Source: an optimization exercise on an open RTL-to-GDS flow (aim: small area). Production flows keep margins and buffers that such runs may drop. RTL that was checked went through simulation tests only; none was proved equivalent to the original. The series may have gaps, and a smaller design here may also do less where the tests do not look. Only the layout flow was run in run 2; the RTL was not checked for function there.

--- flow/design.v ---
package tx_subsystem_pkg;
  localparam int DMA_DATA_W   = 256;
  localparam int DMA_VALID_W  = 32;
  localparam int PCS_DATA_W   = 64;
  localparam int PCS_VALID_W  = 8;
  localparam int BEATS_PER_ENTRY = DMA_DATA_W / PCS_DATA_W;
  typedef struct packed {
    logic [DMA_DATA_W-1:0]  data;
    logic [DMA_VALID_W-1:0] valid;
    logic                   last;
  } fifo_entry_t;
  localparam int FIFO_ENTRY_W = DMA_DATA_W + DMA_VALID_W + 1;
endpackage
package pcs_pkg;
localparam logic [7:0] IDLE_BLK = 8'h1E;  
localparam logic [7:0] SOF_L0   = 8'h78;  
localparam logic [7:0] SOF_L4   = 8'h33;  
localparam logic [7:0] TERM_L0 = 8'h87;  
localparam logic [7:0] TERM_L1 = 8'h99;  
localparam logic [7:0] TERM_L2 = 8'hAA;  
localparam logic [7:0] TERM_L3 = 8'hB4;  
localparam logic [7:0] TERM_L4 = 8'hCC;  
localparam logic [7:0] TERM_L5 = 8'hD2;  
localparam logic [7:0] TERM_L6 = 8'hE1;  
localparam logic [7:0] TERM_L7 = 8'hFF;  
localparam logic [7:0] OS_D6  = 8'h66;  
localparam logic [7:0] OS_D5  = 8'h55;  
localparam logic [7:0] OS_D3T = 8'h4B;  
localparam logic [7:0] OS_D3B = 8'h2D;  
localparam logic [1:0] CTRL_HDR = 2'b10;  
localparam logic [1:0] DATA_HDR = 2'b01;  
localparam int BYTE_W     = 8;
localparam int CONTROL_W  = 2;
localparam int NUM_BYTES  = 8; 
localparam int DATA_W     = NUM_BYTES * BYTE_W;
localparam int PIPE_DEPTH = 1;
typedef struct packed {  
    logic [BYTE_W-1:0] byte0;  
    logic [BYTE_W-1:0] byte1;
    logic [BYTE_W-1:0] byte2;
    logic [BYTE_W-1:0] byte3;
    logic [BYTE_W-1:0] byte4;  
} leftover_bytes_t;
typedef struct packed {
    logic [DATA_W-1:0]    data;
    logic [NUM_BYTES-1:0] valid_bytes_mask;
    logic                 last_byte;
    logic                 valid_data_i;
} skid_entry_t; 
localparam LEFTOVER_T_W = 5 * BYTE_W;
endpackage
module tx_async_fifo #(
    parameter int DATA_W = 8,
    parameter int DEPTH  = 16
) (
    input  logic              wr_clk_i,
    input  logic              wr_rst_i,
    input  logic [DATA_W-1:0] wr_data_i,
    input  logic              wr_valid_i,
    output logic              wr_ready_o,
    output logic              wr_full_o,
    input  logic              rd_clk_i,
    input  logic              rd_rst_i,
    output logic [DATA_W-1:0] rd_data_o,
    output logic              rd_valid_o,
    input  logic              rd_ready_i,
    output logic              rd_empty_o
);
  localparam int ADDR_W     = (DEPTH > 1) ? $clog2(DEPTH) : 1;
  localparam int PTR_W      = ADDR_W + 1;
  localparam int PHYS_DEPTH = 1 << ADDR_W;
  logic [DATA_W-1:0] mem [PHYS_DEPTH];
  logic [PTR_W-1:0] wr_bin_q, wr_bin_d;
  logic [PTR_W-1:0] wr_gray_q, wr_gray_d;
  logic [PTR_W-1:0] rd_bin_q, rd_bin_d;
  logic [PTR_W-1:0] rd_gray_q, rd_gray_d;
  logic [PTR_W-1:0] rd_gray_wr_sync_q1, rd_gray_wr_sync_q2;
  logic [PTR_W-1:0] wr_gray_rd_sync_q1, wr_gray_rd_sync_q2;
  logic wr_full_q, wr_full_d;
  logic wr_push;
  logic rd_empty;
  logic rd_pop;
  function automatic logic [PTR_W-1:0] bin_to_gray(input logic [PTR_W-1:0] bin);
    bin_to_gray = (bin >> 1) ^ bin;
  endfunction
  function automatic logic [PTR_W-1:0] invert_gray_msb2(input logic [PTR_W-1:0] gray);
    invert_gray_msb2 = gray;
    invert_gray_msb2[PTR_W-1] = ~gray[PTR_W-1];
    invert_gray_msb2[PTR_W-2] = ~gray[PTR_W-2];
  endfunction
  assign wr_ready_o = !wr_full_q;
  assign wr_full_o  = wr_full_q;
  assign wr_push    = wr_valid_i && wr_ready_o;
  assign rd_empty_o = rd_empty;
  assign rd_valid_o = !rd_empty;
  assign rd_data_o  = mem[rd_bin_q[ADDR_W-1:0]];
  assign rd_pop     = rd_valid_o && rd_ready_i;
  always_comb begin
    wr_bin_d  = wr_bin_q + PTR_W'(wr_push);
    wr_gray_d = bin_to_gray(wr_bin_d);
    wr_full_d = (wr_gray_d == invert_gray_msb2(rd_gray_wr_sync_q2));
    rd_bin_d  = rd_bin_q + PTR_W'(rd_pop);
    rd_gray_d = bin_to_gray(rd_bin_d);
    rd_empty  = (rd_gray_q == wr_gray_rd_sync_q2);
  end
  always_ff @(posedge wr_clk_i) begin
    if (wr_rst_i) begin
      wr_bin_q           <= '0;
      wr_gray_q          <= '0;
      wr_full_q          <= 1'b0;
      rd_gray_wr_sync_q1 <= '0;
      rd_gray_wr_sync_q2 <= '0;
    end else begin
      rd_gray_wr_sync_q1 <= rd_gray_q;
      rd_gray_wr_sync_q2 <= rd_gray_wr_sync_q1;
      wr_bin_q           <= wr_bin_d;
      wr_gray_q          <= wr_gray_d;
      wr_full_q          <= wr_full_d;
      if (wr_push) begin
        mem[wr_bin_q[ADDR_W-1:0]] <= wr_data_i;
      end
    end
  end
  always_ff @(posedge rd_clk_i) begin
    if (rd_rst_i) begin
      rd_bin_q           <= '0;
      rd_gray_q          <= '0;
      wr_gray_rd_sync_q1 <= '0;
      wr_gray_rd_sync_q2 <= '0;
    end else begin
      wr_gray_rd_sync_q1 <= wr_gray_q;
      wr_gray_rd_sync_q2 <= wr_gray_rd_sync_q1;
      rd_bin_q           <= rd_bin_d;
      rd_gray_q          <= rd_gray_d;
    end
  end
endmodule
import tx_subsystem_pkg::*;
module tx_subsystem #(
    parameter int FIFO_DEPTH = 64,
    parameter int DESC_DEPTH = 32
) (
    input  logic                   dma_clk,
    input  logic                   dma_rst,
    input  logic [DMA_DATA_W-1:0]  s_axis_dma_tdata_i,
    input  logic [DMA_VALID_W-1:0] s_axis_dma_tkeep_i,
    input  logic                   s_axis_dma_tvalid_i,
    input  logic                   s_axis_dma_tlast_i,
    output logic                   s_axis_dma_tready_o,
    input  logic                   tx_clk,
    input  logic                   tx_rst,
    output logic [PCS_DATA_W-1:0]  m_axis_pcs_tdata_o,
    output logic [PCS_VALID_W-1:0] m_axis_pcs_tkeep_o,
    output logic                   m_axis_pcs_tvalid_o,
    output logic                   m_axis_pcs_tlast_o,
    input  logic                   m_axis_pcs_tready_i
);
  localparam int WORD_CNT_W = (FIFO_DEPTH > 1) ? $clog2(FIFO_DEPTH + 1) : 1;
  localparam int LANE_W     = (BEATS_PER_ENTRY > 1) ? $clog2(BEATS_PER_ENTRY) : 1;
  logic [FIFO_ENTRY_W-1:0] data_wr_payload;
  logic [FIFO_ENTRY_W-1:0] data_rd_payload;
  logic                    data_wr_valid;
  logic                    data_wr_ready;
  logic                    data_rd_valid;
  logic                    data_rd_ready;
  logic                    data_fifo_full;
  logic                    data_fifo_empty;
  logic [WORD_CNT_W-1:0] desc_wr_payload;
  logic [WORD_CNT_W-1:0] desc_rd_payload;
  logic                  desc_wr_valid;
  logic                  desc_wr_ready;
  logic                  desc_rd_valid;
  logic                  desc_rd_ready;
  logic                  desc_fifo_full;
  logic                  desc_fifo_empty;
  tx_subsystem_pkg::fifo_entry_t data_rd_entry;
  logic [WORD_CNT_W-1:0] dma_packet_words_q, dma_packet_words_d;
  logic                  axis_accept;
  logic [DMA_DATA_W-1:0]  word_data_q, word_data_d;
  logic [DMA_VALID_W-1:0] word_keep_q, word_keep_d;
  logic                   word_last_q, word_last_d;
  logic                   word_valid_q, word_valid_d;
  logic [LANE_W-1:0]      lane_idx_q, lane_idx_d;
  logic [LANE_W-1:0]      terminal_lane_q, terminal_lane_d;
  logic                   packet_active_q, packet_active_d;
  logic [WORD_CNT_W-1:0]  words_remaining_q, words_remaining_d;
  logic desc_accept;
  logic load_word;
  logic output_accept;
  logic output_terminal_lane;
  function automatic logic [LANE_W-1:0] terminal_lane_from_keep(
      input logic [DMA_VALID_W-1:0] keep,
      input logic                   last
  );
    logic [PCS_VALID_W-1:0] lane_keep;
    begin
      terminal_lane_from_keep = LANE_W'(BEATS_PER_ENTRY - 1);
      if (last) begin
        terminal_lane_from_keep = '0;
        for (int i = 0; i < BEATS_PER_ENTRY; i++) begin
          lane_keep = keep[i * PCS_VALID_W +: PCS_VALID_W];
          if (lane_keep != '0) begin
            terminal_lane_from_keep = LANE_W'(i);
          end
        end
      end
    end
  endfunction
  assign axis_accept        = s_axis_dma_tvalid_i && s_axis_dma_tready_o;
  assign data_wr_payload    = {s_axis_dma_tdata_i, s_axis_dma_tkeep_i, s_axis_dma_tlast_i};
  assign desc_wr_payload    = dma_packet_words_q + WORD_CNT_W'(1);
  assign data_wr_valid      = axis_accept;
  assign desc_wr_valid      = axis_accept && s_axis_dma_tlast_i;
  assign s_axis_dma_tready_o = !dma_rst && data_wr_ready &&
                               (!s_axis_dma_tlast_i || desc_wr_ready);
  tx_async_fifo #(
      .DATA_W(FIFO_ENTRY_W),
      .DEPTH (FIFO_DEPTH)
  ) data_fifo (
      .wr_clk_i  (dma_clk),
      .wr_rst_i  (dma_rst),
      .wr_data_i (data_wr_payload),
      .wr_valid_i(data_wr_valid),
      .wr_ready_o(data_wr_ready),
      .wr_full_o (data_fifo_full),
      .rd_clk_i  (tx_clk),
      .rd_rst_i  (tx_rst),
      .rd_data_o (data_rd_payload),
      .rd_valid_o(data_rd_valid),
      .rd_ready_i(data_rd_ready),
      .rd_empty_o(data_fifo_empty)
  );
  tx_async_fifo #(
      .DATA_W(WORD_CNT_W),
      .DEPTH (DESC_DEPTH)
  ) desc_fifo (
      .wr_clk_i  (dma_clk),
      .wr_rst_i  (dma_rst),
      .wr_data_i (desc_wr_payload),
      .wr_valid_i(desc_wr_valid),
      .wr_ready_o(desc_wr_ready),
      .wr_full_o (desc_fifo_full),
      .rd_clk_i  (tx_clk),
      .rd_rst_i  (tx_rst),
      .rd_data_o (desc_rd_payload),
      .rd_valid_o(desc_rd_valid),
      .rd_ready_i(desc_rd_ready),
      .rd_empty_o(desc_fifo_empty)
  );
  assign {data_rd_entry.data, data_rd_entry.valid, data_rd_entry.last} = data_rd_payload;
  assign desc_rd_ready       = !packet_active_q && !word_valid_q;
  assign desc_accept         = desc_rd_valid && desc_rd_ready;
  assign output_accept       = word_valid_q && m_axis_pcs_tready_i;
  assign output_terminal_lane = output_accept && (lane_idx_q == terminal_lane_q);
  assign data_rd_ready       = packet_active_q && (words_remaining_q != '0) &&
                               (!word_valid_q || output_terminal_lane);
  assign load_word           = data_rd_valid && data_rd_ready;
  assign m_axis_pcs_tvalid_o = word_valid_q;
  assign m_axis_pcs_tdata_o  = word_data_q[lane_idx_q * PCS_DATA_W +: PCS_DATA_W];
  assign m_axis_pcs_tkeep_o  = word_keep_q[lane_idx_q * PCS_VALID_W +: PCS_VALID_W];
  assign m_axis_pcs_tlast_o  = word_valid_q && word_last_q && (lane_idx_q == terminal_lane_q);
  always_comb begin
    dma_packet_words_d = dma_packet_words_q;
    if (axis_accept) begin
      if (s_axis_dma_tlast_i) begin
        dma_packet_words_d = '0;
      end else begin
        dma_packet_words_d = dma_packet_words_q + WORD_CNT_W'(1);
      end
    end
  end
  always_comb begin
    word_data_d       = word_data_q;
    word_keep_d       = word_keep_q;
    word_last_d       = word_last_q;
    word_valid_d      = word_valid_q;
    lane_idx_d        = lane_idx_q;
    terminal_lane_d   = terminal_lane_q;
    packet_active_d   = packet_active_q;
    words_remaining_d = words_remaining_q;
    if (desc_accept) begin
      packet_active_d   = 1'b1;
      words_remaining_d = desc_rd_payload;
    end
    if (output_accept) begin
      if (lane_idx_q == terminal_lane_q) begin
        word_valid_d = 1'b0;
        lane_idx_d   = '0;
        if (word_last_q) begin
          packet_active_d = 1'b0;
        end
      end else begin
        lane_idx_d = lane_idx_q + LANE_W'(1);
      end
    end
    if (load_word) begin
      word_data_d       = data_rd_entry.data;
      word_keep_d       = data_rd_entry.valid;
      word_last_d       = data_rd_entry.last;
      word_valid_d      = 1'b1;
      lane_idx_d        = '0;
      terminal_lane_d   = terminal_lane_from_keep(data_rd_entry.valid, data_rd_entry.last);
      words_remaining_d = words_remaining_q - WORD_CNT_W'(1);
    end
  end
  always_ff @(posedge dma_clk) begin
    if (dma_rst) begin
      dma_packet_words_q <= '0;
    end else begin
      dma_packet_words_q <= dma_packet_words_d;
    end
  end
  always_ff @(posedge tx_clk) begin
    if (tx_rst) begin
      word_data_q       <= '0;
      word_keep_q       <= '0;
      word_last_q       <= 1'b0;
      word_valid_q      <= 1'b0;
      lane_idx_q        <= '0;
      terminal_lane_q   <= '0;
      packet_active_q   <= 1'b0;
      words_remaining_q <= '0;
    end else begin
      word_data_q       <= word_data_d;
      word_keep_q       <= word_keep_d;
      word_last_q       <= word_last_d;
      word_valid_q      <= word_valid_d;
      lane_idx_q        <= lane_idx_d;
      terminal_lane_q   <= terminal_lane_d;
      packet_active_q   <= packet_active_d;
      words_remaining_q <= words_remaining_d;
    end
  end
endmodule
module crc_inserter #(
    parameter DATA_W = 64, 
    parameter MASK_W = DATA_W / 8  
) (
    input  logic              clk,
    input  logic              rst,
    input  logic [DATA_W-1:0] data_i,
    input  logic [MASK_W-1:0] mask_i, 
    input  logic              valid_i,
    input  logic              last_i, 
    input  logic              ready_i,
    output logic              ready_o,  
    output logic [DATA_W-1:0] data_o,
    output logic [MASK_W-1:0] mask_o,
    output logic              valid_o,
    output logic              last_o   
);
localparam logic [31:0] CRC32_POLY = 32'h04C11DB7;
localparam logic [31:0] CRC_INIT   = 32'hFFFFFFFF;
localparam logic [31:0] CRC_XOR    = 32'hFFFFFFFF;  
typedef enum logic [1:0] {
    S_IDLE, 
    S_STREAM, 
    S_APPEND, 
    S_TAIL   
} state_e;
state_e state_q, state_d;
function automatic logic [31:0] crc32_byte(
    input logic [31:0] crc_in,
    input logic [7:0]  byte_in
);
    logic [31:0] crc;
    logic        fb;
    crc = crc_in;
    for (int i = 0; i < 8; i++) begin
        fb  = crc[31] ^ byte_in[7-i];
        crc = {crc[30:0], 1'b0} ^ (fb ? CRC32_POLY : 32'h0);
    end
    crc32_byte = crc;
endfunction
function automatic logic [31:0] crc32_word(
    input logic [31:0]        crc_in,
    input logic [DATA_W-1:0]  data,
    input logic [MASK_W-1:0]  mask
);
    logic [31:0] crc;
    crc = crc_in;
    for (int b = 0; b < MASK_W; b++)
        if (mask[b])
            crc = crc32_byte(crc, data[b*8 +: 8]);
    crc32_word = crc;
endfunction
logic [31:0]       crc_q;       
logic [31:0]       crc_d;  
logic [DATA_W-1:0] held_data_q;
logic [DATA_W-1:0] held_data_d; 
logic [MASK_W-1:0] held_mask_q; 
logic [MASK_W-1:0] held_mask_d;
logic [2:0]        free_bytes_q;
logic [2:0]        free_bytes_d; 
logic [DATA_W-1:0] data_d;
logic [MASK_W-1:0] mask_d;
logic              valid_d;
logic              last_d;
function automatic logic [2:0] free_slots(input logic [MASK_W-1:0] mask);
    logic [2:0] cnt;
    cnt = '0;
    for (int i = 0; i < MASK_W; i++)
        cnt += {2'b0, ~mask[i]};
    free_slots = cnt;
endfunction
logic [31:0] crc_final;   
logic [31:0] crc_next; 
logic        output_ready;
assign crc_final = ~crc_q;  
assign output_ready = ready_i || !valid_o;
always_comb begin
    state_d      = state_q;
    crc_d        = crc_q;
    held_data_d  = held_data_q;
    held_mask_d  = held_mask_q;
    free_bytes_d = free_bytes_q;
    ready_o = 1'b0;
    data_d = data_i;
    mask_d = mask_i;
    valid_d = 1'b0;
    last_d  = 1'b0;
    crc_next = crc32_word(crc_q, data_i, mask_i);
    case (state_q)
        S_IDLE: begin
            ready_o = output_ready;
            crc_d      = CRC_INIT;
            if (valid_i && output_ready) begin
                crc_d        = crc32_word(CRC_INIT, data_i, mask_i);
                free_bytes_d = free_slots(mask_i);
                held_data_d  = data_i;
                held_mask_d  = mask_i;
                valid_d = 1'b1;
                state_d = S_STREAM;
            end
        end
        S_STREAM: begin
            ready_o = output_ready;
            if (valid_i && output_ready) begin
                crc_d        = crc_next;
                held_data_d  = data_i;
                held_mask_d  = mask_i;
                free_bytes_d = free_slots(mask_i);
                valid_d = 1'b1;
                if (last_i) begin
                    if (free_bytes_q >= 3'd4) begin
                        logic [DATA_W-1:0] out_data;
                        logic [MASK_W-1:0] out_mask;
                        int                slot;
                        out_data = data_i;
                        out_mask = mask_i;
                        slot     = 0;
                        for (int b = 0; b < MASK_W; b++) begin
                            if (!mask_i[b] && slot < 4) begin
                                case (slot)
                                    0: out_data[b*8 +: 8] = crc_d[31:24];
                                    1: out_data[b*8 +: 8] = crc_d[23:16];
                                    2: out_data[b*8 +: 8] = crc_d[15:8];
                                    3: out_data[b*8 +: 8] = crc_d[7:0];
                                endcase
                                out_mask[b] = 1'b1;
                                slot++;
                            end
                        end
                        data_d = out_data;
                        mask_d = out_mask;
                        last_d = 1'b1;
                        state_d = S_IDLE;
                    end else begin
                        logic [DATA_W-1:0] out_data;
                        logic [MASK_W-1:0] out_mask;
                        int                slot;
                        out_data = data_i;
                        out_mask = mask_i;
                        slot     = 0;
                        for (int b = 0; b < MASK_W; b++) begin
                            if (!mask_i[b]) begin
                                case (slot)
                                    0: out_data[b*8 +: 8] = crc_d[31:24];
                                    1: out_data[b*8 +: 8] = crc_d[23:16];
                                    2: out_data[b*8 +: 8] = crc_d[15:8];
                                    3: out_data[b*8 +: 8] = crc_d[7:0];
                                    default: ;
                                endcase
                                out_mask[b] = 1'b1;
                                slot++;
                            end
                        end
                        data_d = out_data;
                        mask_d = out_mask;
                        last_d = 1'b0;  
                        free_bytes_d = free_bytes_q;
                        state_d      = S_TAIL;
                    end
                end
            end
        end
        S_TAIL: begin
            logic [DATA_W-1:0] out_data;
            logic [MASK_W-1:0] out_mask;
            int                remaining;
            int                sent;
            ready_o = 1'b0;
            valid_d = 1'b1;
            last_d  = 1'b1;
            out_data  = '0;
            out_mask  = '0;
            sent      = int'(free_bytes_q); 
            remaining = 4 - sent;
            for (int b = 0; b < 4; b++) begin
                if (b < remaining) begin
                    case (sent + b)
                        0: out_data[b*8 +: 8] = crc_q[31:24];
                        1: out_data[b*8 +: 8] = crc_q[23:16];
                        2: out_data[b*8 +: 8] = crc_q[15:8];
                        3: out_data[b*8 +: 8] = crc_q[7:0];
                    endcase
                    out_mask[b] = 1'b1;
                end
            end
            data_d = out_data;
            mask_d = out_mask;
            state_d = S_IDLE;
        end
    endcase
end
always_ff @(posedge clk) begin
    if (rst) begin
        state_q      <= S_IDLE;
        crc_q        <= CRC_INIT;
        held_data_q  <= '0;
        held_mask_q  <= '0;
        free_bytes_q <= '0;
        data_o       <= '0;
        mask_o       <= '0;
        valid_o      <= 1'b0;
        last_o       <= 1'b0;
    end else if (output_ready) begin
        data_o       <= data_d;
        mask_o       <= mask_d;
        valid_o      <= valid_d;
        last_o       <= last_d;
        state_q      <= state_d;
        crc_q        <= crc_d;
        held_data_q  <= held_data_d;
        held_mask_q  <= held_mask_d;
        free_bytes_q <= free_bytes_d;
    end
end
endmodule
module data_pipeline #(
    parameter int                DATA_W     = 32,
    parameter int                PIPE_DEPTH = 1,
    parameter int                RST_EN     = 1,
    parameter logic [DATA_W-1:0] RST_VAL    = '0
) (
    input  logic              clk,
    input  logic              rst,
    input  logic [DATA_W-1:0] data_i,
    output logic [DATA_W-1:0] data_o
);
  generate
    if (PIPE_DEPTH >= 1) begin : gen_delay
      logic [DATA_W-1:0] data_shift_reg_q[PIPE_DEPTH];
      always_ff @(posedge clk) begin
        if (rst && RST_EN) begin
          for (int i = 0; i < PIPE_DEPTH; i++) begin
            data_shift_reg_q[i] <= RST_VAL;
          end
        end else begin
          data_shift_reg_q[0] <= data_i;
          for (int i = 1; i < PIPE_DEPTH; i++) begin
            data_shift_reg_q[i] <= data_shift_reg_q[i-1];
          end
        end
      end
      assign data_o = data_shift_reg_q[PIPE_DEPTH-1];
    end else begin : gen_no_delay
      assign data_o = data_i;
    end
  endgenerate
endmodule
import pcs_pkg::*;
module pcs_generator
(
    input  logic                 clk,
    input  logic                 rst,
    input  logic                 out_ready_i,  
    output logic [DATA_W-1:0]    out_data_o,
    output logic [CONTROL_W-1:0] out_control_o,  
    output logic                 out_valid_o,
    input  logic [DATA_W-1:0]    s_tdata_i,
    input  logic [NUM_BYTES-1:0] s_tkeep_i,
    input  logic                 s_tvalid_i,
    input  logic                 s_tlast_i,
    output logic                 s_tready_o
);
function automatic logic [3:0] count_valid (input logic[BYTE_W-1:0] mask);
    logic [3:0] cnt;
    logic       stop;
    cnt  = 4'd0;
    stop = 1'b0;
    for (int i = 0; i < BYTE_W; i++) begin
        if (!stop && mask[i]) cnt = cnt + 4'd1;
        else                  stop = 1'b1;
    end
    count_valid = cnt;
endfunction
pcs_pkg::skid_entry_t              skid_value_q;
pcs_pkg::skid_entry_t              skid_value_d;
pcs_pkg::leftover_bytes_t          leftover_bytes_q;
pcs_pkg::leftover_bytes_t          leftover_bytes_d;
typedef enum logic [3:0] {WAIT_START, DATA, EOF, IDLE_OUT} state_t;
state_t current_state, next_state;
logic       can_read;
logic       use_sof0;
logic       next_is_last;
logic [2:0] held_byte_cnt_d, held_byte_cnt_q;  
logic [3:0] num_incoming_d, num_incoming_q;  
logic                 get_axi;
logic [CONTROL_W-1:0] out_control_d;
logic [DATA_W-1:0]    out_data_d;
logic                 out_valid_d;
logic                 tready_d;
assign can_read     = skid_value_q.valid_data_i  && out_ready_i;
assign next_is_last = get_axi && s_tlast_i;  
assign get_axi      = s_tvalid_i && s_tready_o;
always_comb begin
    skid_value_d.data             = s_tdata_i;  
    skid_value_d.valid_bytes_mask = s_tkeep_i;
    skid_value_d.last_byte        = s_tlast_i;
    skid_value_d.valid_data_i     = s_tvalid_i;
end
always_comb begin
    next_state       = current_state;
    out_data_d       = out_data_o;
    out_control_d    = out_control_o;
    held_byte_cnt_d  = held_byte_cnt_q;
    leftover_bytes_d = leftover_bytes_q;
    num_incoming_d   = num_incoming_q;
    use_sof0         = 1'b0;
    out_valid_d      = 1'b0;
    tready_d = (!skid_value_q.valid_data_i || can_read) && !(get_axi && !can_read);
    case(current_state) 
        WAIT_START : begin 
            if(can_read)begin
                next_state    = DATA;
                out_control_d = CTRL_HDR;
                leftover_bytes_d = {skid_value_q.data[DATA_W-1 -: (5*BYTE_W)]};
                if(held_byte_cnt_q == 3'd5) begin 
                    out_data_d      = {skid_value_q.data[(3*BYTE_W)-1:0], {4{8'd0}}, SOF_L4};  
                    held_byte_cnt_d = 3'd5;
                end else begin  
                    out_data_d      = {skid_value_q.data[(7*BYTE_W)-1:0], SOF_L0};  
                    held_byte_cnt_d = 3'd1;
                end
                out_valid_d = 1'b1;
            end else if(out_ready_i) begin  
                out_control_d   = CTRL_HDR;
                out_data_d      = {{7{8'd0}}, IDLE_BLK};
                out_valid_d     = 1'b1;
                held_byte_cnt_d = 1'b1;
            end
        end
        DATA : begin
            if(can_read) begin
                out_control_d    = DATA_HDR;
                leftover_bytes_d = {skid_value_q.data[DATA_W-1 -: (5*BYTE_W)]};  
                if(held_byte_cnt_q == 3'd5) begin  
                    out_data_d = {skid_value_q.data[(BYTE_W*3)-1:0], leftover_bytes_q};
                end else begin 
                    out_data_d = {skid_value_q.data[(BYTE_W*7)-1:0], leftover_bytes_q[LEFTOVER_T_W-1 -: BYTE_W]};
                end
                out_valid_d = 1'b1; 
            end
            if(next_is_last) begin
                next_state     = EOF;
                num_incoming_d = count_valid(skid_value_d.valid_bytes_mask);
            end
        end
        EOF : begin  
            if(out_ready_i) begin
                if(num_incoming_q + held_byte_cnt_q <= 7) begin  
                    out_control_d = CTRL_HDR;
                    if(num_incoming_q == 4'd0) begin  
                        case(held_byte_cnt_q)
                            3'd0 : begin out_data_d = {{7{8'd0}}, TERM_L0}; use_sof0 = 1'b1; end
                            3'd1 : begin out_data_d = {{6{8'd0}}, leftover_bytes_q[LEFTOVER_T_W-1 -: BYTE_W], TERM_L1}; use_sof0 = 1'b1; end
                            3'd2 : begin out_data_d = {{5{8'd0}}, leftover_bytes_q[LEFTOVER_T_W-1 -: BYTE_W*2], TERM_L2}; use_sof0 = 1'b1; end
                            3'd3 : begin out_data_d = {{4{8'd0}}, leftover_bytes_q[LEFTOVER_T_W-1 -: BYTE_W*3], TERM_L3}; use_sof0 = 1'b1;end
                            3'd4 : out_data_d = {{3{8'd0}}, leftover_bytes_q[LEFTOVER_T_W-1 -: BYTE_W*4], TERM_L4};
                            3'd5 : out_data_d = {{2{8'd0}}, leftover_bytes_q[LEFTOVER_T_W-1 -: BYTE_W*5], TERM_L5};
                        endcase
                    end else if(held_byte_cnt_q == 3'd5) begin  
                        case(num_incoming_q + 5)
                            3'd0 : begin out_data_d = {{7{8'd0}}, TERM_L0}; use_sof0 = 1'b1; end
                            3'd5 : out_data_d = {{2{8'd0}}, leftover_bytes_q[LEFTOVER_T_W-1 -: BYTE_W*5], TERM_L5};
                            3'd6 : out_data_d = {{1{8'd0}}, skid_value_q.data[0 +: BYTE_W], leftover_bytes_q[LEFTOVER_T_W-1 -: BYTE_W*5], TERM_L6};
                            3'd7 : out_data_d = {skid_value_q.data[0 +: BYTE_W*2], leftover_bytes_q[LEFTOVER_T_W-1 -: BYTE_W*5], TERM_L7};
                        endcase
                    end else begin
                        case(num_incoming_q + 1)
                            3'd0 : begin out_data_d = {{7{8'd0}}, TERM_L0}; use_sof0 = 1'b1; end
                            3'd1 : begin out_data_d = {{6{8'd0}}, leftover_bytes_q[LEFTOVER_T_W-1 -: BYTE_W], TERM_L1}; use_sof0 = 1'b1; end
                            3'd2 : begin out_data_d = {{5{8'd0}}, skid_value_q.data[0 +: BYTE_W], leftover_bytes_q[LEFTOVER_T_W-1 -: BYTE_W], TERM_L2}; use_sof0 = 1'b1; end
                            3'd3 : begin out_data_d = {{4{8'd0}}, skid_value_q.data[0 +: BYTE_W*2], leftover_bytes_q[LEFTOVER_T_W-1 -: BYTE_W], TERM_L3}; use_sof0 = 1'b1; end
                            3'd4 : out_data_d = {{3{8'd0}}, skid_value_q.data[0 +: BYTE_W*3], leftover_bytes_q[LEFTOVER_T_W-1 -: BYTE_W], TERM_L4};
                            3'd5 : out_data_d = {{2{8'd0}}, skid_value_q.data[0 +: BYTE_W*4], leftover_bytes_q[LEFTOVER_T_W-1 -: BYTE_W], TERM_L5};
                            3'd6 : out_data_d = {{1{8'd0}}, skid_value_q.data[0 +: BYTE_W*5], leftover_bytes_q[LEFTOVER_T_W-1 -: BYTE_W], TERM_L6};
                            3'd7 : out_data_d = {skid_value_q.data[0 +: BYTE_W*6],  leftover_bytes_q[LEFTOVER_T_W-1 -: BYTE_W], TERM_L7};
                        endcase
                    end
                    out_valid_d     = 1'b1;
                    held_byte_cnt_d = 3'd0;
                    next_state      = IDLE_OUT;
                    tready_d        = '0;
                end else begin  
                    out_control_d  = DATA_HDR;
                    tready_d       = 1'b0;  
                    num_incoming_d = 4'd0;  
                    if(held_byte_cnt_q == 3'd5) begin
                        held_byte_cnt_d = num_incoming_q - 4'd3;
                        out_data_d      = {skid_value_q.data[(BYTE_W*3)-1:0], leftover_bytes_q[(5*BYTE_W)-1:0]};
                        case(num_incoming_q - 4'd3)
                            3'd0 : leftover_bytes_d = '0;
                            3'd1 : leftover_bytes_d = {skid_value_q.data[(BYTE_W*3) +: BYTE_W], {4{8'd0}}};
                            3'd2 : leftover_bytes_d = {skid_value_q.data[(BYTE_W*3) +: BYTE_W*2], {3{8'd0}}};
                            3'd3 : leftover_bytes_d = {skid_value_q.data[(BYTE_W*3) +: BYTE_W*3], {2{8'd0}}};
                            3'd4 : leftover_bytes_d = {skid_value_q.data[(BYTE_W*3) +: BYTE_W*4], {1{8'd0}}};
                            3'd5 : leftover_bytes_d = skid_value_q.data[(BYTE_W*3) +: BYTE_W*5];
                        endcase
                    end else begin 
                        held_byte_cnt_d = num_incoming_q - 4'd7;
                        out_data_d      = {skid_value_q.data[(BYTE_W*7)-1:0], leftover_bytes_q[LEFTOVER_T_W-1 -: BYTE_W]};
                        case(num_incoming_q - 4'd7)
                            3'd0 : leftover_bytes_d = '0;
                            3'd1 : leftover_bytes_d = {skid_value_q.data[(BYTE_W*7) +: BYTE_W], {4{8'd0}}};
                        endcase
                    end
                    out_valid_d = 1'b1;
                end
            end
        end
        IDLE_OUT : begin
            tready_d      = '0;
            if(out_ready_i) begin
                next_state    = WAIT_START;
                out_control_d = CTRL_HDR;
                out_data_d    = {{7{8'd0}}, IDLE_BLK};
                out_valid_d   = 1'b1;
                if (skid_value_q.valid_data_i || get_axi) begin
                    if (use_sof0) begin
                        held_byte_cnt_d = 3'd1;
                    end else begin
                        held_byte_cnt_d = 3'd5;
                    end
                end else begin
                    held_byte_cnt_d = 3'd1;
                end
            end
        end
        default : begin
            next_state = WAIT_START;
        end
    endcase
end 
always_ff@(posedge clk)begin
    if(rst)begin
        current_state    <= WAIT_START;
        skid_value_q     <= '0;
        held_byte_cnt_q  <= '0;
        leftover_bytes_q <= '0;
        num_incoming_q   <= '0;
    end else begin
        current_state <= next_state;
        if(get_axi == 1'b1) begin
            skid_value_q <= skid_value_d;
        end else if (can_read && current_state != IDLE_OUT) begin
            skid_value_q.valid_data_i <= '0;
        end
        held_byte_cnt_q  <= held_byte_cnt_d;
        leftover_bytes_q <= leftover_bytes_d;
        num_incoming_q   <= num_incoming_d;
    end
end
data_pipeline #(
    .DATA_W    (1),
    .PIPE_DEPTH(PIPE_DEPTH),
    .RST_EN    (1)
) data_pipeline_inst0 (
    .clk   (clk),
    .rst   (rst),
    .data_i(tready_d),
    .data_o(s_tready_o)
);
data_pipeline #(
    .DATA_W    (DATA_W),
    .PIPE_DEPTH(PIPE_DEPTH),
    .RST_EN    (0)
) data_pipeline_inst1 (
    .clk   (clk),
    .rst   (rst),
    .data_i(out_data_d),
    .data_o(out_data_o)
);
data_pipeline #(
    .DATA_W    (CONTROL_W),
    .PIPE_DEPTH(PIPE_DEPTH),
    .RST_EN    (0)
) data_pipeline_inst2 (
    .clk   (clk),
    .rst   (rst),
    .data_i(out_control_d),
    .data_o(out_control_o)
);
data_pipeline #(
    .DATA_W    (1),
    .PIPE_DEPTH(PIPE_DEPTH),
    .RST_EN    (1)
) data_pipeline_inst3 (
    .clk   (clk),
    .rst   (rst),
    .data_i(out_valid_d),
    .data_o(out_valid_o)
);
endmodule
module scrambler #(
    parameter BIT_IN_W  = 64,
    parameter BIT_OUT_W = 66,
    parameter HEAD_W    = 2,
    parameter STATE_W   = 58
)(
    input  logic                     clk,
    input  logic                     rst,
    input  logic [BIT_IN_W-1:0]      _64b_i,
    input  logic                     valid_i,
    input  logic [HEAD_W-1:0]        _2b_header_i,
    output logic [BIT_OUT_W-1:0]     _66b_o,
    output logic                     valid_o
);
localparam TAP_1 = 19;
localparam TAP_2 = 0;
logic [BIT_IN_W-1:0] scrambled_d, scrambled_q;
logic [STATE_W-1:0]  state_d, state_q, state_intermediate;
logic                valid_o_d, valid_o_q;
logic                valid_state_d, valid_state_q;
logic [HEAD_W-1:0]   header_prop_d, header_prop_q;
always_comb begin
    scrambled_d          = '0;
    state_d              = state_q;
    state_intermediate   = state_q;
    valid_o_d            = 1'b0;
    valid_state_d        = valid_state_q;
    header_prop_d        = header_prop_q;
    if (valid_i) begin
        header_prop_d = _2b_header_i;
        for (int i = 0; i < BIT_IN_W; i++) begin
            scrambled_d[i]     = _64b_i[i] ^ state_intermediate[TAP_1] ^ state_intermediate[TAP_2];
            state_intermediate = {state_intermediate[STATE_W-2:0], (_64b_i[i] ^ state_intermediate[TAP_1] ^ state_intermediate[TAP_2])};
        end
        state_d = state_intermediate;
        valid_o_d          = 1'b1;
        valid_state_d      = 1'b1;
    end
end
always_ff @(posedge clk) begin
    if (rst == 1'b1) begin
        scrambled_q        <= '0;
        state_q            <= '1;  
        valid_state_q      <= '0;
        valid_o_q          <= '0;
        header_prop_q      <= '0;
    end else begin
        scrambled_q        <= scrambled_d;
        state_q            <= state_d;
        valid_state_q      <= valid_state_d;
        valid_o_q          <= valid_o_d;
        header_prop_q      <= header_prop_d;
    end
end
assign valid_o       = valid_o_q;
assign _66b_o        = {header_prop_q[HEAD_W-1:0], scrambled_q[BIT_IN_W-1:0]};
endmodule
module debubbler #(
    parameter BIT_IN_W   = 66,
    parameter BIT_OUT_W  = 64
)(
    input logic                              clk,
    input logic                              rst,
    input logic [BIT_IN_W-1:0]               _66b_i,
    input logic                              valid_i,
    output logic [BIT_OUT_W-1:0]             _64b_o,
    output logic                             valid_o,
    output logic                             ready_o
);
localparam BIT_OUT_COUNT_W = $clog2(BIT_IN_W);
logic [BIT_OUT_W-1:0]           remainder_d, remainder_q;
logic [BIT_OUT_COUNT_W-1:0]     bits_remaining_d, bits_remaining_q;
logic [BIT_OUT_W-1:0]           output_d, output_q;
logic                           valid_d, valid_q;
logic                           ready_d, ready_q;
logic [BIT_IN_W-1:0]            pending_66b_d, pending_66b_q;
logic                           pending_valid_d, pending_valid_q;
logic [BIT_IN_W-1:0]            selected_66b;
logic                           selected_valid;
assign selected_66b   = pending_valid_q ? pending_66b_q : _66b_i;
assign selected_valid = pending_valid_q || valid_i;
always_comb begin
    output_d         = output_q;
    remainder_d      = remainder_q;
    bits_remaining_d = bits_remaining_q;
    valid_d          = 1'b0;
    ready_d          = 1'b1;
    pending_66b_d    = pending_66b_q;
    pending_valid_d  = pending_valid_q;
    if(bits_remaining_q == 64) begin
        output_d         = remainder_q;
        remainder_d      = '0;
        bits_remaining_d = '0;
        ready_d          = '0;
        valid_d          = '1;
        if(valid_i) begin
            pending_66b_d   = _66b_i;
            pending_valid_d = 1'b1;
        end
    end else if(selected_valid) begin
        output_d         = remainder_q | 64'(selected_66b << bits_remaining_q);
        remainder_d      = 64'(selected_66b >> (BIT_OUT_W-bits_remaining_q));
        bits_remaining_d = bits_remaining_q + (BIT_IN_W - BIT_OUT_W);
        valid_d          = 1'b1;
        if(pending_valid_q) begin
            pending_66b_d   = _66b_i;
            pending_valid_d = valid_i;
        end
    end
end
always_ff @(posedge clk) begin
    if(rst == 1'b1)begin
        output_q         <= '0;
        remainder_q      <= '0;
        bits_remaining_q <= '0;
        valid_q          <= '0;
        ready_q          <= '0;
        pending_66b_q    <= '0;
        pending_valid_q  <= '0;
    end else begin
        ready_q          <= ready_d;
        valid_q          <= valid_d;
        bits_remaining_q <= bits_remaining_d;
        remainder_q      <= remainder_d;
        output_q         <= output_d;
        pending_66b_q    <= pending_66b_d;
        pending_valid_q  <= pending_valid_d;
    end
end
assign _64b_o  = output_q;
assign valid_o = valid_q;
assign ready_o = ready_d && !pending_valid_q;
endmodule
module tx_top #(
    parameter int FIFO_DEPTH      = 8,
    parameter int DESC_DEPTH      = 4,
    parameter int NUM_QUEUES      = 4,
    parameter int MAX_BURST_BEATS = 256,
    parameter int QID_W           = (NUM_QUEUES > 1) ? $clog2(NUM_QUEUES) : 1
) (
    input logic clk,
    input logic rst,
    input  logic [255:0]     s_axis_dma_tdata_i,
    input  logic [31:0]      s_axis_dma_tkeep_i,
    input  logic             s_axis_dma_tvalid_i,
    input  logic             s_axis_dma_tlast_i,
    input  logic [QID_W-1:0] s_axis_dma_tdest_i,
    output logic             s_axis_dma_tready_o,
    output logic [63:0] raw_data_o,
    output logic        raw_valid_o,
    output logic        raw_ready_o,
    output logic [63:0] pcs_data_o,
    output logic [1:0]  pcs_control_o,
    output logic        pcs_valid_o
);
  logic [63:0] pcs_in_tdata;
  logic [7:0]  pcs_in_tkeep;
  logic        pcs_in_tvalid;
  logic        pcs_in_tlast;
  logic        pcs_in_tready;
  logic [63:0] subsystem_tdata;
  logic [7:0]  subsystem_tkeep;
  logic        subsystem_tvalid;
  logic        subsystem_tlast;
  logic        subsystem_tready;
  logic [63:0] crc_tdata;
  logic [7:0]  crc_tkeep;
  logic        crc_tvalid;
  logic        crc_tlast;
  logic        crc_ready;
  logic [65:0] scrambled_66b;
  logic        scrambled_valid;
  logic        debubbler_ready;
  tx_subsystem #(
      .FIFO_DEPTH(FIFO_DEPTH),
      .DESC_DEPTH(DESC_DEPTH)
  ) u_tx_subsystem (
      .dma_clk(clk),
      .dma_rst(rst),
      .s_axis_dma_tdata_i(s_axis_dma_tdata_i),
      .s_axis_dma_tkeep_i(s_axis_dma_tkeep_i),
      .s_axis_dma_tvalid_i(s_axis_dma_tvalid_i),
      .s_axis_dma_tlast_i(s_axis_dma_tlast_i),
      .s_axis_dma_tready_o(s_axis_dma_tready_o),
      .tx_clk(clk),
      .tx_rst(rst),
      .m_axis_pcs_tdata_o(subsystem_tdata),
      .m_axis_pcs_tkeep_o(subsystem_tkeep),
      .m_axis_pcs_tvalid_o(subsystem_tvalid),
      .m_axis_pcs_tlast_o(subsystem_tlast),
      .m_axis_pcs_tready_i(subsystem_tready)
  );
  crc_inserter u_crc_inserter (
      .clk(clk),
      .rst(rst),
      .data_i(subsystem_tdata),
      .mask_i(subsystem_tkeep),
      .valid_i(subsystem_tvalid),
      .last_i(subsystem_tlast),
      .ready_i(pcs_in_tready),
      .ready_o(crc_ready),
      .data_o(crc_tdata),
      .mask_o(crc_tkeep),
      .valid_o(crc_tvalid),
      .last_o(crc_tlast)
  );
  assign subsystem_tready = crc_ready;
  assign pcs_in_tdata  = crc_tdata;
  assign pcs_in_tkeep  = crc_tkeep;
  assign pcs_in_tvalid = crc_tvalid;
  assign pcs_in_tlast  = crc_tlast;
  pcs_generator u_pcs_generator (
      .clk(clk),
      .rst(rst),
      .out_ready_i(debubbler_ready),
      .out_data_o(pcs_data_o),
      .out_control_o(pcs_control_o),
      .out_valid_o(pcs_valid_o),
      .s_tdata_i(pcs_in_tdata),
      .s_tkeep_i(pcs_in_tkeep),
      .s_tvalid_i(pcs_in_tvalid),
      .s_tlast_i(pcs_in_tlast),
      .s_tready_o(pcs_in_tready)
  );
  scrambler #(
      .BIT_IN_W (64),
      .BIT_OUT_W(66),
      .HEAD_W   (2),
      .STATE_W  (58)
  ) u_scrambler (
      .clk(clk),
      .rst(rst),
      ._64b_i(pcs_data_o),
      .valid_i(pcs_valid_o),
      ._2b_header_i(pcs_control_o),
      ._66b_o(scrambled_66b),
      .valid_o(scrambled_valid)
  );
  debubbler #(
      .BIT_IN_W (66),
      .BIT_OUT_W(64)
  ) u_debubbler (
      .clk(clk),
      .rst(rst),
      ._66b_i(scrambled_66b),
      .valid_i(scrambled_valid),
      ._64b_o(raw_data_o),
      .valid_o(raw_valid_o),
      .ready_o(debubbler_ready)
  );
  assign raw_ready_o = debubbler_ready;
endmodule
--- flow/constraint.sdc ---
create_clock -name core_clock -period 15.0 [get_ports {clk}]
set_input_delay 3.0000 -clock core_clock [delete_from_list [all_inputs] [get_ports {clk}]]
set_output_delay 3.0000 -clock core_clock [all_outputs]
set_load 0.01 [all_outputs]
--- flow/config.mk ---
export PLATFORM = sky130hd
export DESIGN_NAME = tx_top
export DESIGN_NICKNAME = tx_top
export VERILOG_FILES = /design/flow/design.v
export SDC_FILE = /design/flow/constraint.sdc
export NUM_CORES = 4
export LEC_CHECK = 0
export ABC_CLOCK_PERIOD_IN_PS = 10000
export CAP_MARGIN = 20
export CORE_MARGIN = 2
export CORE_UTILIZATION = 40
export SLEW_MARGIN = 20
--- flow/run.sh ---
#!/bin/bash
# synth_recipe.tcl (not shown) runs the flow's synth.tcl, then flattens the netlist and writes it again
# the make line also repeats each setting of config.mk as NAME=value (left out here)
make -C /OpenROAD-flow-scripts/flow DESIGN_CONFIG=/design/flow/config.mk WORK_HOME=/design/flow/orfs CLKGATE_MAP_FILE= SYNTH_SCRIPT=/design/flow/synth_recipe.tcl finish
==> run summary, run 1 <==
status - no timing/DRC/antenna violations
Synth Register Bits - 3267
kind of end point of the critical path - flip-flop
Initial Utilization - 0.402
setup tns final - 0 ps
critical path's most frequent cell - xnor2_1
Synth Cell Area - 164000 µm²
share of the synthesized area in the top cell type - 0.439
dpl cells - 18.1k
CTS tree - built
ys flop type - edfxtp_1
remaining global-route overflow - 0
Crit. Startpoint - u_tx_subsystem.lane_idx_q[0]
slowest cell on the critical path - dfxtp_4
syn_area_per_cell - 12.7 µm²
most frequent cells in the layout - edfxtp_1 (2394), nor2_1 (1306), nand2_1 (931)
TritonRoute pass-1 iters - 13
# DRC - 0
Sink Count - 3267
Clk pin slew, worst setup/hold paths - 70 ps
pin count of the biggest net entering global routing - 162
Place WS - 1700 ps
highest clock rate - 0.0734 GHz
dominant cell by count in the synthesized netlist - edfxtp_1
startpoint types - flip-flop
relative slew slack - 0.169
Post-CTS Setup Bufs - 0
metal2 WL - 246 mm
vias in the first global route - 107k
Slew @ Worst Pin - 1230 ps
Post-synth EDFFs - 2394
Met1 Wirelength - 220 mm
share of flip-flops with an asynchronous set or reset - 0
H-tree depth - 5
die footprint - 415000 µm²
most common cell after layout, fill and taps aside - edfxtp_1
main area contributors after synthesis - edfxtp_1 (44%), dfxtp_1 (11%), mux4_2 (10%), mux2i_1 (3.9%), xnor2_1 (3.8%)
unrepaired setup endpoints after global routing - false
Pins Over Slew Limit - 0
Post-Synthesis Net Count - 13.3k
GR Util met2 - 0.397
root buf cell - clkbuf_16
CP arrival - 14480 ps
Req. time, crit path - 15850 ps
clock latency on the worst-skew pair - 990 ps
PnR worst setup slack - 1370 ps
antenna violations before repair - 86
Hold EP - u_tx_subsystem.desc_fifo.rd_gray_wr_sync_q2[1]
reg2reg setup slack - 1370 ps
routed vias/inst - 5.95
fin util - 0.455
Max Cap Viol - 0
endpoint of the worst-slack reg-to-reg timing path - u_crc_inserter.data_o[9]
met3 wire length - 40.4 mm
FF-to-FF path depth - 32
hold buffers post-CTS - 0
DP Wirelength - 369 mm
crit path max fanout - 31
design area - 185000 µm²
list of most frequent post-synthesis cells - edfxtp_1 (2394), nor2_1 (1317), nand2_1 (935)
Yosys top cell by area - edfxtp_1
First DRT Iteration DRCs - 12.6k
met1 Usage GRT - 0.335
Max Used Layer - met5
met3 Usage GRT - 0.0449
layout cells sized above 1 - 0.135
Post-Syn Instances - 12.9k
post-synth cell types - 132
ANT nets after route - 0
sequential share of the synthesized area - 0.546
YS warnings - 13
Worst path max stage delay - 860 ps
Num CTS Buffers - 347
Rows - 234
skew final - 105 ps
worst hold start - u_tx_subsystem.desc_fifo.rd_gray_wr_sync_q1[1]
global route hottest layer - met2
FF-to-FF Start - u_tx_subsystem.lane_idx_q[0]
Fin Hold WS - 419 ps
Post-DP Area - 174000 µm²
CTS resizes - 0
Final GP Congestion - 0.984
clk buf depth - 4
Period minus WS final - 13630 ps
die span in y - 644 µm
Setup violations, final - 0
Hold Vio Cnt, Final - 0
Critical Path Sink - u_crc_inserter.data_o[9]
first-pass GRT wire length - 771 mm
CP Class - reg2reg
HP Class - reg2reg
hold path depth - 1
Die Width - 644 µm
Layout area overhead - 13.1%
fin nets - 13.4k
Tcrit/Tclk final - 0.909
## run 1: final cells by class
cell class | count | area [µm²] | area share
diodes | 28 | 70.1 | 0.000378
repair buffers | 716 | 6750 | 0.0364
clock inverters | 154 | 1720 | 0.00928
multi-input cells | 8584 | 70500 | 0.381
flip-flops and latches | 3267 | 89400 | 0.482
clock buffers | 486 | 9620 | 0.0519
well taps | 5428 | 6790 | 0.0367
inverters | 111 | 427 | 0.00230
## run 1: flip-flops by register name, indices dropped and copies added, names as in the netlist, 4 cells and up, named ones only
name,flops
u_crc_inserter.crc_q,32
u_crc_inserter.mask_o,8
u_tx_subsystem.data_fifo.wr_gray_rd_sync_q1,4
u_tx_subsystem.data_fifo.wr_gray_rd_sync_q2,4
u_tx_subsystem.words_remaining_q,4
u_tx_subsystem.data_fifo.mem,2312
u_tx_subsystem.desc_fifo.mem,16
u_debubbler.output_q,64
u_tx_subsystem.word_data_q,256
u_debubbler.bits_remaining_q,6
u_pcs_generator.num_incoming_q,4
u_pcs_generator.leftover_bytes_q,40
u_debubbler.pending_66b_q,66
u_debubbler.remainder_q,64
u_tx_subsystem.word_keep_q,32
u_tx_subsystem.data_fifo.rd_gray_wr_sync_q2,4
u_tx_subsystem.data_fifo.wr_gray_q,4
u_tx_subsystem.data_fifo.rd_gray_q,4
u_scrambler.scrambled_q,64
u_tx_subsystem.dma_packet_words_q,4
u_pcs_generator.skid_value_q,65
u_tx_subsystem.data_fifo.rd_gray_wr_sync_q1,4
u_scrambler.state_q,20
u_crc_inserter.data_o,64
## run 1: logic make-up after synthesis
logic type / Yosys count / share of synthesized area
compound gates: 2705 / 0.110
xor+xnor: 1224 / 0.0818
fa+ha+maj: 82 / 0.00654
buf+inv: 1090 / 0.0260
flops: 3267 / 0.546
mux: 1457 / 0.147
simple gates: 3116 / 0.0833
## run 1: worst max-delay path: cells and delay by family, from the launching register on
| family | cells | cell delay (ps) |
|---|---|---|
| XOR/XNOR | 15 | 5920 |
| AND/OR/NAND/NOR | 4 | 1010 |
| multiplexers | 3 | 1640 |
| AO/OA/AOI/OAI | 10 | 3950 |
| flip-flops | 1 | 860 |
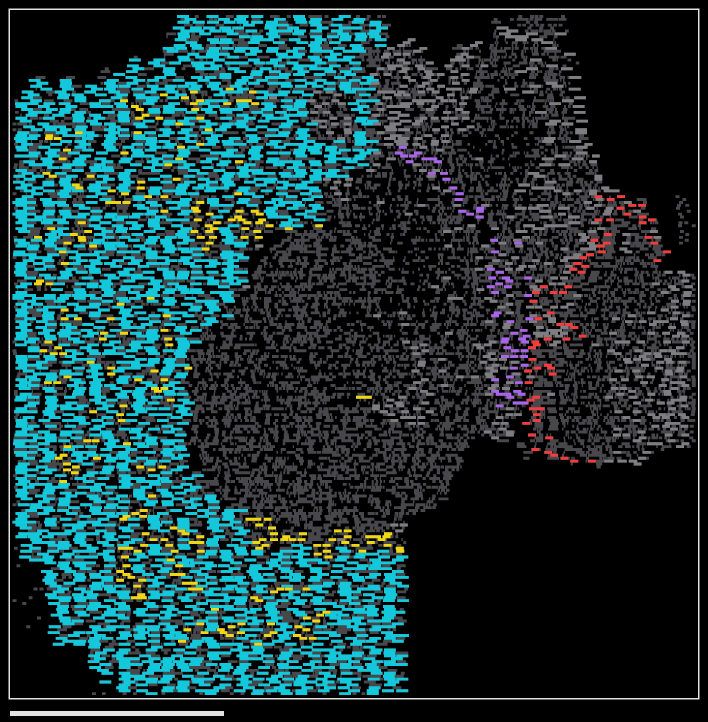
**Above:** run 1 (where the registers sit).
The bar under the picture is 200 µm long. Other sequential cells in the stronger grey, the rest of the logic in the fainter grey.
Cyan stands for u_tx_subsystem.data_fifo.mem, flops 2312. Yellow stands for u_tx_subsystem.word_data_q, flops 256. Purple stands for u_pcs_generator.skid_value_q, flops 65. Red stands for u_debubbler.pending_66b_q, flops 66, where east.
Another 568 sequential cells are not coloured.
FF+latch area: 89400 µm²
Seq/total area: 0.482

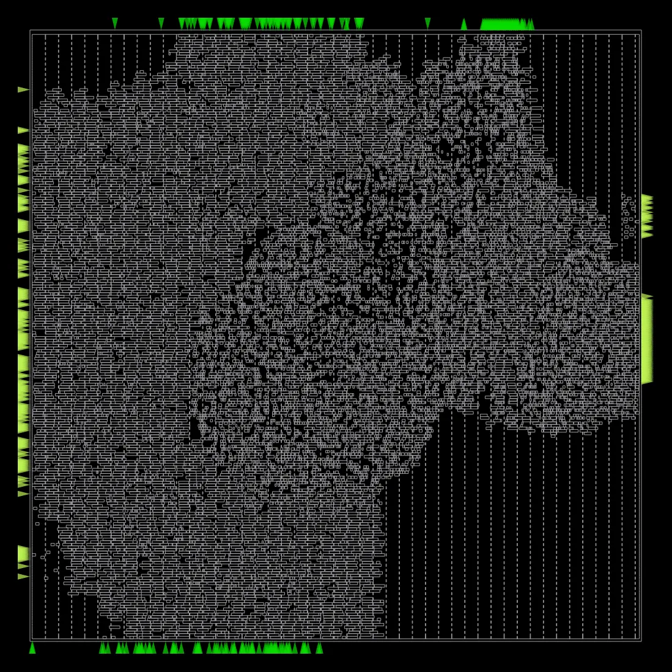
**Above:** run 1 (cell placement).
Core Box Area: 407000 µm²
Seq Cell Count: 3267
non-filler cells in the finished layout: 18.8k
# Taps: 5428
filler instances: 36.5k

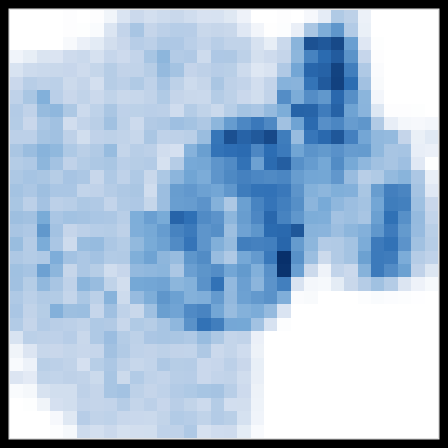
**Above:** run 1 (wire density map).
32 x 32 tiles, from white (low) to dark blue (high), scaled to the fullest tile. Values are wire area over tile area, all layers added.
The mean over all tiles is 0.22. The emptiest ninth of the die: south-east. 19% of the tiles are over half the peak.
final WL: 537 mm
Via Count: 112k
average wire per standard cell: 28.6 µm
Total GRT Usage: 0.251

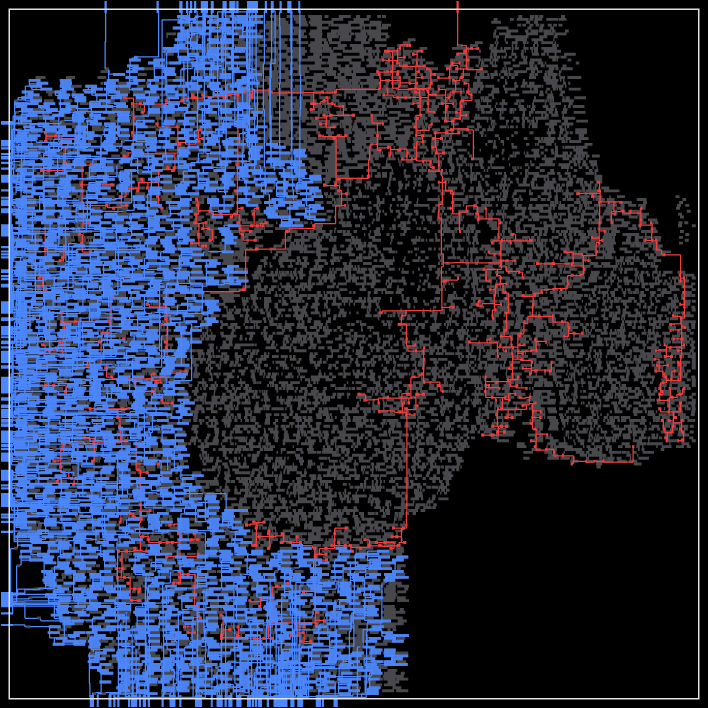
**Above:** run 1 (nets reached from selected ports).
Red stands for rst, direction input, edge north, end cells 679, wire 8440 µm. Blue stands for s_axis_dma_tdata_i, direction input, edge 150 west, 67 south, 39 north, end cells 2048, wire 39.8 mm.
IO Count: 428
Buffers on Ports: 425

**Run 1: congestion heat map**

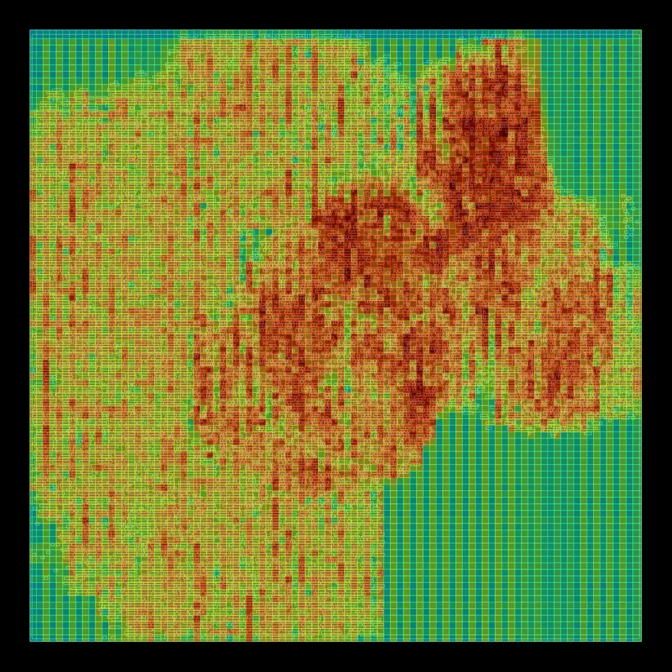

--- run 2 (changed files replaced; the others as in run 1) ---
removed: flow/run.sh
==> flow/design.v <==
package tx_subsystem_pkg;
  localparam int DMA_DATA_W   = 256;
  localparam int DMA_VALID_W  = 32;
  localparam int PCS_DATA_W   = 64;
  localparam int PCS_VALID_W  = 8;
  localparam int BEATS_PER_ENTRY = DMA_DATA_W / PCS_DATA_W;
  typedef struct packed {
    logic [DMA_DATA_W-1:0]  data;
    logic [DMA_VALID_W-1:0] valid;
    logic                   last;
  } fifo_entry_t;
  localparam int FIFO_ENTRY_W = DMA_DATA_W + DMA_VALID_W + 1;
endpackage
package pcs_pkg;
localparam logic [7:0] IDLE_BLK = 8'h1E;  
localparam logic [7:0] SOF_L0   = 8'h78;  
localparam logic [7:0] SOF_L4   = 8'h33;  
localparam logic [7:0] TERM_L0 = 8'h87;  
localparam logic [7:0] TERM_L1 = 8'h99;  
localparam logic [7:0] TERM_L2 = 8'hAA;  
localparam logic [7:0] TERM_L3 = 8'hB4;  
localparam logic [7:0] TERM_L4 = 8'hCC;  
localparam logic [7:0] TERM_L5 = 8'hD2;  
localparam logic [7:0] TERM_L6 = 8'hE1;  
localparam logic [7:0] TERM_L7 = 8'hFF;  
localparam logic [7:0] OS_D6  = 8'h66;  
localparam logic [7:0] OS_D5  = 8'h55;  
localparam logic [7:0] OS_D3T = 8'h4B;  
localparam logic [7:0] OS_D3B = 8'h2D;  
localparam logic [1:0] CTRL_HDR = 2'b10;  
localparam logic [1:0] DATA_HDR = 2'b01;  
localparam int BYTE_W     = 8;
localparam int CONTROL_W  = 2;
localparam int NUM_BYTES  = 8; 
localparam int DATA_W     = NUM_BYTES * BYTE_W;
localparam int PIPE_DEPTH = 1;
typedef struct packed {  
    logic [BYTE_W-1:0] byte0;  
    logic [BYTE_W-1:0] byte1;
    logic [BYTE_W-1:0] byte2;
    logic [BYTE_W-1:0] byte3;
    logic [BYTE_W-1:0] byte4;  
} leftover_bytes_t;
typedef struct packed {
    logic [DATA_W-1:0]    data;
    logic [NUM_BYTES-1:0] valid_bytes_mask;
    logic                 last_byte;
    logic                 valid_data_i;
} skid_entry_t; 
localparam LEFTOVER_T_W = 5 * BYTE_W;
endpackage
module tx_subsystem (
    input  logic         clk,
    input  logic         rst,
    input  logic [255:0] s_tdata_i,
    input  logic [31:0]  s_tkeep_i,
    input  logic         s_tvalid_i,
    input  logic         s_tlast_i,
    output logic         s_tready_o,
    output logic [63:0]  m_data_o,
    output logic [2:0]   m_cnt_o,     
    output logic         m_valid_o,
    output logic         m_last_o,
    input  logic         m_ready_i
);
  logic [2:0] beats_q;           
  logic [2:0] wp_q;              
  logic [3:0] wocc_q;            
  logic [2:0] pop_dly_q;         
  logic [1:0] dwp_q;             
  logic [2:0] dwocc_q;           
  logic [2:0] dpop_dly_q;
  logic       push, dpush;
  logic       data_full, desc_full;
  assign data_full  = wocc_q[3];
  assign desc_full  = dwocc_q[2];
  assign s_tready_o = !rst && !data_full && (!s_tlast_i || !desc_full);
  assign push       = s_tvalid_i && s_tready_o;
  assign dpush      = push && s_tlast_i;
  logic [4:0] last_m;
  always_comb begin
    for (int b = 0; b < 5; b++) begin
      last_m[b] = 1'b0;
      for (int q = 0; q < (32 >> (b + 1)); q++) begin
        if ((q + 1) * (2 << b) < 32)
          last_m[b] = last_m[b] | (s_tkeep_i[q * (2 << b) + (1 << b)] & ~s_tkeep_i[(q + 1) * (2 << b)]);
        else
          last_m[b] = last_m[b] | s_tkeep_i[q * (2 << b) + (1 << b)];
      end
    end
  end
  logic [255:0] mem [8];
  logic [7:0]   desc_mem [4];
  logic [2:0] rp_q;
  logic [3:0] rocc_q;            
  logic [1:0] push_dly_q;
  logic [1:0] drp_q;
  logic [2:0] drocc_q;
  logic [1:0] dpush_dly_q;
  logic [255:0] word_q;
  logic         word_valid_q;
  logic [1:0]   lane_q;
  logic         active_q;
  logic [3:0]   remain_q;        
  logic [4:0]   fm_q;            
  logic pop, dpop;
  logic word_last, term, out_acc, out_term;
  logic [1:0] term_lane;
  assign word_last = (remain_q == 4'd0);
  assign term_lane = word_last ? fm_q[4:3] : 2'd3;
  assign term      = (lane_q == term_lane);
  assign out_acc   = word_valid_q && m_ready_i;
  assign out_term  = out_acc && term;
  assign dpop      = (drocc_q != 3'd0) && !active_q && !word_valid_q;
  assign pop       = (rocc_q != 4'd0) && active_q && !word_last && (!word_valid_q || out_term);
  logic [7:0] rsel;
  always_comb for (int i = 0; i < 8; i++) rsel[i] = (rp_q == 3'(i));
  logic [255:0] rd_word;
  always_comb begin
    rd_word = '0;
    for (int i = 0; i < 8; i++) rd_word = rd_word | (mem[i] & {256{rsel[i]}});
  end
  logic [7:0] drd;
  always_comb begin
    drd = '0;
    for (int i = 0; i < 4; i++) drd = drd | (desc_mem[i] & {8{drp_q == 2'(i)}});
  end
  always_comb begin
    m_data_o = '0;
    for (int i = 0; i < 4; i++) m_data_o = m_data_o | (word_q[i*64 +: 64] & {64{lane_q == 2'(i)}});
  end
  assign m_cnt_o   = fm_q[2:0];
  assign m_valid_o = word_valid_q;
  assign m_last_o  = word_valid_q && word_last && term;
  always_ff @(posedge clk) begin
    if (push) mem[wp_q] <= s_tdata_i;
    if (dpush) desc_mem[dwp_q] <= {beats_q, last_m};
    if (pop) word_q <= rd_word;
    if (dpop) fm_q <= drd[4:0];
  end
  always_ff @(posedge clk) begin
    if (rst) begin
      beats_q      <= '0;
      wp_q         <= '0;
      wocc_q       <= '0;
      pop_dly_q    <= '0;
      dwp_q        <= '0;
      dwocc_q      <= '0;
      dpop_dly_q   <= '0;
      rp_q         <= '0;
      rocc_q       <= '0;
      push_dly_q   <= '0;
      drp_q        <= '0;
      drocc_q      <= '0;
      dpush_dly_q  <= '0;
      word_valid_q <= 1'b0;
      lane_q       <= '0;
      active_q     <= 1'b0;
      remain_q     <= '0;
    end else begin
      if (push) beats_q <= s_tlast_i ? 3'd0 : beats_q + 3'd1;
      wp_q       <= wp_q + 3'(push);
      wocc_q     <= wocc_q + 4'(push) - 4'(pop_dly_q[2]);
      pop_dly_q  <= {pop_dly_q[1:0], pop};
      dwp_q      <= dwp_q + 2'(dpush);
      dwocc_q    <= dwocc_q + 3'(dpush) - 3'(dpop_dly_q[2]);
      dpop_dly_q <= {dpop_dly_q[1:0], dpop};
      rp_q        <= rp_q + 3'(pop);
      rocc_q      <= rocc_q + 4'(push_dly_q[1]) - 4'(pop);
      push_dly_q  <= {push_dly_q[0], push};
      drp_q       <= drp_q + 2'(dpop);
      drocc_q     <= drocc_q + 3'(dpush_dly_q[1]) - 3'(dpop);
      dpush_dly_q <= {dpush_dly_q[0], dpush};
      if (dpop) begin
        active_q <= 1'b1;
        remain_q <= {1'b0, drd[7:5]} + 4'd1;
      end
      if (out_acc) begin
        if (term) begin
          word_valid_q <= 1'b0;
          lane_q       <= '0;
          if (word_last) active_q <= 1'b0;
        end else begin
          lane_q <= lane_q + 2'd1;
        end
      end
      if (pop) begin
        word_valid_q <= 1'b1;
        lane_q       <= '0;
        remain_q     <= remain_q - 4'd1;
      end
    end
  end
endmodule
module crc_inserter (
    input  logic        clk,
    input  logic        rst,
    input  logic [63:0] data_i,
    input  logic [2:0]  cnt_i,      
    input  logic        valid_i,
    input  logic        last_i,
    input  logic        ready_i,
    output logic        ready_o,
    output logic [63:0] data_o,
    output logic        valid_o,
    output logic        last_o      
);
  localparam logic [31:0] CRC32_POLY = 32'h04C11DB7;
  function automatic logic [31:0] crc32_byte(input logic [31:0] crc_in, input logic [7:0] byte_in);
    logic [31:0] crc;
    logic        fb;
    crc = crc_in;
    for (int i = 0; i < 8; i++) begin
      fb  = crc[31] ^ byte_in[7-i];
      crc = {crc[30:0], 1'b0} ^ (fb ? CRC32_POLY : 32'h0);
    end
    crc32_byte = crc;
  endfunction
  logic        stream_q, tail_q;
  logic [31:0] crc_q;
  logic [31:0] crc_next;
  logic        output_ready;
  logic        take;
  assign output_ready = ready_i || !valid_o;
  assign ready_o      = output_ready && !tail_q;
  assign take         = valid_i && output_ready && !tail_q;
  logic [31:0] ck [9];
  always_comb begin
    ck[0] = stream_q ? crc_q : 32'hFFFFFFFF;
    for (int b = 0; b < 8; b++) ck[b+1] = crc32_byte(ck[b], data_i[b*8 +: 8]);
    crc_next = ck[8];
    if (last_i)
      for (int b = 0; b < 7; b++)
        if (cnt_i == 3'(b)) crc_next = ck[b+1];
  end
  logic [63:0] ins;
  always_comb begin
    ins = '0;
    for (int b = 1; b < 8; b++)
      for (int s = 0; s < 4; s++)
        if (b - 1 - s >= 0 && b - 1 - s < 8)
          if (cnt_i == 3'(b - 1 - s)) ins[b*8 +: 8] = crc_next[31 - 8*s -: 8];
  end
  always_ff @(posedge clk) begin
    if (rst) begin
      stream_q <= 1'b0;
      tail_q   <= 1'b0;
      valid_o  <= 1'b0;
    end else if (output_ready) begin
      valid_o  <= take || tail_q;
      if (tail_q) begin
        tail_q <= 1'b0;
      end else if (take && stream_q && last_i) begin
        stream_q <= 1'b0;
        tail_q   <= 1'b1;
      end else if (take) begin
        stream_q <= 1'b1;
      end
    end
  end
  always_ff @(posedge clk) begin
    if (output_ready) begin
      last_o <= tail_q;
      if (take) crc_q <= crc_next;
      if (tail_q)
        data_o <= {32'h0, crc_q[7:0], crc_q[15:8], crc_q[23:16], crc_q[31:24]};
      else if (stream_q && last_i)
        data_o <= data_i | ins;
      else
        data_o <= data_i;
    end
  end
endmodule
import pcs_pkg::*;
module pcs_generator
(
    input  logic                 clk,
    input  logic                 rst,
    input  logic                 out_ready_i,
    output logic [DATA_W-1:0]    out_data_o,
    output logic [CONTROL_W-1:0] out_control_o,
    output logic                 out_valid_o,
    input  logic [DATA_W-1:0]    s_tdata_i,
    input  logic                 s_tvalid_i,
    input  logic                 s_tlast_i,
    output logic                 s_tready_o
);
logic [DATA_W-1:0] skid_data_q;
logic              skid_valid_q;
logic [39:0]       leftover_q, leftover_d;
localparam logic [1:0] WAIT_START = 2'd0, DATA = 2'd1, EOF = 2'd2, IDLE_OUT = 2'd3;
logic [1:0] current_state, next_state;
logic       can_read;
logic       get_axi;
logic       next_is_last;
logic       held5_d, held5_q;      
logic       num4_d, num4_q;        
logic [CONTROL_W-1:0] out_control_d;
logic [DATA_W-1:0]    out_data_d;
logic                 out_valid_d;
logic                 tready_d;
assign can_read     = skid_valid_q && out_ready_i;
assign get_axi      = s_tvalid_i && s_tready_o;
assign next_is_last = get_axi && s_tlast_i;
always_comb begin
    next_state      = current_state;
    out_data_d      = out_data_o;
    out_control_d   = out_control_o;
    held5_d         = held5_q;
    leftover_d      = leftover_q;
    num4_d          = num4_q;
    out_valid_d     = 1'b0;
    tready_d = (!skid_valid_q || can_read) && !(get_axi && !can_read);
    case (current_state)
        WAIT_START: begin
            if (can_read) begin
                next_state    = DATA;
                out_control_d = CTRL_HDR;
                leftover_d    = skid_data_q[63:24];
                if (held5_q)
                    out_data_d = {skid_data_q[23:0], 32'd0, SOF_L4};
                else
                    out_data_d = {skid_data_q[55:0], SOF_L0};
                out_valid_d = 1'b1;
            end else if (out_ready_i) begin
                out_control_d   = CTRL_HDR;
                out_data_d      = {56'd0, IDLE_BLK};
                out_valid_d     = 1'b1;
                held5_d         = 1'b0;
            end
        end
        DATA: begin
            if (can_read) begin
                out_control_d = DATA_HDR;
                leftover_d    = skid_data_q[63:24];
                if (held5_q)
                    out_data_d = {skid_data_q[23:0], leftover_q};
                else
                    out_data_d = {skid_data_q[55:0], leftover_q[39:32]};
                out_valid_d = 1'b1;
            end
            if (next_is_last) begin
                next_state = EOF;
                num4_d     = 1'b1;
            end
        end
        EOF: begin
            if (out_ready_i) begin
                if (num4_q && held5_q) begin
                    out_control_d   = DATA_HDR;
                    tready_d        = 1'b0;
                    num4_d          = 1'b0;
                    held5_d         = 1'b0;
                    out_data_d      = {skid_data_q[23:0], leftover_q};
                    leftover_d      = {skid_data_q[31:24], 32'd0};
                    out_valid_d     = 1'b1;
                end else begin
                    out_control_d = CTRL_HDR;
                    if (num4_q)
                        out_data_d = {16'd0, skid_data_q[31:0], leftover_q[39:32], TERM_L5};
                    else
                        out_data_d = {48'd0, leftover_q[39:32], TERM_L1};
                    out_valid_d     = 1'b1;
                    held5_d         = 1'b0;
                    next_state      = IDLE_OUT;
                    tready_d        = 1'b0;
                end
            end
        end
        IDLE_OUT: begin
            tready_d = 1'b0;
            if (out_ready_i) begin
                next_state    = WAIT_START;
                out_control_d = CTRL_HDR;
                out_data_d    = {56'd0, IDLE_BLK};
                out_valid_d   = 1'b1;
                held5_d       = skid_valid_q || get_axi;
            end
        end
    endcase
end
always_ff @(posedge clk) begin
    if (rst) begin
        current_state   <= WAIT_START;
        skid_valid_q    <= 1'b0;
        held5_q         <= 1'b0;
        num4_q          <= 1'b0;
        s_tready_o      <= 1'b0;
        out_valid_o     <= 1'b0;
    end else begin
        current_state <= next_state;
        if (get_axi)
            skid_valid_q <= 1'b1;
        else if (can_read && current_state != IDLE_OUT)
            skid_valid_q <= 1'b0;
        held5_q         <= held5_d;
        num4_q          <= num4_d;
        s_tready_o      <= tready_d;
        out_valid_o     <= out_valid_d;
    end
end
always_ff @(posedge clk) begin
    if (get_axi) skid_data_q <= s_tdata_i;
    leftover_q    <= leftover_d;
    out_data_o    <= out_data_d;
    out_control_o <= out_control_d;
end
endmodule
module scrambler (
    input  logic [63:0] data_i,
    input  logic [19:0] prev_i,
    output logic [63:0] data_o
);
  logic [83:0] e;    
  always_comb begin
    e[19:0] = prev_i;
    for (int i = 0; i < 64; i++)
      e[i + 20] = data_i[i] ^ e[i + 19] ^ e[i];
    data_o = e[83:20];
  end
endmodule
module debubbler (
    input  logic        clk,
    input  logic        rst,
    input  logic [63:0] pcs_data_i,
    input  logic [1:0]  pcs_ctrl_i,
    input  logic        pcs_valid_i,
    output logic [63:0] raw_data_o,
    output logic        raw_valid_o,
    output logic        ready_o
);
  logic [65:0] d_q;       
  logic        sv_q;      
  logic        pv_q;      
  logic [5:0]  r2_q;      
  logic [63:0] rem_q;
  logic [63:0] scr;
  scrambler u_scr (.data_i(pcs_data_i), .prev_i(d_q[63:44]), .data_o(scr));
  logic r64, sel_valid, consume, load;
  assign r64       = r2_q[5];
  assign sel_valid = pv_q || sv_q;
  assign consume   = !r64 && sel_valid;
  assign load      = pv_q ? sv_q : (pcs_valid_i && !(r64 && sv_q));
  assign ready_o   = !r64 && !pv_q;
  logic [63:0] rot, m, out_d, rem_d;
  always_comb begin
    rot = d_q[63:0];
    for (int s = 0; s < 5; s++)
      if (r2_q[s]) rot = (rot << (2 << s)) | (rot >> (64 - (2 << s)));
    for (int k = 0; k < 64; k++) begin
      m[k]     = 6'(k >> 1) < r2_q;
      out_d[k] = m[k] ? rem_q[k] : rot[k];
      rem_d[k] = m[k] ? rot[k] : d_q[64 + (k & 1)];
    end
  end
  always_ff @(posedge clk) begin
    if (rst) begin
      d_q[63:44]  <= '1;
      sv_q        <= 1'b0;
      pv_q        <= 1'b0;
      r2_q        <= '0;
      raw_valid_o <= 1'b0;
    end else begin
      if (load) d_q[63:44] <= scr[63:44];
      sv_q        <= pcs_valid_i;
      pv_q        <= r64 ? (sv_q || pv_q) : (pv_q && sv_q);
      raw_valid_o <= r64 || consume;
      if (r64) r2_q <= '0;
      else if (consume) r2_q <= r2_q + 6'd1;
    end
  end
  always_ff @(posedge clk) begin
    if (load) {d_q[65:64], d_q[43:0]} <= {pcs_ctrl_i, scr[43:0]};
    if (r64 || sel_valid) rem_q <= rem_d;
    raw_data_o <= out_d;
  end
endmodule
module tx_top #(
    parameter int FIFO_DEPTH      = 8,
    parameter int DESC_DEPTH      = 4,
    parameter int NUM_QUEUES      = 4,
    parameter int MAX_BURST_BEATS = 256,
    parameter int QID_W           = (NUM_QUEUES > 1) ? $clog2(NUM_QUEUES) : 1
) (
    input logic clk,
    input logic rst,
    input  logic [255:0]     s_axis_dma_tdata_i,
    input  logic [31:0]      s_axis_dma_tkeep_i,
    input  logic             s_axis_dma_tvalid_i,
    input  logic             s_axis_dma_tlast_i,
    input  logic [QID_W-1:0] s_axis_dma_tdest_i,
    output logic             s_axis_dma_tready_o,
    output logic [63:0] raw_data_o,
    output logic        raw_valid_o,
    output logic        raw_ready_o,
    output logic [63:0] pcs_data_o,
    output logic [1:0]  pcs_control_o,
    output logic        pcs_valid_o
);
  logic [63:0] sub_data;
  logic [2:0]  sub_cnt;
  logic        sub_valid, sub_last, sub_ready;
  logic [63:0] crc_data;
  logic        crc_valid, crc_last, pcs_ready;
  tx_subsystem u_tx_subsystem (
      .clk       (clk),
      .rst       (rst),
      .s_tdata_i (s_axis_dma_tdata_i),
      .s_tkeep_i (s_axis_dma_tkeep_i),
      .s_tvalid_i(s_axis_dma_tvalid_i),
      .s_tlast_i (s_axis_dma_tlast_i),
      .s_tready_o(s_axis_dma_tready_o),
      .m_data_o  (sub_data),
      .m_cnt_o   (sub_cnt),
      .m_valid_o (sub_valid),
      .m_last_o  (sub_last),
      .m_ready_i (sub_ready)
  );
  crc_inserter u_crc_inserter (
      .clk    (clk),
      .rst    (rst),
      .data_i (sub_data),
      .cnt_i  (sub_cnt),
      .valid_i(sub_valid),
      .last_i (sub_last),
      .ready_i(pcs_ready),
      .ready_o(sub_ready),
      .data_o (crc_data),
      .valid_o(crc_valid),
      .last_o (crc_last)
  );
  pcs_generator u_pcs_generator (
      .clk          (clk),
      .rst          (rst),
      .out_ready_i  (raw_ready_o),
      .out_data_o   (pcs_data_o),
      .out_control_o(pcs_control_o),
      .out_valid_o  (pcs_valid_o),
      .s_tdata_i    (crc_data),
      .s_tvalid_i   (crc_valid),
      .s_tlast_i    (crc_last),
      .s_tready_o   (pcs_ready)
  );
  debubbler u_debubbler (
      .clk        (clk),
      .rst        (rst),
      .pcs_data_i (pcs_data_o),
      .pcs_ctrl_i (pcs_control_o),
      .pcs_valid_i(pcs_valid_o),
      .raw_data_o (raw_data_o),
      .raw_valid_o(raw_valid_o),
      .ready_o    (raw_ready_o)
  );
endmodule
==> flow/flow/run.sh <==
#!/bin/bash
set -euo pipefail
cd "$(dirname "$0")/.."
export BUFFER_PORTS_ARGS="-buffer_cell sky130_fd_sc_hd__buf_1"
export CTS_ARGS="-sink_clustering_enable -repair_clock_nets -buf_list sky130_fd_sc_hd__clkbuf_8 -root_buf sky130_fd_sc_hd__clkbuf_16 -sink_clustering_size 20 -dont_use_dummy_load"
export RECOVER_POWER=100
bash standard.sh > flow.log 2>&1
==> flow/standard.sh <==
#!/bin/bash
# synth_recipe.tcl (not shown) runs the flow's synth.tcl, then flattens the netlist and writes it again
# the make line also repeats each setting of config.mk as NAME=value (left out here)
make -C /OpenROAD-flow-scripts/flow DESIGN_CONFIG=/design/flow/config.mk WORK_HOME=/design/flow/orfs CLKGATE_MAP_FILE= SYNTH_SCRIPT=/design/flow/synth_recipe.tcl "${@:-finish}"
==> flow/config.mk <==
export PLATFORM = sky130hd
export DESIGN_NAME = tx_top
export DESIGN_NICKNAME = tx_top
export VERILOG_FILES = /design/flow/design.v
export SDC_FILE = /design/flow/constraint.sdc
export NUM_CORES = 4
export LEC_CHECK = 0
export ABC_CLOCK_PERIOD_IN_PS = 10000
export CAP_MARGIN = 20
export CORE_MARGIN = 2
export CORE_UTILIZATION = 60
export PLACE_DENSITY = 0.7
export SLEW_MARGIN = 20
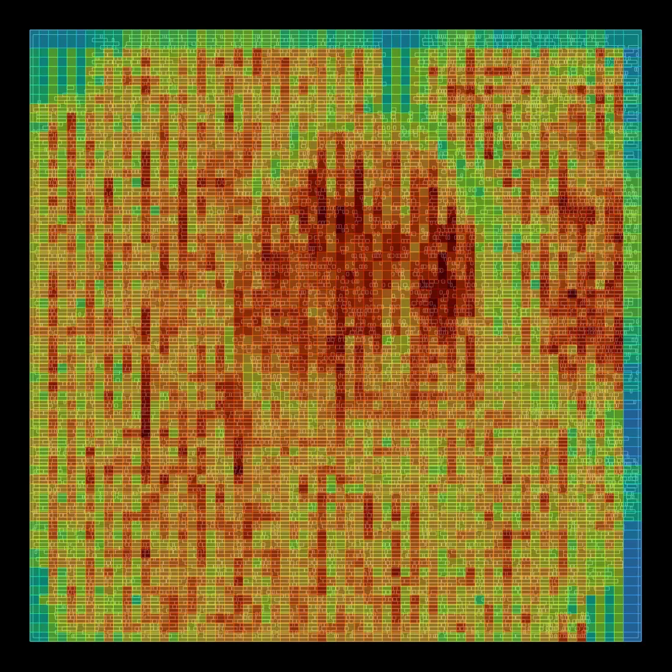
**Above:** run 2 (congestion heat map).
global route hottest layer: met2
fin util: 0.658

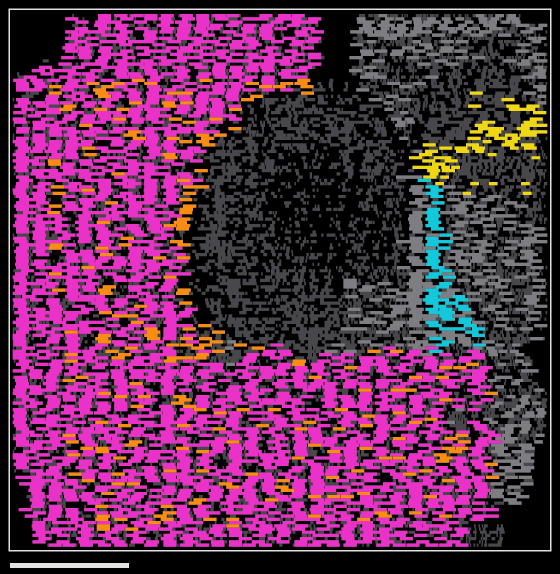
**Above:** run 2 (where the registers sit).
The bar under the picture is 100 µm long. Other sequential cells in the stronger grey, the rest of the logic in the fainter grey.
Magenta stands for u_tx_subsystem.mem, flops 2048, where spread over the die. Cyan stands for u_pcs_generator.skid_data_q, flops 64, where east. Orange stands for u_tx_subsystem.word_q, flops 256. Yellow stands for u_debubbler.d_q, flops 66, where north-east.
Another 432 sequential cells are not coloured.
FF+latch area: 84600 µm²
Seq/total area: 0.636

==> run summary, run 2 <==
Rows - 165 (-29%)
most frequent cells in the layout - edfxtp_1 (2718), a22oi_1 (1136), xnor2_1 (478)
first-pass GRT wire length - 518 mm (-33%)
# DRC - 0 (unchanged)
TritonRoute pass-1 iters - 8 (-5)
violated checks - max-capacitance violations, max-slew violations
Pins Over Slew Limit - 3198 (+3198)
metal2 WL - 167 mm (-32%)
Slew @ Worst Pin - 9800 ps (+8560 ps)
syn_area_per_cell - 15.8 µm² (+25%)
most common cell after layout, fill and taps aside - edfxtp_1
clock latency on the worst-skew pair - 940 ps (-50 ps)
Max Cap Viol - 57 (+57)
worst hold start - u_crc_inserter.data_o[47]
Crit path depth - 24 (-25%)
Largest register FFs - 2048 (-11%)
Max Used Layer - met5
FF-to-FF path depth - 24 (-25%)
Worst path max stage delay - 1100 ps (+240 ps)
Tcrit/Tclk final - 0.875 (-0.0337)
unrepaired setup endpoints after global routing - false
Post-Synthesis Net Count - 8056 (-40%)
Post-DP Area - 127000 µm² (-27%)
relative slew slack - -5.53 (-5.70)
Clk pin slew, worst setup/hold paths - 60 ps (about the same)
skew final - 124 ps (+19.2 ps)
ANT nets after route - 0 (unchanged)
Post-Syn Instances - 7724 (-40%)
share of flip-flops with an asynchronous set or reset - 0 (unchanged)
Crit. Startpoint - u_tx_subsystem.lane_q[0]
layout cells sized above 1 - 0.103 (-0.0322)
ys flop type - edfxtp_1
CTS tree - built
Initial Utilization - 0.604 (+0.201)
list of most frequent post-synthesis cells - edfxtp_1 (2718), a22oi_1 (1136), xnor2_1 (476)
pin count of the biggest net entering global routing - 147 (-9.3%)
main area contributors after synthesis - edfxtp_1 (67%), a22oi_1 (7.0%), xnor2_1 (3.4%), xnor3_1 (2.8%), dfxtp_1 (2.4%)
Num CTS Buffers - 447 (+29%)
status - failed layout checks
crit path max fanout - 52 (+68%)
fin nets - 8628 (-36%)
Layout area overhead - 9.00%
hold buffers post-CTS - 0 (unchanged)
endpoint of the worst-slack reg-to-reg timing path - u_crc_inserter.data_o[53]
CTS resizes - 0 (unchanged)
vias in the first global route - 70.8k (-34%)
reg2reg setup slack - 1870 ps (+510 ps)
CP arrival - 13750 ps (-730 ps)
YS warnings - 6 (-7)
startpoint types - flip-flop
Period minus WS final - 13130 ps (-506 ps)
Post-synth EDFFs - 2718 (+14%)
post-synth cell types - 103 (-22%)
filler instances - 14.0k (-62%)
Yosys top cell by area - edfxtp_1
First DRT Iteration DRCs - 10.1k (-20%)
final WL - 368 mm (-31%)
design area - 133000 µm² (-28%)
critical path's most frequent cell - xnor3_1
Sink Count - 2866 (-12%)
share of the synthesized area in the top cell type - 0.669 (+0.230)
dominant cell by count in the synthesized netlist - edfxtp_1
Met1 Wirelength - 143 mm (-35%)
Core Box Area - 202000 µm² (-50%)
met3 wire length - 39.7 mm (-1.8%)
H-tree depth - 5 (unchanged)
average wire per standard cell - 33.4 µm (+17%)
remaining global-route overflow - 0 (unchanged)
antenna violations before repair - 64 (-26%)
Buffers on Ports - 424 (-0.24%)
Req. time, crit path - 15630 ps (-220 ps)
HP Class - reg2reg
Synth Register Bits - 2866 (-12%)
Setup violations, final - 0 (unchanged)
DP Wirelength - 231 mm (-37%)
-- run 2: cell types whose count changed after synthesis, sizes merged, moves of 434 or more --
| cell | change |
|---|---|
| mux2i | -515 |
| a21oi | -553 |
| a22oi | +956 |
| mux4 | -674 |
| a211oi | -434 |
| nor2 | -1068 |
| dfxtp | -725 |
| nand2 | -584 |
-- run 2: routing by layer --
| metal | global-route usage | vias up |
|---|---|---|
| met5 | 0 | - |
| met4 | 0.155 | 54 |
| met3 | 0.0735 | 792 |
| met2 | 0.527 | 4852 |
| met1 | 0.500 | 37839 |
| li1 | - | 31528 |
-- run 2: area by class of cell --
type,instances,area [µm²],area share
Tap cell,2672,3340,0.0251
Inverter,94,354,0.00266
Timing Repair Buffer,584,2760,0.0207
Multi-Input combinational cell,4303,35300,0.266
Sequential cell,2866,84600,0.636
Clock buffer,447,6520,0.0490
Antenna cell,34,85.1,0.000640
-- run 2: worst min path at each step --
stage	endpoint	slack, ps	cells after the start
2_1_floorplan	u_pcs_generator.skid_data_q[0]	400	0
3_3_place_gp	u_pcs_generator.skid_data_q[13]	410	0
3_5_place_dp	u_pcs_generator.skid_data_q[17]	400	0
4_1_cts	u_pcs_generator.skid_data_q[47]	350	0
-- run 2: through the flow --
| step | hold slack [ps] | cells | setup slack (ps) | TNS [ps] |
|---|---|---|---|---|
| floorplan | 400 | 7724 | -612 | -462390 |
| global placement | 406 | 10516 | 3710 | 0 |
| detailed placement | 405 | 10518 | 3650 | 0 |
| CTS | 347 | 10965 | 3540 | 0 |
| global route | 348 | 10985 | 1580 | 0 |
| finish | 350 | 11000 | 1870 | 0 |
-- run 2: logic make-up (layout without fill, tap and decap cells) --
| family | after synthesis | count (layout) | share of synthesized area |
|---|---|---|---|
| flops | 2866 | 2866 | 0.693 |
| simple gates | 1077 | 1077 | 0.0426 |
| buf+inv | 555 | 1125 | 0.0181 |
| compound gates | 1961 | 1961 | 0.114 |
| xor+xnor | 908 | 908 | 0.0934 |
| other cells | 0 | 34 | 0 |
| mux | 319 | 319 | 0.0348 |
| fa+ha+maj | 38 | 38 | 0.00414 |
**Run 2: nets reached from selected ports**

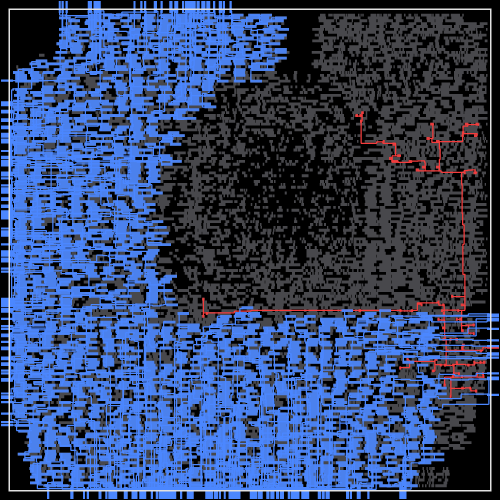

==> run 3: changes to the inputs <==
--- a/flow/design.v
+++ b/flow/design.v
@@ -225,12 +225,10 @@
   assign ready_o      = output_ready && !tail_q;
   assign take         = valid_i && output_ready && !tail_q;
-  logic [31:0] ck [9];
   always_comb begin
-    ck[0] = stream_q ? crc_q : 32'hFFFFFFFF;
-    for (int b = 0; b < 8; b++) ck[b+1] = crc32_byte(ck[b], data_i[b*8 +: 8]);
-    crc_next = ck[8];
-    if (last_i)
-      for (int b = 0; b < 7; b++)
-        if (cnt_i == 3'(b)) crc_next = ck[b+1];
+    logic [31:0] c;
+    c = stream_q ? crc_q : 32'hFFFFFFFF;
+    for (int b = 0; b < 8; b++)
+      if (b == 0 || !last_i || 3'(b) <= cnt_i) c = crc32_byte(c, data_i[b*8 +: 8]);
+    crc_next = c;
   end
   logic [63:0] ins;
==> flow/run.sh (new file) <==
#!/bin/bash
# synth_recipe.tcl (not shown) runs the flow's synth.tcl, then flattens the netlist and writes it again
# the make line also repeats each setting of config.mk as NAME=value (left out here)
make -C /OpenROAD-flow-scripts/flow DESIGN_CONFIG=/design/flow/config.mk WORK_HOME=/design/flow/orfs CLKGATE_MAP_FILE= SYNTH_SCRIPT=/design/flow/synth_recipe.tcl finish
removed: flow/flow/run.sh
removed: flow/standard.sh
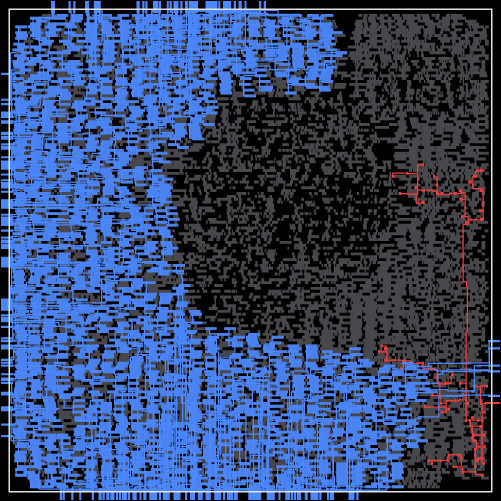
**Above:** run 3 (nets reached from selected ports).
Red stands for rst, direction input, edge east, end cells 77, wire 1030 µm. Blue stands for s_axis_dma_tdata_i, direction input, edge 103 south, 89 west, 59 north, 5 east, end cells 2048, wire 33.6 mm.
Buffers on Ports: 424

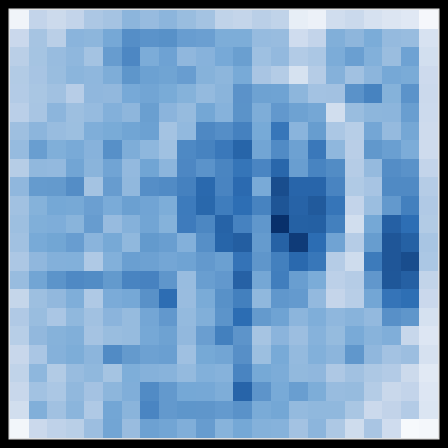
**Above:** run 3 (wire density map).
23 x 23 tiles, from white (low) to dark blue (high), scaled to the fullest tile. Values are wire area over tile area, all layers added.
41% of the tiles are over half the peak. The densest ninth of the die: centre. The fullest tile reaches 0.65.
average wire per standard cell: 32.3 µm
final WL: 370 mm
Total GRT Usage: 0.352

==> run summary, run 3 <==
ANT nets after route - 0 (unchanged)
status - no timing/DRC/antenna violations
Synth Cell Area - 122000 µm²
Synth Register Bits - 2866 (unchanged)
fin nets - 8868 (+2.8%)
relative slew slack - 0.129 (+5.66)
CTS resizes - 0 (unchanged)
Die Width - 455 µm
share of flip-flops with an asynchronous set or reset - 0 (unchanged)
Tcrit/Tclk final - 0.909 (+0.0341)
hold buffers post-CTS - 0 (unchanged)
startpoint types - flip-flop
pin count of the biggest net entering global routing - 126 (-14%)
DP Wirelength - 236 mm (+2.0%)
Num CTS Buffers - 300 (-33%)
GR Util met2 - 0.530 (+0.00308)
FF-to-FF path depth - 32 (+33%)
sequential share of the synthesized area - 0.692
global route hottest layer - met2
vias in the first global route - 71.9k (+1.5%)
First DRT Iteration DRCs - 9770 (-3.0%)
die footprint - 207000 µm²
CP arrival - 14250 ps (+500 ps)
# DRC - 0 (unchanged)
root buf cell - clkbuf_16
critical path's most frequent cell - xnor3_1
Rows - 165 (unchanged)
post-synth cell types - 112 (+8.7%)
remaining global-route overflow - 0 (unchanged)
non-filler cells in the finished layout - 11.4k (+4.0%)
HP Class - reg2reg
highest clock rate - 0.0733 GHz
clk buf depth - 4
skew final - 72.2 ps (-52.2 ps)
routed vias/inst - 6.73
met1 Usage GRT - 0.500 (about the same)
Layout area overhead - 13.7%
hold path depth - 0
filler instances - 13.7k (-2.6%)
first-pass GRT wire length - 522 mm (+0.84%)
main area contributors after synthesis - edfxtp_1 (67%), a22oi_1 (7.0%), xnor2_1 (2.8%), dfxtp_1 (2.4%), xnor3_1 (1.7%)
TritonRoute pass-1 iters - 6 (-2)
Max Cap Viol - 0 (-100%)
Hold Vio Cnt, Final - 0
crit path max fanout - 19 (-63%)
Final GP Congestion - 1.00
Post-synth EDFFs - 2718 (unchanged)
die span in y - 455 µm
YS warnings - 5 (-1)
met3 Usage GRT - 0.0628 (-0.0106)
Setup violations, final - 0 (unchanged)
Via Count - 77.0k
Slew @ Worst Pin - 1310 ps (-8490 ps)
Initial Utilization - 0.604 (about the same)
Pins Over Slew Limit - 0 (-100%)
most frequent cells in the layout - edfxtp_1 (2718), a22oi_1 (1146), nand2_1 (513)
Post-Syn Instances - 8152 (+5.5%)
dpl cells - 10.9k (+3.7%)
list of most frequent post-synthesis cells - edfxtp_1 (2718), a22oi_1 (1146), nand2_1 (514)
Yosys top cell by area - edfxtp_1
Req. time, crit path - 15610 ps (-20 ps)
setup tns final - 0 ps (unchanged)
antenna violations before repair - 54 (-16%)
CTS tree - built
dominant cell by count in the synthesized netlist - edfxtp_1
Largest register FFs - 2048 (unchanged)
CP Class - reg2reg
unrepaired setup endpoints after global routing - false
layout cells sized above 1 - 0.101 (-0.00185)
most common cell after layout, fill and taps aside - edfxtp_1
Post-CTS Setup Bufs - 0
kind of end point of the critical path - flip-flop
slowest cell on the critical path - xnor3_1
syn_area_per_cell - 15.0 µm² (-5.1%)
IO Count - 428
H-tree depth - 5 (unchanged)
Period minus WS final - 13640 ps (+511 ps)
Post-Synthesis Net Count - 8484 (+5.3%)
Worst path max stage delay - 900 ps (-200 ps)
Sink Count - 2866 (unchanged)
ys flop type - edfxtp_1
share of the synthesized area in the top cell type - 0.668 (-0.000747)
Clk pin slew, worst setup/hold paths - 60 ps (about the same)
Core Box Area - 202000 µm² (+0.10%)
clock latency on the worst-skew pair - 970 ps (+30 ps)
[run 3: changes by cell type in the layout (fill, tap and decap cells not counted), moves of 87 or more]
cell,previous run,this run
clkbuf_16,33,306
clkdlybuf4s50_1,0,423
nand2_1,353,513
xnor2_1,478,391
clkbuf_1,311,50
clkbuf_8,414,11
buf_1,165,0
[run 3: through the flow]
step	hold slack, ps	utilization	setup slack (ps)	instance area [µm²]
after global placement	404	0.640	1730	129000
after detailed placement	405	0.640	1710	129000
after floorplan	400	-	-8750	122000
after global routing	406	0.686	916	139000
final	415	0.686	1360	139000
after CTS	410	0.686	1660	139000
[run 3: final timing paths]
kind | from | end | slack [ps]
setup / recovery | u_tx_subsystem.lane_q[0] | u_crc_inserter.data_o[44] | 1360
hold / removal | u_crc_inserter.data_o[17] | u_pcs_generator.skid_data_q[17] | 420
setup reg to reg | u_tx_subsystem.lane_q[0] | u_crc_inserter.data_o[44] | 1360
hold reg to reg | u_crc_inserter.data_o[17] | u_pcs_generator.skid_data_q[17] | 420
[run 3: worst max-delay path: cells and delay by family, from the launching register on]
family | cells | cell delay, ps
adders and majority gates | 1 | 330
AOI/OAI and AO/OA | 6 | 2630
DFF | 1 | 510
buffers and inverters | 2 | 390
muxes | 2 | 510
and+or+nand+nor | 4 | 1680
xor gates and xnor gates | 17 | 7190
[run 3: area by class of cell]
type,instances,area (µm²),area share
repair buffers,580,5670,0.0408
diodes,20,50.0,0.000360
well taps,2672,3340,0.0241
clock inverters,150,1320,0.00947
inverters,102,390,0.00281
multi-input cells,4686,35500,0.256
clock buffers,368,8000,0.0576
flip-flops and latches,2866,84600,0.609
[run 3: logic make-up (layout without fill, tap and decap cells)]
family | Yosys count | in the layout | share of synthesized area
DFF | 2866 | 2866 | 0.692
AOI/OAI and AO/OA | 2077 | 2077 | 0.121
and+or+nand+nor | 1505 | 1505 | 0.0593
xor gates and xnor gates | 716 | 716 | 0.0671
buffers and inverters | 600 | 1200 | 0.0189
muxes | 350 | 350 | 0.0372
adders and majority gates | 38 | 38 | 0.00414
other | 0 | 20 | 0
[run 3: layer usage]
metal	wire [µm]	part of all wire	vias to the layer above
li1	-	-	33035
met3	36300	0.098	708
met5	270	0.00073	-
met2	168000	0.46	4380
met4	20100	0.055	44
met1	145000	0.39	38853
==> run 4: changes to the inputs <==
--- a/flow/design.v
+++ b/flow/design.v
@@ -225,10 +225,14 @@
   assign ready_o      = output_ready && !tail_q;
   assign take         = valid_i && output_ready && !tail_q;
+  logic [31:0] ck [9];    
+  assign ck[0] = stream_q ? crc_q : 32'hFFFFFFFF;
+  for (genvar g = 0; g < 8; g++) begin : g_step
+    crc_byte_step u_step (.c(ck[g]), .b(data_i[g*8 +: 8]), .o(ck[g+1]));
+  end
   always_comb begin
-    logic [31:0] c;
-    c = stream_q ? crc_q : 32'hFFFFFFFF;
-    for (int b = 0; b < 8; b++)
-      if (b == 0 || !last_i || 3'(b) <= cnt_i) c = crc32_byte(c, data_i[b*8 +: 8]);
-    crc_next = c;
+    crc_next = ck[8];
+    if (last_i)
+      for (int b = 0; b < 7; b++)
+        if (cnt_i == 3'(b)) crc_next = ck[b+1];
   end
   logic [63:0] ins;
@@ -270,4 +274,61 @@
   end
 endmodule
+module crc_byte_step(input logic [31:0] c, input logic [7:0] b, output logic [31:0] o);
+  logic [7:0] y;
+  logic [23:8] t;
+  logic [31:0] tv;
+always_comb begin
+  y = c[31:24] ^ b;
+  t[8] = y[0] ^ y[6];
+  t[9] = y[1] ^ y[7];
+  t[10] = y[2] ^ y[3];
+  t[11] = y[4] ^ y[5];
+  t[12] = t[8] ^ t[9];
+  t[13] = y[2] ^ y[6];
+  t[14] = y[5] ^ t[10];
+  t[15] = y[3] ^ y[4];
+  t[16] = y[3] ^ y[7];
+  t[17] = y[4] ^ t[10];
+  t[18] = t[9] ^ t[11];
+  t[19] = y[0] ^ t[14];
+  t[20] = y[0] ^ y[1];
+  t[21] = t[15] ^ t[20];
+  t[22] = y[1] ^ y[2];
+  t[23] = t[11] ^ t[22];
+  tv[0] = t[8];
+  tv[1] = t[12];
+  tv[2] = y[2] ^ t[12];
+  tv[3] = t[9] ^ t[10];
+  tv[4] = t[8] ^ t[17];
+  tv[5] = y[3] ^ t[11] ^ t[12];
+  tv[6] = t[13] ^ t[18];
+  tv[7] = y[7] ^ t[19];
+  tv[8] = t[21];
+  tv[9] = t[23];
+  tv[10] = t[19];
+  tv[11] = t[21];
+  tv[12] = t[8] ^ t[23];
+  tv[13] = y[6] ^ t[9] ^ t[14];
+  tv[14] = y[6] ^ y[7] ^ t[17];
+  tv[15] = t[11] ^ t[16];
+  tv[16] = y[0] ^ t[11];
+  tv[17] = y[1] ^ y[5] ^ y[6];
+  tv[18] = y[7] ^ t[13];
+  tv[19] = t[16];
+  tv[20] = y[4];
+  tv[21] = y[5];
+  tv[22] = y[0];
+  tv[23] = y[1] ^ t[8];
+  tv[24] = y[2] ^ t[9];
+  tv[25] = t[10];
+  tv[26] = t[8] ^ t[15];
+  tv[27] = t[18];
+  tv[28] = y[5] ^ t[13];
+  tv[29] = y[6] ^ t[16];
+  tv[30] = y[4] ^ y[7];
+  tv[31] = y[5];
+end
+assign o = {c[23:0], 8'h00} ^ tv;
+endmodule
 import pcs_pkg::*;
 module pcs_generator
--- a/flow/config.mk
+++ b/flow/config.mk
@@ -9,5 +9,8 @@
 export CAP_MARGIN = 20
 export CORE_MARGIN = 2
-export CORE_UTILIZATION = 60
-export PLACE_DENSITY = 0.7
+export CORE_UTILIZATION = 65
+export CTS_BUF_LIST = sky130_fd_sc_hd__clkbuf_16
+export CTS_CLUSTER_DIAMETER = 180
+export CTS_CLUSTER_SIZE = 22
+export PLACE_DENSITY = 0.72
 export SLEW_MARGIN = 20
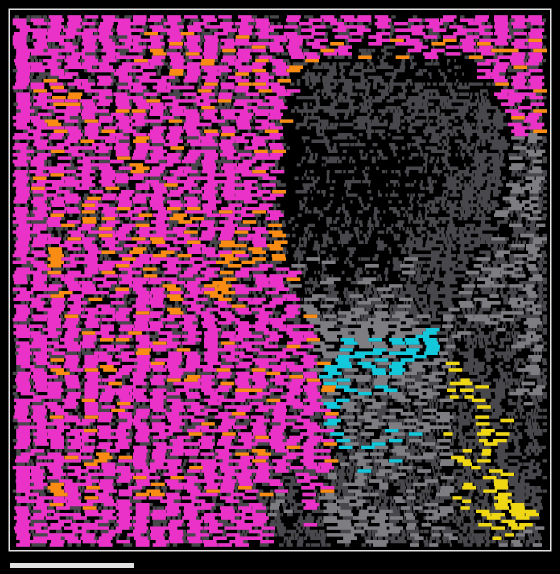
**Above:** run 4 (where the registers sit).
The bar under the picture is 100 µm long. Other sequential cells in the stronger grey, the rest of the logic in the fainter grey.
Yellow stands for u_debubbler.d_q, flops 66, where south-east. Cyan stands for u_pcs_generator.skid_data_q, flops 64. Orange stands for u_tx_subsystem.word_q, flops 256. Magenta stands for u_tx_subsystem.mem, flops 2048.
Another 432 sequential cells are not coloured.
fin util: 0.717
FF+latch area: 84600 µm²
Seq/total area: 0.635

==> run summary, run 4 <==
fin nets - 8275 (-6.7%)
PnR worst setup slack - 3000 ps (+1640 ps)
Post-Syn Instances - 7660 (-6.0%)
skew final - 55.7 ps (-16.5 ps)
Hold Vio Cnt, Final - 0 (unchanged)
multi-input combinational area share - 0.264 (+0.00820)
YS warnings - 8 (+3)
dpl cells - 10.3k (-5.8%)
main area contributors after synthesis - edfxtp_1 (67%), a22oi_1 (7.0%), xnor2_1 (3.1%), xnor3_1 (2.7%), dfxtp_1 (2.4%)
Buffers on Ports - 424 (unchanged)
first-pass GRT wire length - 524 mm (+0.33%)
Tcrit/Tclk final - 0.800 (-0.109)
Die Width - 437 µm (-4.1%)
Synth Cell Area - 122000 µm² (-0.40%)
Rows - 158 (-4.2%)
comb_multi_in - 4235 (-9.6%)
ys flop type - edfxtp_1
CP Class - reg2reg
final WL - 378 mm (+2.2%)
clk buf depth - 3 (-1)
Multi-input gate area - 35100 µm² (-1.1%)
Initial Utilization - 0.655 (+0.0516)
Slew @ Worst Pin - 1270 ps (-32.3 ps)
invs w/o clock - 106 (+3.9%)
status - no timing/DRC/antenna violations
worst hold start - u_crc_inserter.data_o[23]
share of flip-flops with an asynchronous set or reset - 0 (unchanged)
syn_area_per_cell - 15.9 µm² (+6.0%)
post-synth cell types - 88 (-21%)
layout cells sized above 1 - 0.0877 (-0.0134)
Req. time, crit path - 15580 ps (-30 ps)
CTS tree - built
Leading cell kind - registers
FF-to-FF Start - u_tx_subsystem.lane_q[0]
die footprint - 191000 µm² (-8.0%)
die span in y - 437 µm (-4.1%)
HP Class - reg2reg
Period minus WS final - 12000 ps (-1640 ps)
CP arrival - 12570 ps (-1680 ps)
Fin Hold WS - 424 ps (+8.36 ps)
Place WS - 3650 ps (+1940 ps)
Via Count - 74.3k (-3.6%)
pin count of the biggest net entering global routing - 140 (+11%)
Hold EP - u_pcs_generator.skid_data_q[23]
antenna violations before repair - 77 (+43%)
Post-Synthesis Net Count - 7992 (-5.8%)
Clk pin slew, worst setup/hold paths - 90 ps (+30 ps)
DP Wirelength - 249 mm (+5.5%)
remaining global-route overflow - 0 (unchanged)
Seq Cell Count - 2866 (unchanged)
share of the synthesized area in the top cell type - 0.671 (+0.00269)
Sink Count - 2866 (unchanged)
endpoint of the worst-slack reg-to-reg timing path - u_crc_inserter.data_o[62]
sequential share of the synthesized area - 0.695 (+0.00278)
# DRC - 0 (unchanged)
CTS resizes - 0 (unchanged)
Final GP Congestion - 1.03 (+2.1%)
hold buffers post-CTS - 0 (unchanged)
Layout area overhead - 9.42%
Post-CTS Setup Bufs - 0 (unchanged)
unrepaired setup endpoints after global routing - false
Clock-cell share - 0.0309 (-0.0362)
vias in the first global route - 69.8k (-2.8%)
Ant. Diodes - 47 (+140%)
TritonRoute pass-1 iters - 9 (+3)
reg2reg setup slack - 3000 ps (+1640 ps)
Setup violations, final - 0 (unchanged)
setup tns final - 0 ps (unchanged)
# Taps - 2480 (-7.2%)
highest clock rate - 0.0834 GHz (+14%)
dominant cell by count in the synthesized netlist - edfxtp_1
Post-synth EDFFs - 2718 (unchanged)
Largest register FFs - 2048 (unchanged)
relative slew slack - 0.150 (+0.0216)
IO Count - 428 (unchanged)
crit path max fanout - 64 (+45)
Post-DP Area - 129000 µm² (-0.47%)
most frequent cells in the layout - edfxtp_1 (2718), a22oi_1 (1129), xnor2_1 (437)
Num CTS Buffers - 148 (-51%)
non-filler cells in the finished layout - 10.5k (-8.2%)
design area - 133000 µm² (-4.1%)
H-tree depth - 4 (-1)
ANT nets after route - 0 (unchanged)
Max Cap Viol - 0 (unchanged)
First DRT Iteration DRCs - 10.3k (+5.5%)
Clock buffer cells - 151 (-59%)
hold path depth - 0 (unchanged)
most common cell after layout, fill and taps aside - edfxtp_1
Pins Over Slew Limit - 0 (unchanged)
signal buffers share of area - 0.0426 (+0.00177)
root buf cell - clkbuf_16
routed vias/inst - 7.07 (+5.0%)
Synth Register Bits - 2866 (unchanged)
kind of end point of the critical path - flip-flop
clock latency on the worst-skew pair - 850 ps (-120 ps)
list of most frequent post-synthesis cells - edfxtp_1 (2718), a22oi_1 (1129), xnor2_1 (437)
startpoint types - flip-flop
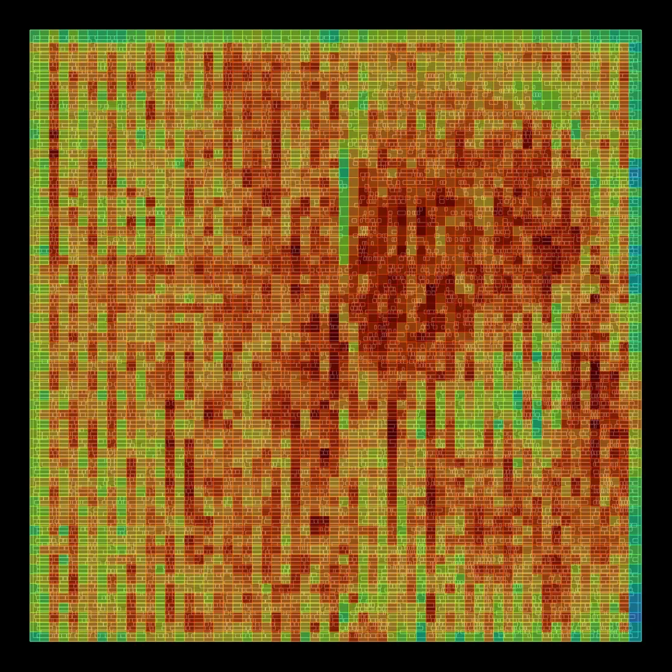
**Above:** run 4 (congestion heat map).
GR Util met2: 0.604
met3 Usage GRT: 0.0854
Total GRT Usage: 0.390
met1 Usage GRT: 0.507
average wire per standard cell: 35.9 µm

[run 4: cell types whose count changed after synthesis, moves of 29 or more]
cell / delta
nand2_1: -177
nor2_1: -79
xnor3_1: +54
mux2i_1: -51
xnor2_1: +46
nand3_1: -42
clkbuf_1: -37
a21oi_1: -29
[run 4: worst max path at each step]
stage               cells past startpoint                        end                startpoint  slack (ps)
finish                                 24  u_crc_inserter.data_o[62]  u_tx_subsystem.lane_q[0]        3000
global route                           24  u_crc_inserter.data_o[38]  u_tx_subsystem.lane_q[0]        2840
CTS                                    24  u_crc_inserter.data_o[38]  u_tx_subsystem.lane_q[0]        3590
detailed placement                     24  u_crc_inserter.data_o[42]  u_tx_subsystem.lane_q[0]        3650
global placement                       24  u_crc_inserter.data_o[43]  u_tx_subsystem.lane_q[0]        3660
floorplan                               5   u_tx_subsystem.mem[7][0]        s_axis_dma_tlast_i        -630
[run 4: kinds of logic after synthesis]
group,share of synthesized area
DFF,0.695
AOI/OAI and AO/OA,0.112
and+or+nand+nor,0.0418
xor gates and xnor gates,0.0934
buffers and inverters,0.0178
muxes,0.0353
adders and majority gates,0.00415
[run 4: worst max-delay path, cell delays in order, from the launching register on]
cell	delay, ps
dfxtp_1	460
inv_1	130
ha_2	220
buf_12	170
a22oi_1	1040
nand2_2	370
xor2_4	510
xnor3_2	540
xnor3_1	550
xnor3_1	670
xnor3_1	640
xnor2_2	330
xor2_2	480
xnor3_1	660
xnor2_2	290
xnor2_2	710
xor2_1	300
xnor2_2	540
xnor3_2	630
xnor2_1	400
xnor2_1	280
a21oi_1	190
o21ai_1	800
nor2_1	100
o22ai_1	470
[run 4: layer usage]
layer  track usage  wire length (µm)  share of wire  vias up
met3        0.0854             39900           0.11      967
met2         0.604            178000           0.47     4924
met4         0.246             27600          0.073       42
met5             0               280        0.00074        -
li1              -                 -              -    30824
met1         0.507            132000           0.35    37527
==> run 5: changes to the inputs <==
--- a/flow/config.mk
+++ b/flow/config.mk
@@ -6,11 +6,12 @@
 export NUM_CORES = 4
 export LEC_CHECK = 0
+export ABC_AREA = 1
 export ABC_CLOCK_PERIOD_IN_PS = 10000
 export CAP_MARGIN = 20
 export CORE_MARGIN = 2
-export CORE_UTILIZATION = 65
+export CORE_UTILIZATION = 68
 export CTS_BUF_LIST = sky130_fd_sc_hd__clkbuf_16
 export CTS_CLUSTER_DIAMETER = 180
 export CTS_CLUSTER_SIZE = 22
-export PLACE_DENSITY = 0.72
+export PLACE_DENSITY = 0.76
 export SLEW_MARGIN = 20
==> run summary, run 5 <==
vias in the first global route - 72.5k (+3.8%)
YS warnings - 8 (unchanged)
Synth Register Bits - 2866 (unchanged)
fin util - 0.746 (+0.0291)
die footprint - 180000 µm² (-5.8%)
list of most frequent post-synthesis cells - edfxtp_1 (2718), nand2_1 (1664), inv_1 (437)
share of flip-flops with an asynchronous set or reset - 0 (unchanged)
setup tns final - 0 ps (unchanged)
startpoint types - flip-flop
Multi-input gate area - 31900 µm² (-9.1%)
Crit. Startpoint - u_tx_subsystem.lane_q[0]
# DRC - 0 (unchanged)
DP Wirelength - 228 mm (-8.4%)
Synth Cell Area - 120000 µm² (-1.5%)
share of the synthesized area in the top cell type - 0.681 (+0.00996)
CP arrival - 13750 ps (+1180 ps)
Post-synth EDFFs - 2718 (unchanged)
Max Cap Viol - 0 (unchanged)
Synth Area in XOR/XNOR - 0.0530 (-0.0404)
Tcrit/Tclk final - 0.881 (+0.0810)
remaining global-route overflow - 0 (unchanged)
slowest cell on the critical path - ha_2
highest clock rate - 0.0757 GHz (-9.2%)
most frequent cells in the layout - edfxtp_1 (2718), nand2_1 (1659), inv_1 (464)
relative slew slack - 0.181 (+0.0304)
FF-to-FF Start - u_tx_subsystem.lane_q[0]
Die Width - 424 µm (-2.9%)
unrepaired setup endpoints after global routing - false
clock latency on the worst-skew pair - 860 ps (about the same)
pin count of the biggest net entering global routing - 139 (-0.71%)
Sink Count - 2866 (unchanged)
Req. time, crit path - 15540 ps (-40 ps)
Layout area overhead - 9.39% (about the same)
Synth Area in Compound Gates - 0.107 (-0.00596)
main combinational cell family by area after synthesis - compound AO/OA/AOI/OAI gates
Worst path max stage delay - 720 ps (-320 ps)
Post-CTS Setup Bufs - 0 (unchanged)
PnR worst setup slack - 1790 ps (-1220 ps)
Rows - 154 (-2.5%)
syn_area_per_cell - 13.4 µm² (-16%)
antenna violations before repair - 71 (-7.8%)
Num CTS Buffers - 148 (unchanged)
Hold Vio Cnt, Final - 0 (unchanged)
mux cell area share after synthesis - 0.00768 (-0.0276)
first-pass GRT wire length - 501 mm (-4.4%)
Final GP Congestion - 1.03 (+0.67%)
Buffers on Ports - 424 (unchanged)
Pins Over Slew Limit - 0 (unchanged)
ANT nets after route - 0 (unchanged)
sequential share of the synthesized area - 0.705 (+0.0103)
ys flop type - edfxtp_1
CP Class - reg2reg
HP Class - reg2reg
skew final - 55.1 ps (-0.584 ps)
status - no timing/DRC/antenna violations
Place WS - 2110 ps (-1550 ps)
Post-Syn Instances - 8958 (+17%)
Post-Synthesis Net Count - 9290 (+16%)
CTS resizes - 0 (unchanged)
Synth Area in Adders - 0.00422 (+0.0000617)
most common cell after layout, fill and taps aside - edfxtp_1
Slew @ Worst Pin - 1220 ps (-50.2 ps)
dominant cell by count in the synthesized netlist - edfxtp_1
Largest register FFs - 2048 (unchanged)
Setup violations, final - 0 (unchanged)
TritonRoute pass-1 iters - 8 (-1)
fin nets - 9556 (+15%)
crit path max fanout - 17 (-73%)
[run 5: worst paths after layout]
path / endpoint / slack (ps) / cells past startpoint
setup reg to reg: u_crc_inserter.data_o[52] / 1790 / 51
hold / removal: u_pcs_generator.skid_data_q[33] / 390 / 0
setup / recovery: u_crc_inserter.data_o[52] / 1790 / 51
hold reg to reg: u_pcs_generator.skid_data_q[33] / 390 / 0
[run 5: critical path, delay by kind of cell (launching register included)]
kind / cells / cell delay (ps)
AO/OA/AOI/OAI: 9 / 1950
XOR/XNOR: 22 / 6860
adder cells (fa/ha/maj): 1 / 720
buffers and inverters: 3 / 510
flip-flops: 1 / 560
AND/OR/NAND/NOR: 16 / 2260
[run 5: through the flow]
step | std cells | hold WS, ps
after floorplan | 8958 | 388
after global placement | 11411 | 401
after detailed placement | 11413 | 397
after CTS | 11612 | 399
after global routing | 11648 | 402
final | 11664 | 391
[run 5: kinds of logic (layout without fill, tap and decap cells)]
kind of cell               count (synthesis)  in the layout
DFF                                     2866           2866
and+or+nand+nor                         2595           2595
AOI/OAI and AO/OA                       1826           1826
buffers and inverters                    932           1247
xor gates and xnor gates                 609            609
muxes                                     92             92
adders and majority gates                 38             38
other                                      0             51
[run 5: cell type report]
cell class | count | share of cell area
sequential | 2866 | 0.645
multi-input combinational | 5160 | 0.244
timing repair buffer | 576 | 0.0425
clock buffer | 151 | 0.0288
tap | 2340 | 0.0223
inverter | 472 | 0.0137
clock inverter | 48 | 0.00322
antenna | 51 | 0.000973
[run 5: layer usage]
metal,vias to the layer above,wire [µm],global-route usage
met5,-,291,0
met4,44,20800,0.201
met3,822,39700,0.0801
met2,5184,162000,0.590
met1,38584,129000,0.534
li1,33666,-,-
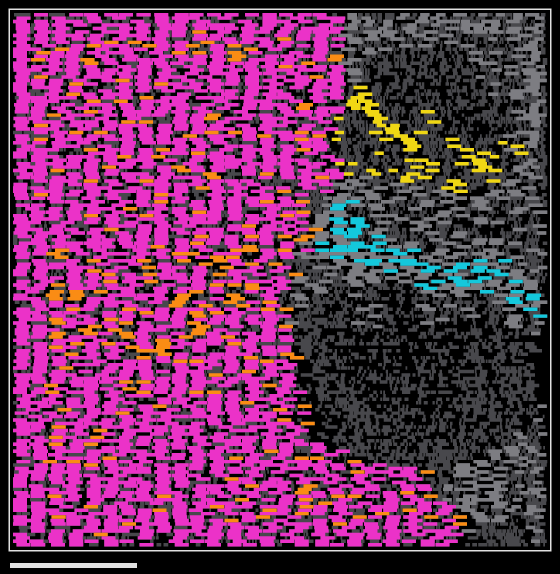
**Above:** run 5 (where the registers sit).
The bar under the picture is 100 µm long. Other sequential cells in the stronger grey, the rest of the logic in the fainter grey.
Orange stands for u_tx_subsystem.word_q, flops 256. Cyan stands for u_pcs_generator.skid_data_q, flops 64. Magenta stands for u_tx_subsystem.mem, flops 2048. Yellow stands for u_debubbler.d_q, flops 66, where north-east.
Another 432 sequential cells are not coloured.
FF+latch area: 84600 µm²

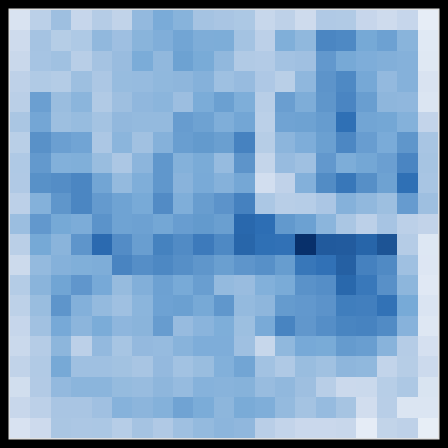
**Above:** run 5 (wire density map).
21 x 21 tiles, from white (low) to dark blue (high), scaled to the fullest tile. Values are wire area over tile area, all layers added.
The mean over all tiles is 0.34. 33% of the tiles are over half the peak. The fullest tile reaches 0.77.
Total GRT Usage: 0.387
average wire per standard cell: 30.2 µm
final WL: 353 mm
Via Count: 78.3k

==> run 6: changes to the inputs <==
==> flow/flow/run.sh (new file) <==
#!/bin/bash

# Each tool writes its full log under orfs/logs/; make's own output goes to flow.log here.
set -euo pipefail
cd "$(dirname "$0")/.."
export BUFFER_PORTS_ARGS="-buffer_cell sky130_fd_sc_hd__buf_1"
export CTS_ARGS="-sink_clustering_enable -repair_clock_nets -buf_list sky130_fd_sc_hd__clkbuf_16 -sink_clustering_size 22 -sink_clustering_max_diameter 180 -dont_use_dummy_load"
bash standard.sh > flow.log 2>&1
==> flow/standard.sh (new file) <==
#!/bin/bash
# synth_recipe.tcl (not shown) runs the flow's synth.tcl, then flattens the netlist and writes it again
# the make line also repeats each setting of config.mk as NAME=value (left out here)
make -C /OpenROAD-flow-scripts/flow DESIGN_CONFIG=/design/flow/config.mk WORK_HOME=/design/flow/orfs CLKGATE_MAP_FILE= SYNTH_SCRIPT=/design/flow/synth_recipe.tcl "${@:-finish}"
--- a/flow/config.mk
+++ b/flow/config.mk
@@ -11,7 +11,4 @@
 export CORE_MARGIN = 2
 export CORE_UTILIZATION = 68
-export CTS_BUF_LIST = sky130_fd_sc_hd__clkbuf_16
-export CTS_CLUSTER_DIAMETER = 180
-export CTS_CLUSTER_SIZE = 22
 export PLACE_DENSITY = 0.76
 export SLEW_MARGIN = 20
removed: flow/run.sh
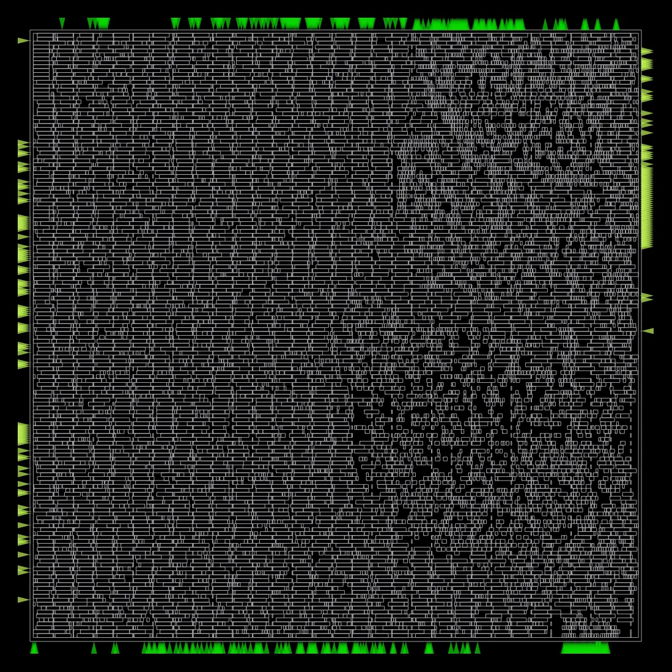
**Above:** run 6 (cell placement).
non-filler cells in the finished layout: 11.6k
Seq/total area: 0.661
Rows: 154
Seq Cell Count: 2866

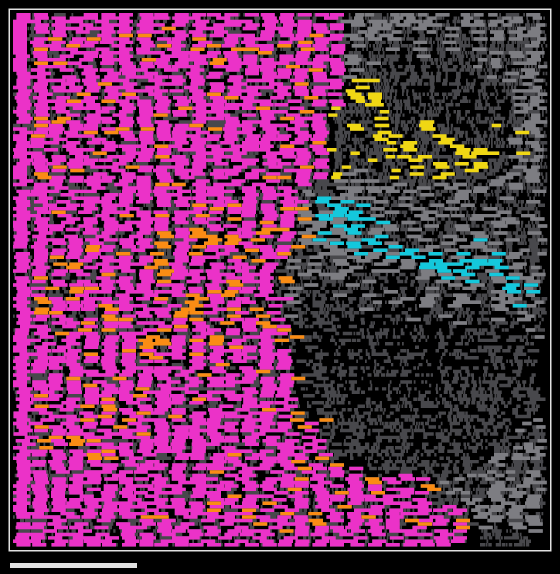
**Above:** run 6 (where the registers sit).
The bar under the picture is 100 µm long. Other sequential cells in the stronger grey, the rest of the logic in the fainter grey.
Cyan stands for u_pcs_generator.skid_data_q, flops 64. Orange stands for u_tx_subsystem.word_q, flops 256. Magenta stands for u_tx_subsystem.mem, flops 2048. Yellow stands for u_debubbler.d_q, flops 66.
fin util: 0.729

==> run summary, run 6 <==
average wire per standard cell - 30.5 µm (+1.0%)
Post-Syn Instances - 8958 (unchanged)
HP Class - reg2reg
Worst path max stage delay - 730 ps (about the same)
Num CTS Buffers - 148 (unchanged)
DP Wirelength - 229 mm (+0.59%)
most frequent cells in the layout - edfxtp_1 (2718), nand2_1 (1659), inv_1 (430), o21ai_0 (430), buf_1 (423)
most common cell after layout, fill and taps aside - edfxtp_1
pin count of the biggest net entering global routing - 148 (+6.5%)
global route hottest layer - met2
skew final - 78.9 ps (+23.8 ps)
Final GP Congestion - 1.04 (+0.37%)
met3 Usage GRT - 0.0805 (+0.000430)
list of most frequent post-synthesis cells - edfxtp_1 (2718), nand2_1 (1664), inv_1 (437)
Synth Register Bits - 2866 (unchanged)
antenna violations before repair - 75 (+5.6%)
Sink Count - 2866 (unchanged)
Synth Cell Area - 120000 µm² (unchanged)
highest clock rate - 0.0744 GHz (-1.7%)
Hold Vio Cnt, Final - 0 (unchanged)
startpoint types - flip-flop
Total GRT Usage - 0.390 (+0.00271)
sequential share of the synthesized area - 0.705 (unchanged)
slowest cell on the critical path - ha_2
crit path max fanout - 11 (-6)
Setup violations, final - 0 (unchanged)
remaining global-route overflow - 0 (unchanged)
Tcrit/Tclk final - 0.896 (+0.0148)
main combinational cell family by area after synthesis - compound AO/OA/AOI/OAI gates
Die Width - 424 µm (unchanged)
share of the synthesized area in the top cell type - 0.681 (unchanged)
Synth Area in XOR/XNOR - 0.0530 (unchanged)
YS warnings - 8 (unchanged)
ANT nets after route - 0 (unchanged)
unrepaired setup endpoints after global routing - false
PnR worst setup slack - 1570 ps (-223 ps)
status - no timing/DRC/antenna violations
Crit. Startpoint - u_tx_subsystem.lane_q[0]
Synth Area in Adders - 0.00422 (unchanged)
syn_area_per_cell - 13.4 µm² (unchanged)
Post-synth EDFFs - 2718 (unchanged)
final WL - 355 mm (+0.67%)
Place WS - 1850 ps (-261 ps)
clock latency on the worst-skew pair - 850 ps (about the same)
reg2reg setup slack - 1570 ps (-220 ps)
Largest register FFs - 2048 (unchanged)
# DRC - 0 (unchanged)
Via Count - 78.2k (-0.088%)
dominant cell by count in the synthesized netlist - edfxtp_1
Layout area overhead - 6.81%
Synth Area in Compound Gates - 0.107 (unchanged)
die footprint - 180000 µm² (unchanged)
CTS resizes - 0 (unchanged)
Buffers on Ports - 424 (unchanged)
share of flip-flops with an asynchronous set or reset - 0 (unchanged)
GR Util met2 - 0.591 (+0.000763)
Max Cap Viol - 0 (unchanged)
TritonRoute pass-1 iters - 8 (unchanged)
met1 Usage GRT - 0.538 (+0.00338)
mux cell area share after synthesis - 0.00768 (unchanged)
Post-Synthesis Net Count - 9290 (unchanged)
Pins Over Slew Limit - 0 (unchanged)
CP Class - reg2reg
Slew @ Worst Pin - 1280 ps (+54.4 ps)
Req. time, crit path - 15650 ps (+110 ps)
## run 6: logic make-up after synthesis
group | Yosys count
mux | 92
flops | 2866
simple gates | 2595
fa+ha+maj | 38
compound gates | 1826
buf+inv | 932
xor+xnor | 609
## run 6: final cells by class
type                            instances  area [µm²]
Antenna cell                           56         140
Clock buffer                          148        3700
Fill cell                           11246       47700
Inverter                              472        1790
Multi-Input combinational cell       5160       31900
Sequential cell                      2866       84600
Tap cell                             2340        2930
Timing Repair Buffer                  583        2960
## run 6: routing by layer
metal | wire (µm) | vias up | part of all wire
li1 | - | 33610 | -
met1 | 129000 | 38574 | 0.36
met4 | 22100 | 32 | 0.062
met3 | 41100 | 792 | 0.12
met2 | 162000 | 5223 | 0.46
met5 | 188 | - | 0.00053
## run 6: worst paths after layout
check                            endpoint  depth (start not counted)
min reg2reg  u_tx_subsystem.dpop_dly_q[2]                          2
min          u_tx_subsystem.dpop_dly_q[2]                          2
max             u_crc_inserter.data_o[34]                         59
max reg2reg     u_crc_inserter.data_o[34]                         59
## run 6: worst max-delay path: cells and delay by family, from the launching register on
kind | cells | cell delay, ps
buffers and inverters | 7 | 970
XOR/XNOR | 19 | 5960
AND/OR/NAND/NOR | 20 | 3070
adder cells (fa/ha/maj) | 1 | 730
flip-flops | 1 | 410
AO/OA/AOI/OAI | 12 | 2060
## run 6: through the flow
| stage | hold slack, ps | utilization | instance area [µm²] | setup TNS [ps] | std cells |
|---|---|---|---|---|---|
| 2_1_floorplan | 388 | - | 120000 | -685490 | 8958 |
| 3_3_place_gp | 396 | 0.706 | 124000 | 0 | 11415 |
| 3_5_place_dp | 397 | 0.707 | 124000 | 0 | 11420 |
| 4_1_cts | 416 | 0.728 | 128000 | 0 | 11568 |
| 5_1_grt | 431 | 0.728 | 128000 | 0 | 11610 |
| 6_report | 413 | 0.729 | 128000 | 0 | 11625 |

==> gallery <==
Cell placement.
(a)
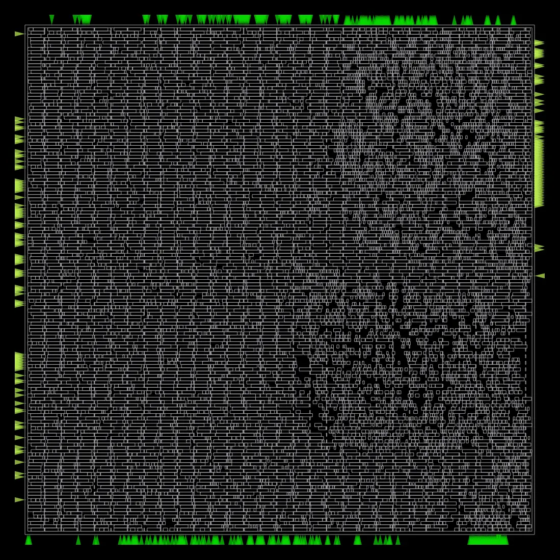
(b)
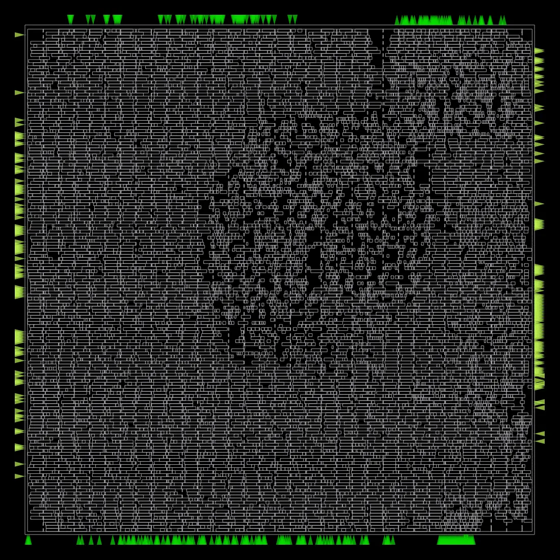
(c)
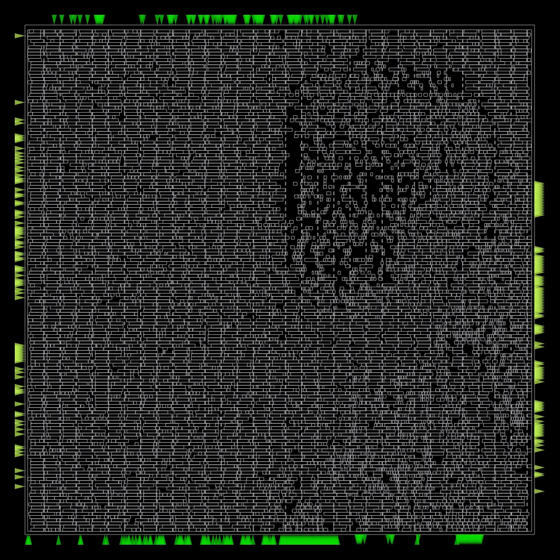
(d)
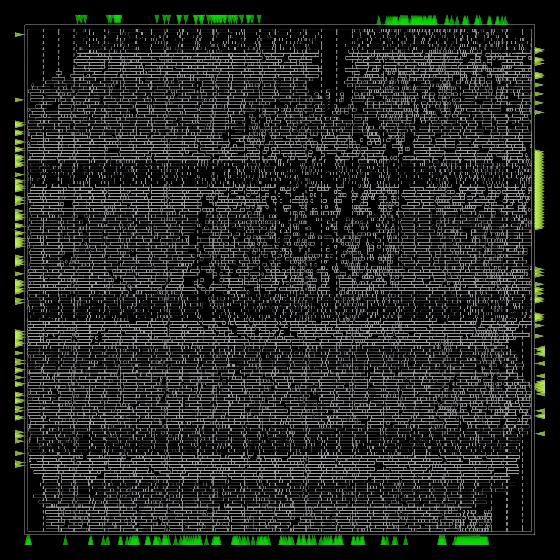
Run 4 is (c).
Run 5 is (a).
Run 2 is (d).
Run 3 is (b).


## Gallery

Nets reached from selected ports.
panel A
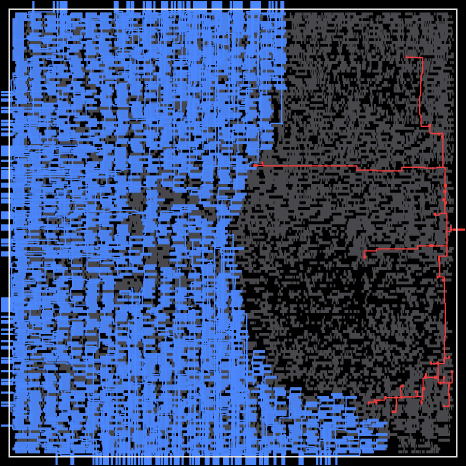
panel B
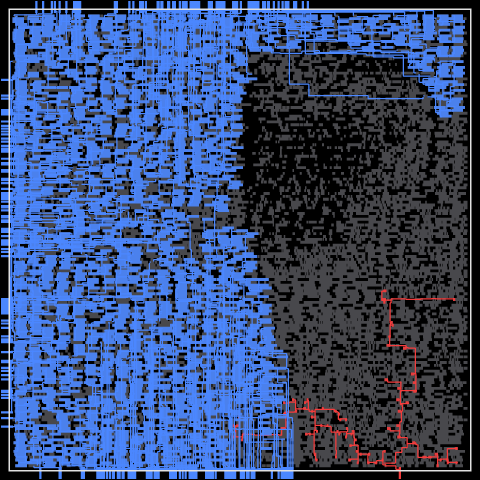
- run 4 = panel B
- run 6 = panel A

Key to panel B:
Red stands for rst, direction input, edge south, end cells 78, wire 953 µm. Blue stands for s_axis_dma_tdata_i, direction input, edge 88 south, 85 north, 83 west, end cells 2048, wire 36.8 mm.

## separate check: timing with driven ports
The results above use ideal ports. As a check the final layouts listed here were re-extracted and re-timed, cells and wires unchanged. Step 1 (the two cells are an assumption about what drives the block):
set clk [get_ports {clk}]
set_driving_cell -lib_cell sky130_fd_sc_hd__clkbuf_16 $clk
set_driving_cell -lib_cell sky130_fd_sc_hd__buf_2 [delete_from_list [all_inputs] $clk]
Step 2 also shifts input and output timing later by t, the mid clock arrival at the registers, as if the neighbouring blocks saw the same clock. Slacks: no drivers / after step 1 / after step 2; pairs: no drivers / after step 1.
run | t (ns) | setup slack, ns | slew at the worst register clock pin (ns) | cell pins on the clock port's net
run 1 | 1.060 | 1.368 / 1.368 / 1.368 | 0.08 / 0.08 | 1
run 2 | 0.972 | 1.874 / 1.874 / 1.089 | 0.07 / 0.07 | 1
run 3 | 1.018 | 1.362 / 1.362 / 1.362 | 0.08 / 0.08 | 1
run 4 | 0.930 | 3.004 / 3.004 / 3.004 | 0.10 / 0.10 | 1
run 5 | 0.936 | 1.789 / 1.789 / 1.789 | 0.12 / 0.12 | 1
run 6 | 0.899 | 1.566 / 1.566 / 1.566 | 0.11 / 0.11 | 1
The setup slack of run 2, which loses most, moves by 0.000 ns with the drivers and by -0.785 ns with both steps.
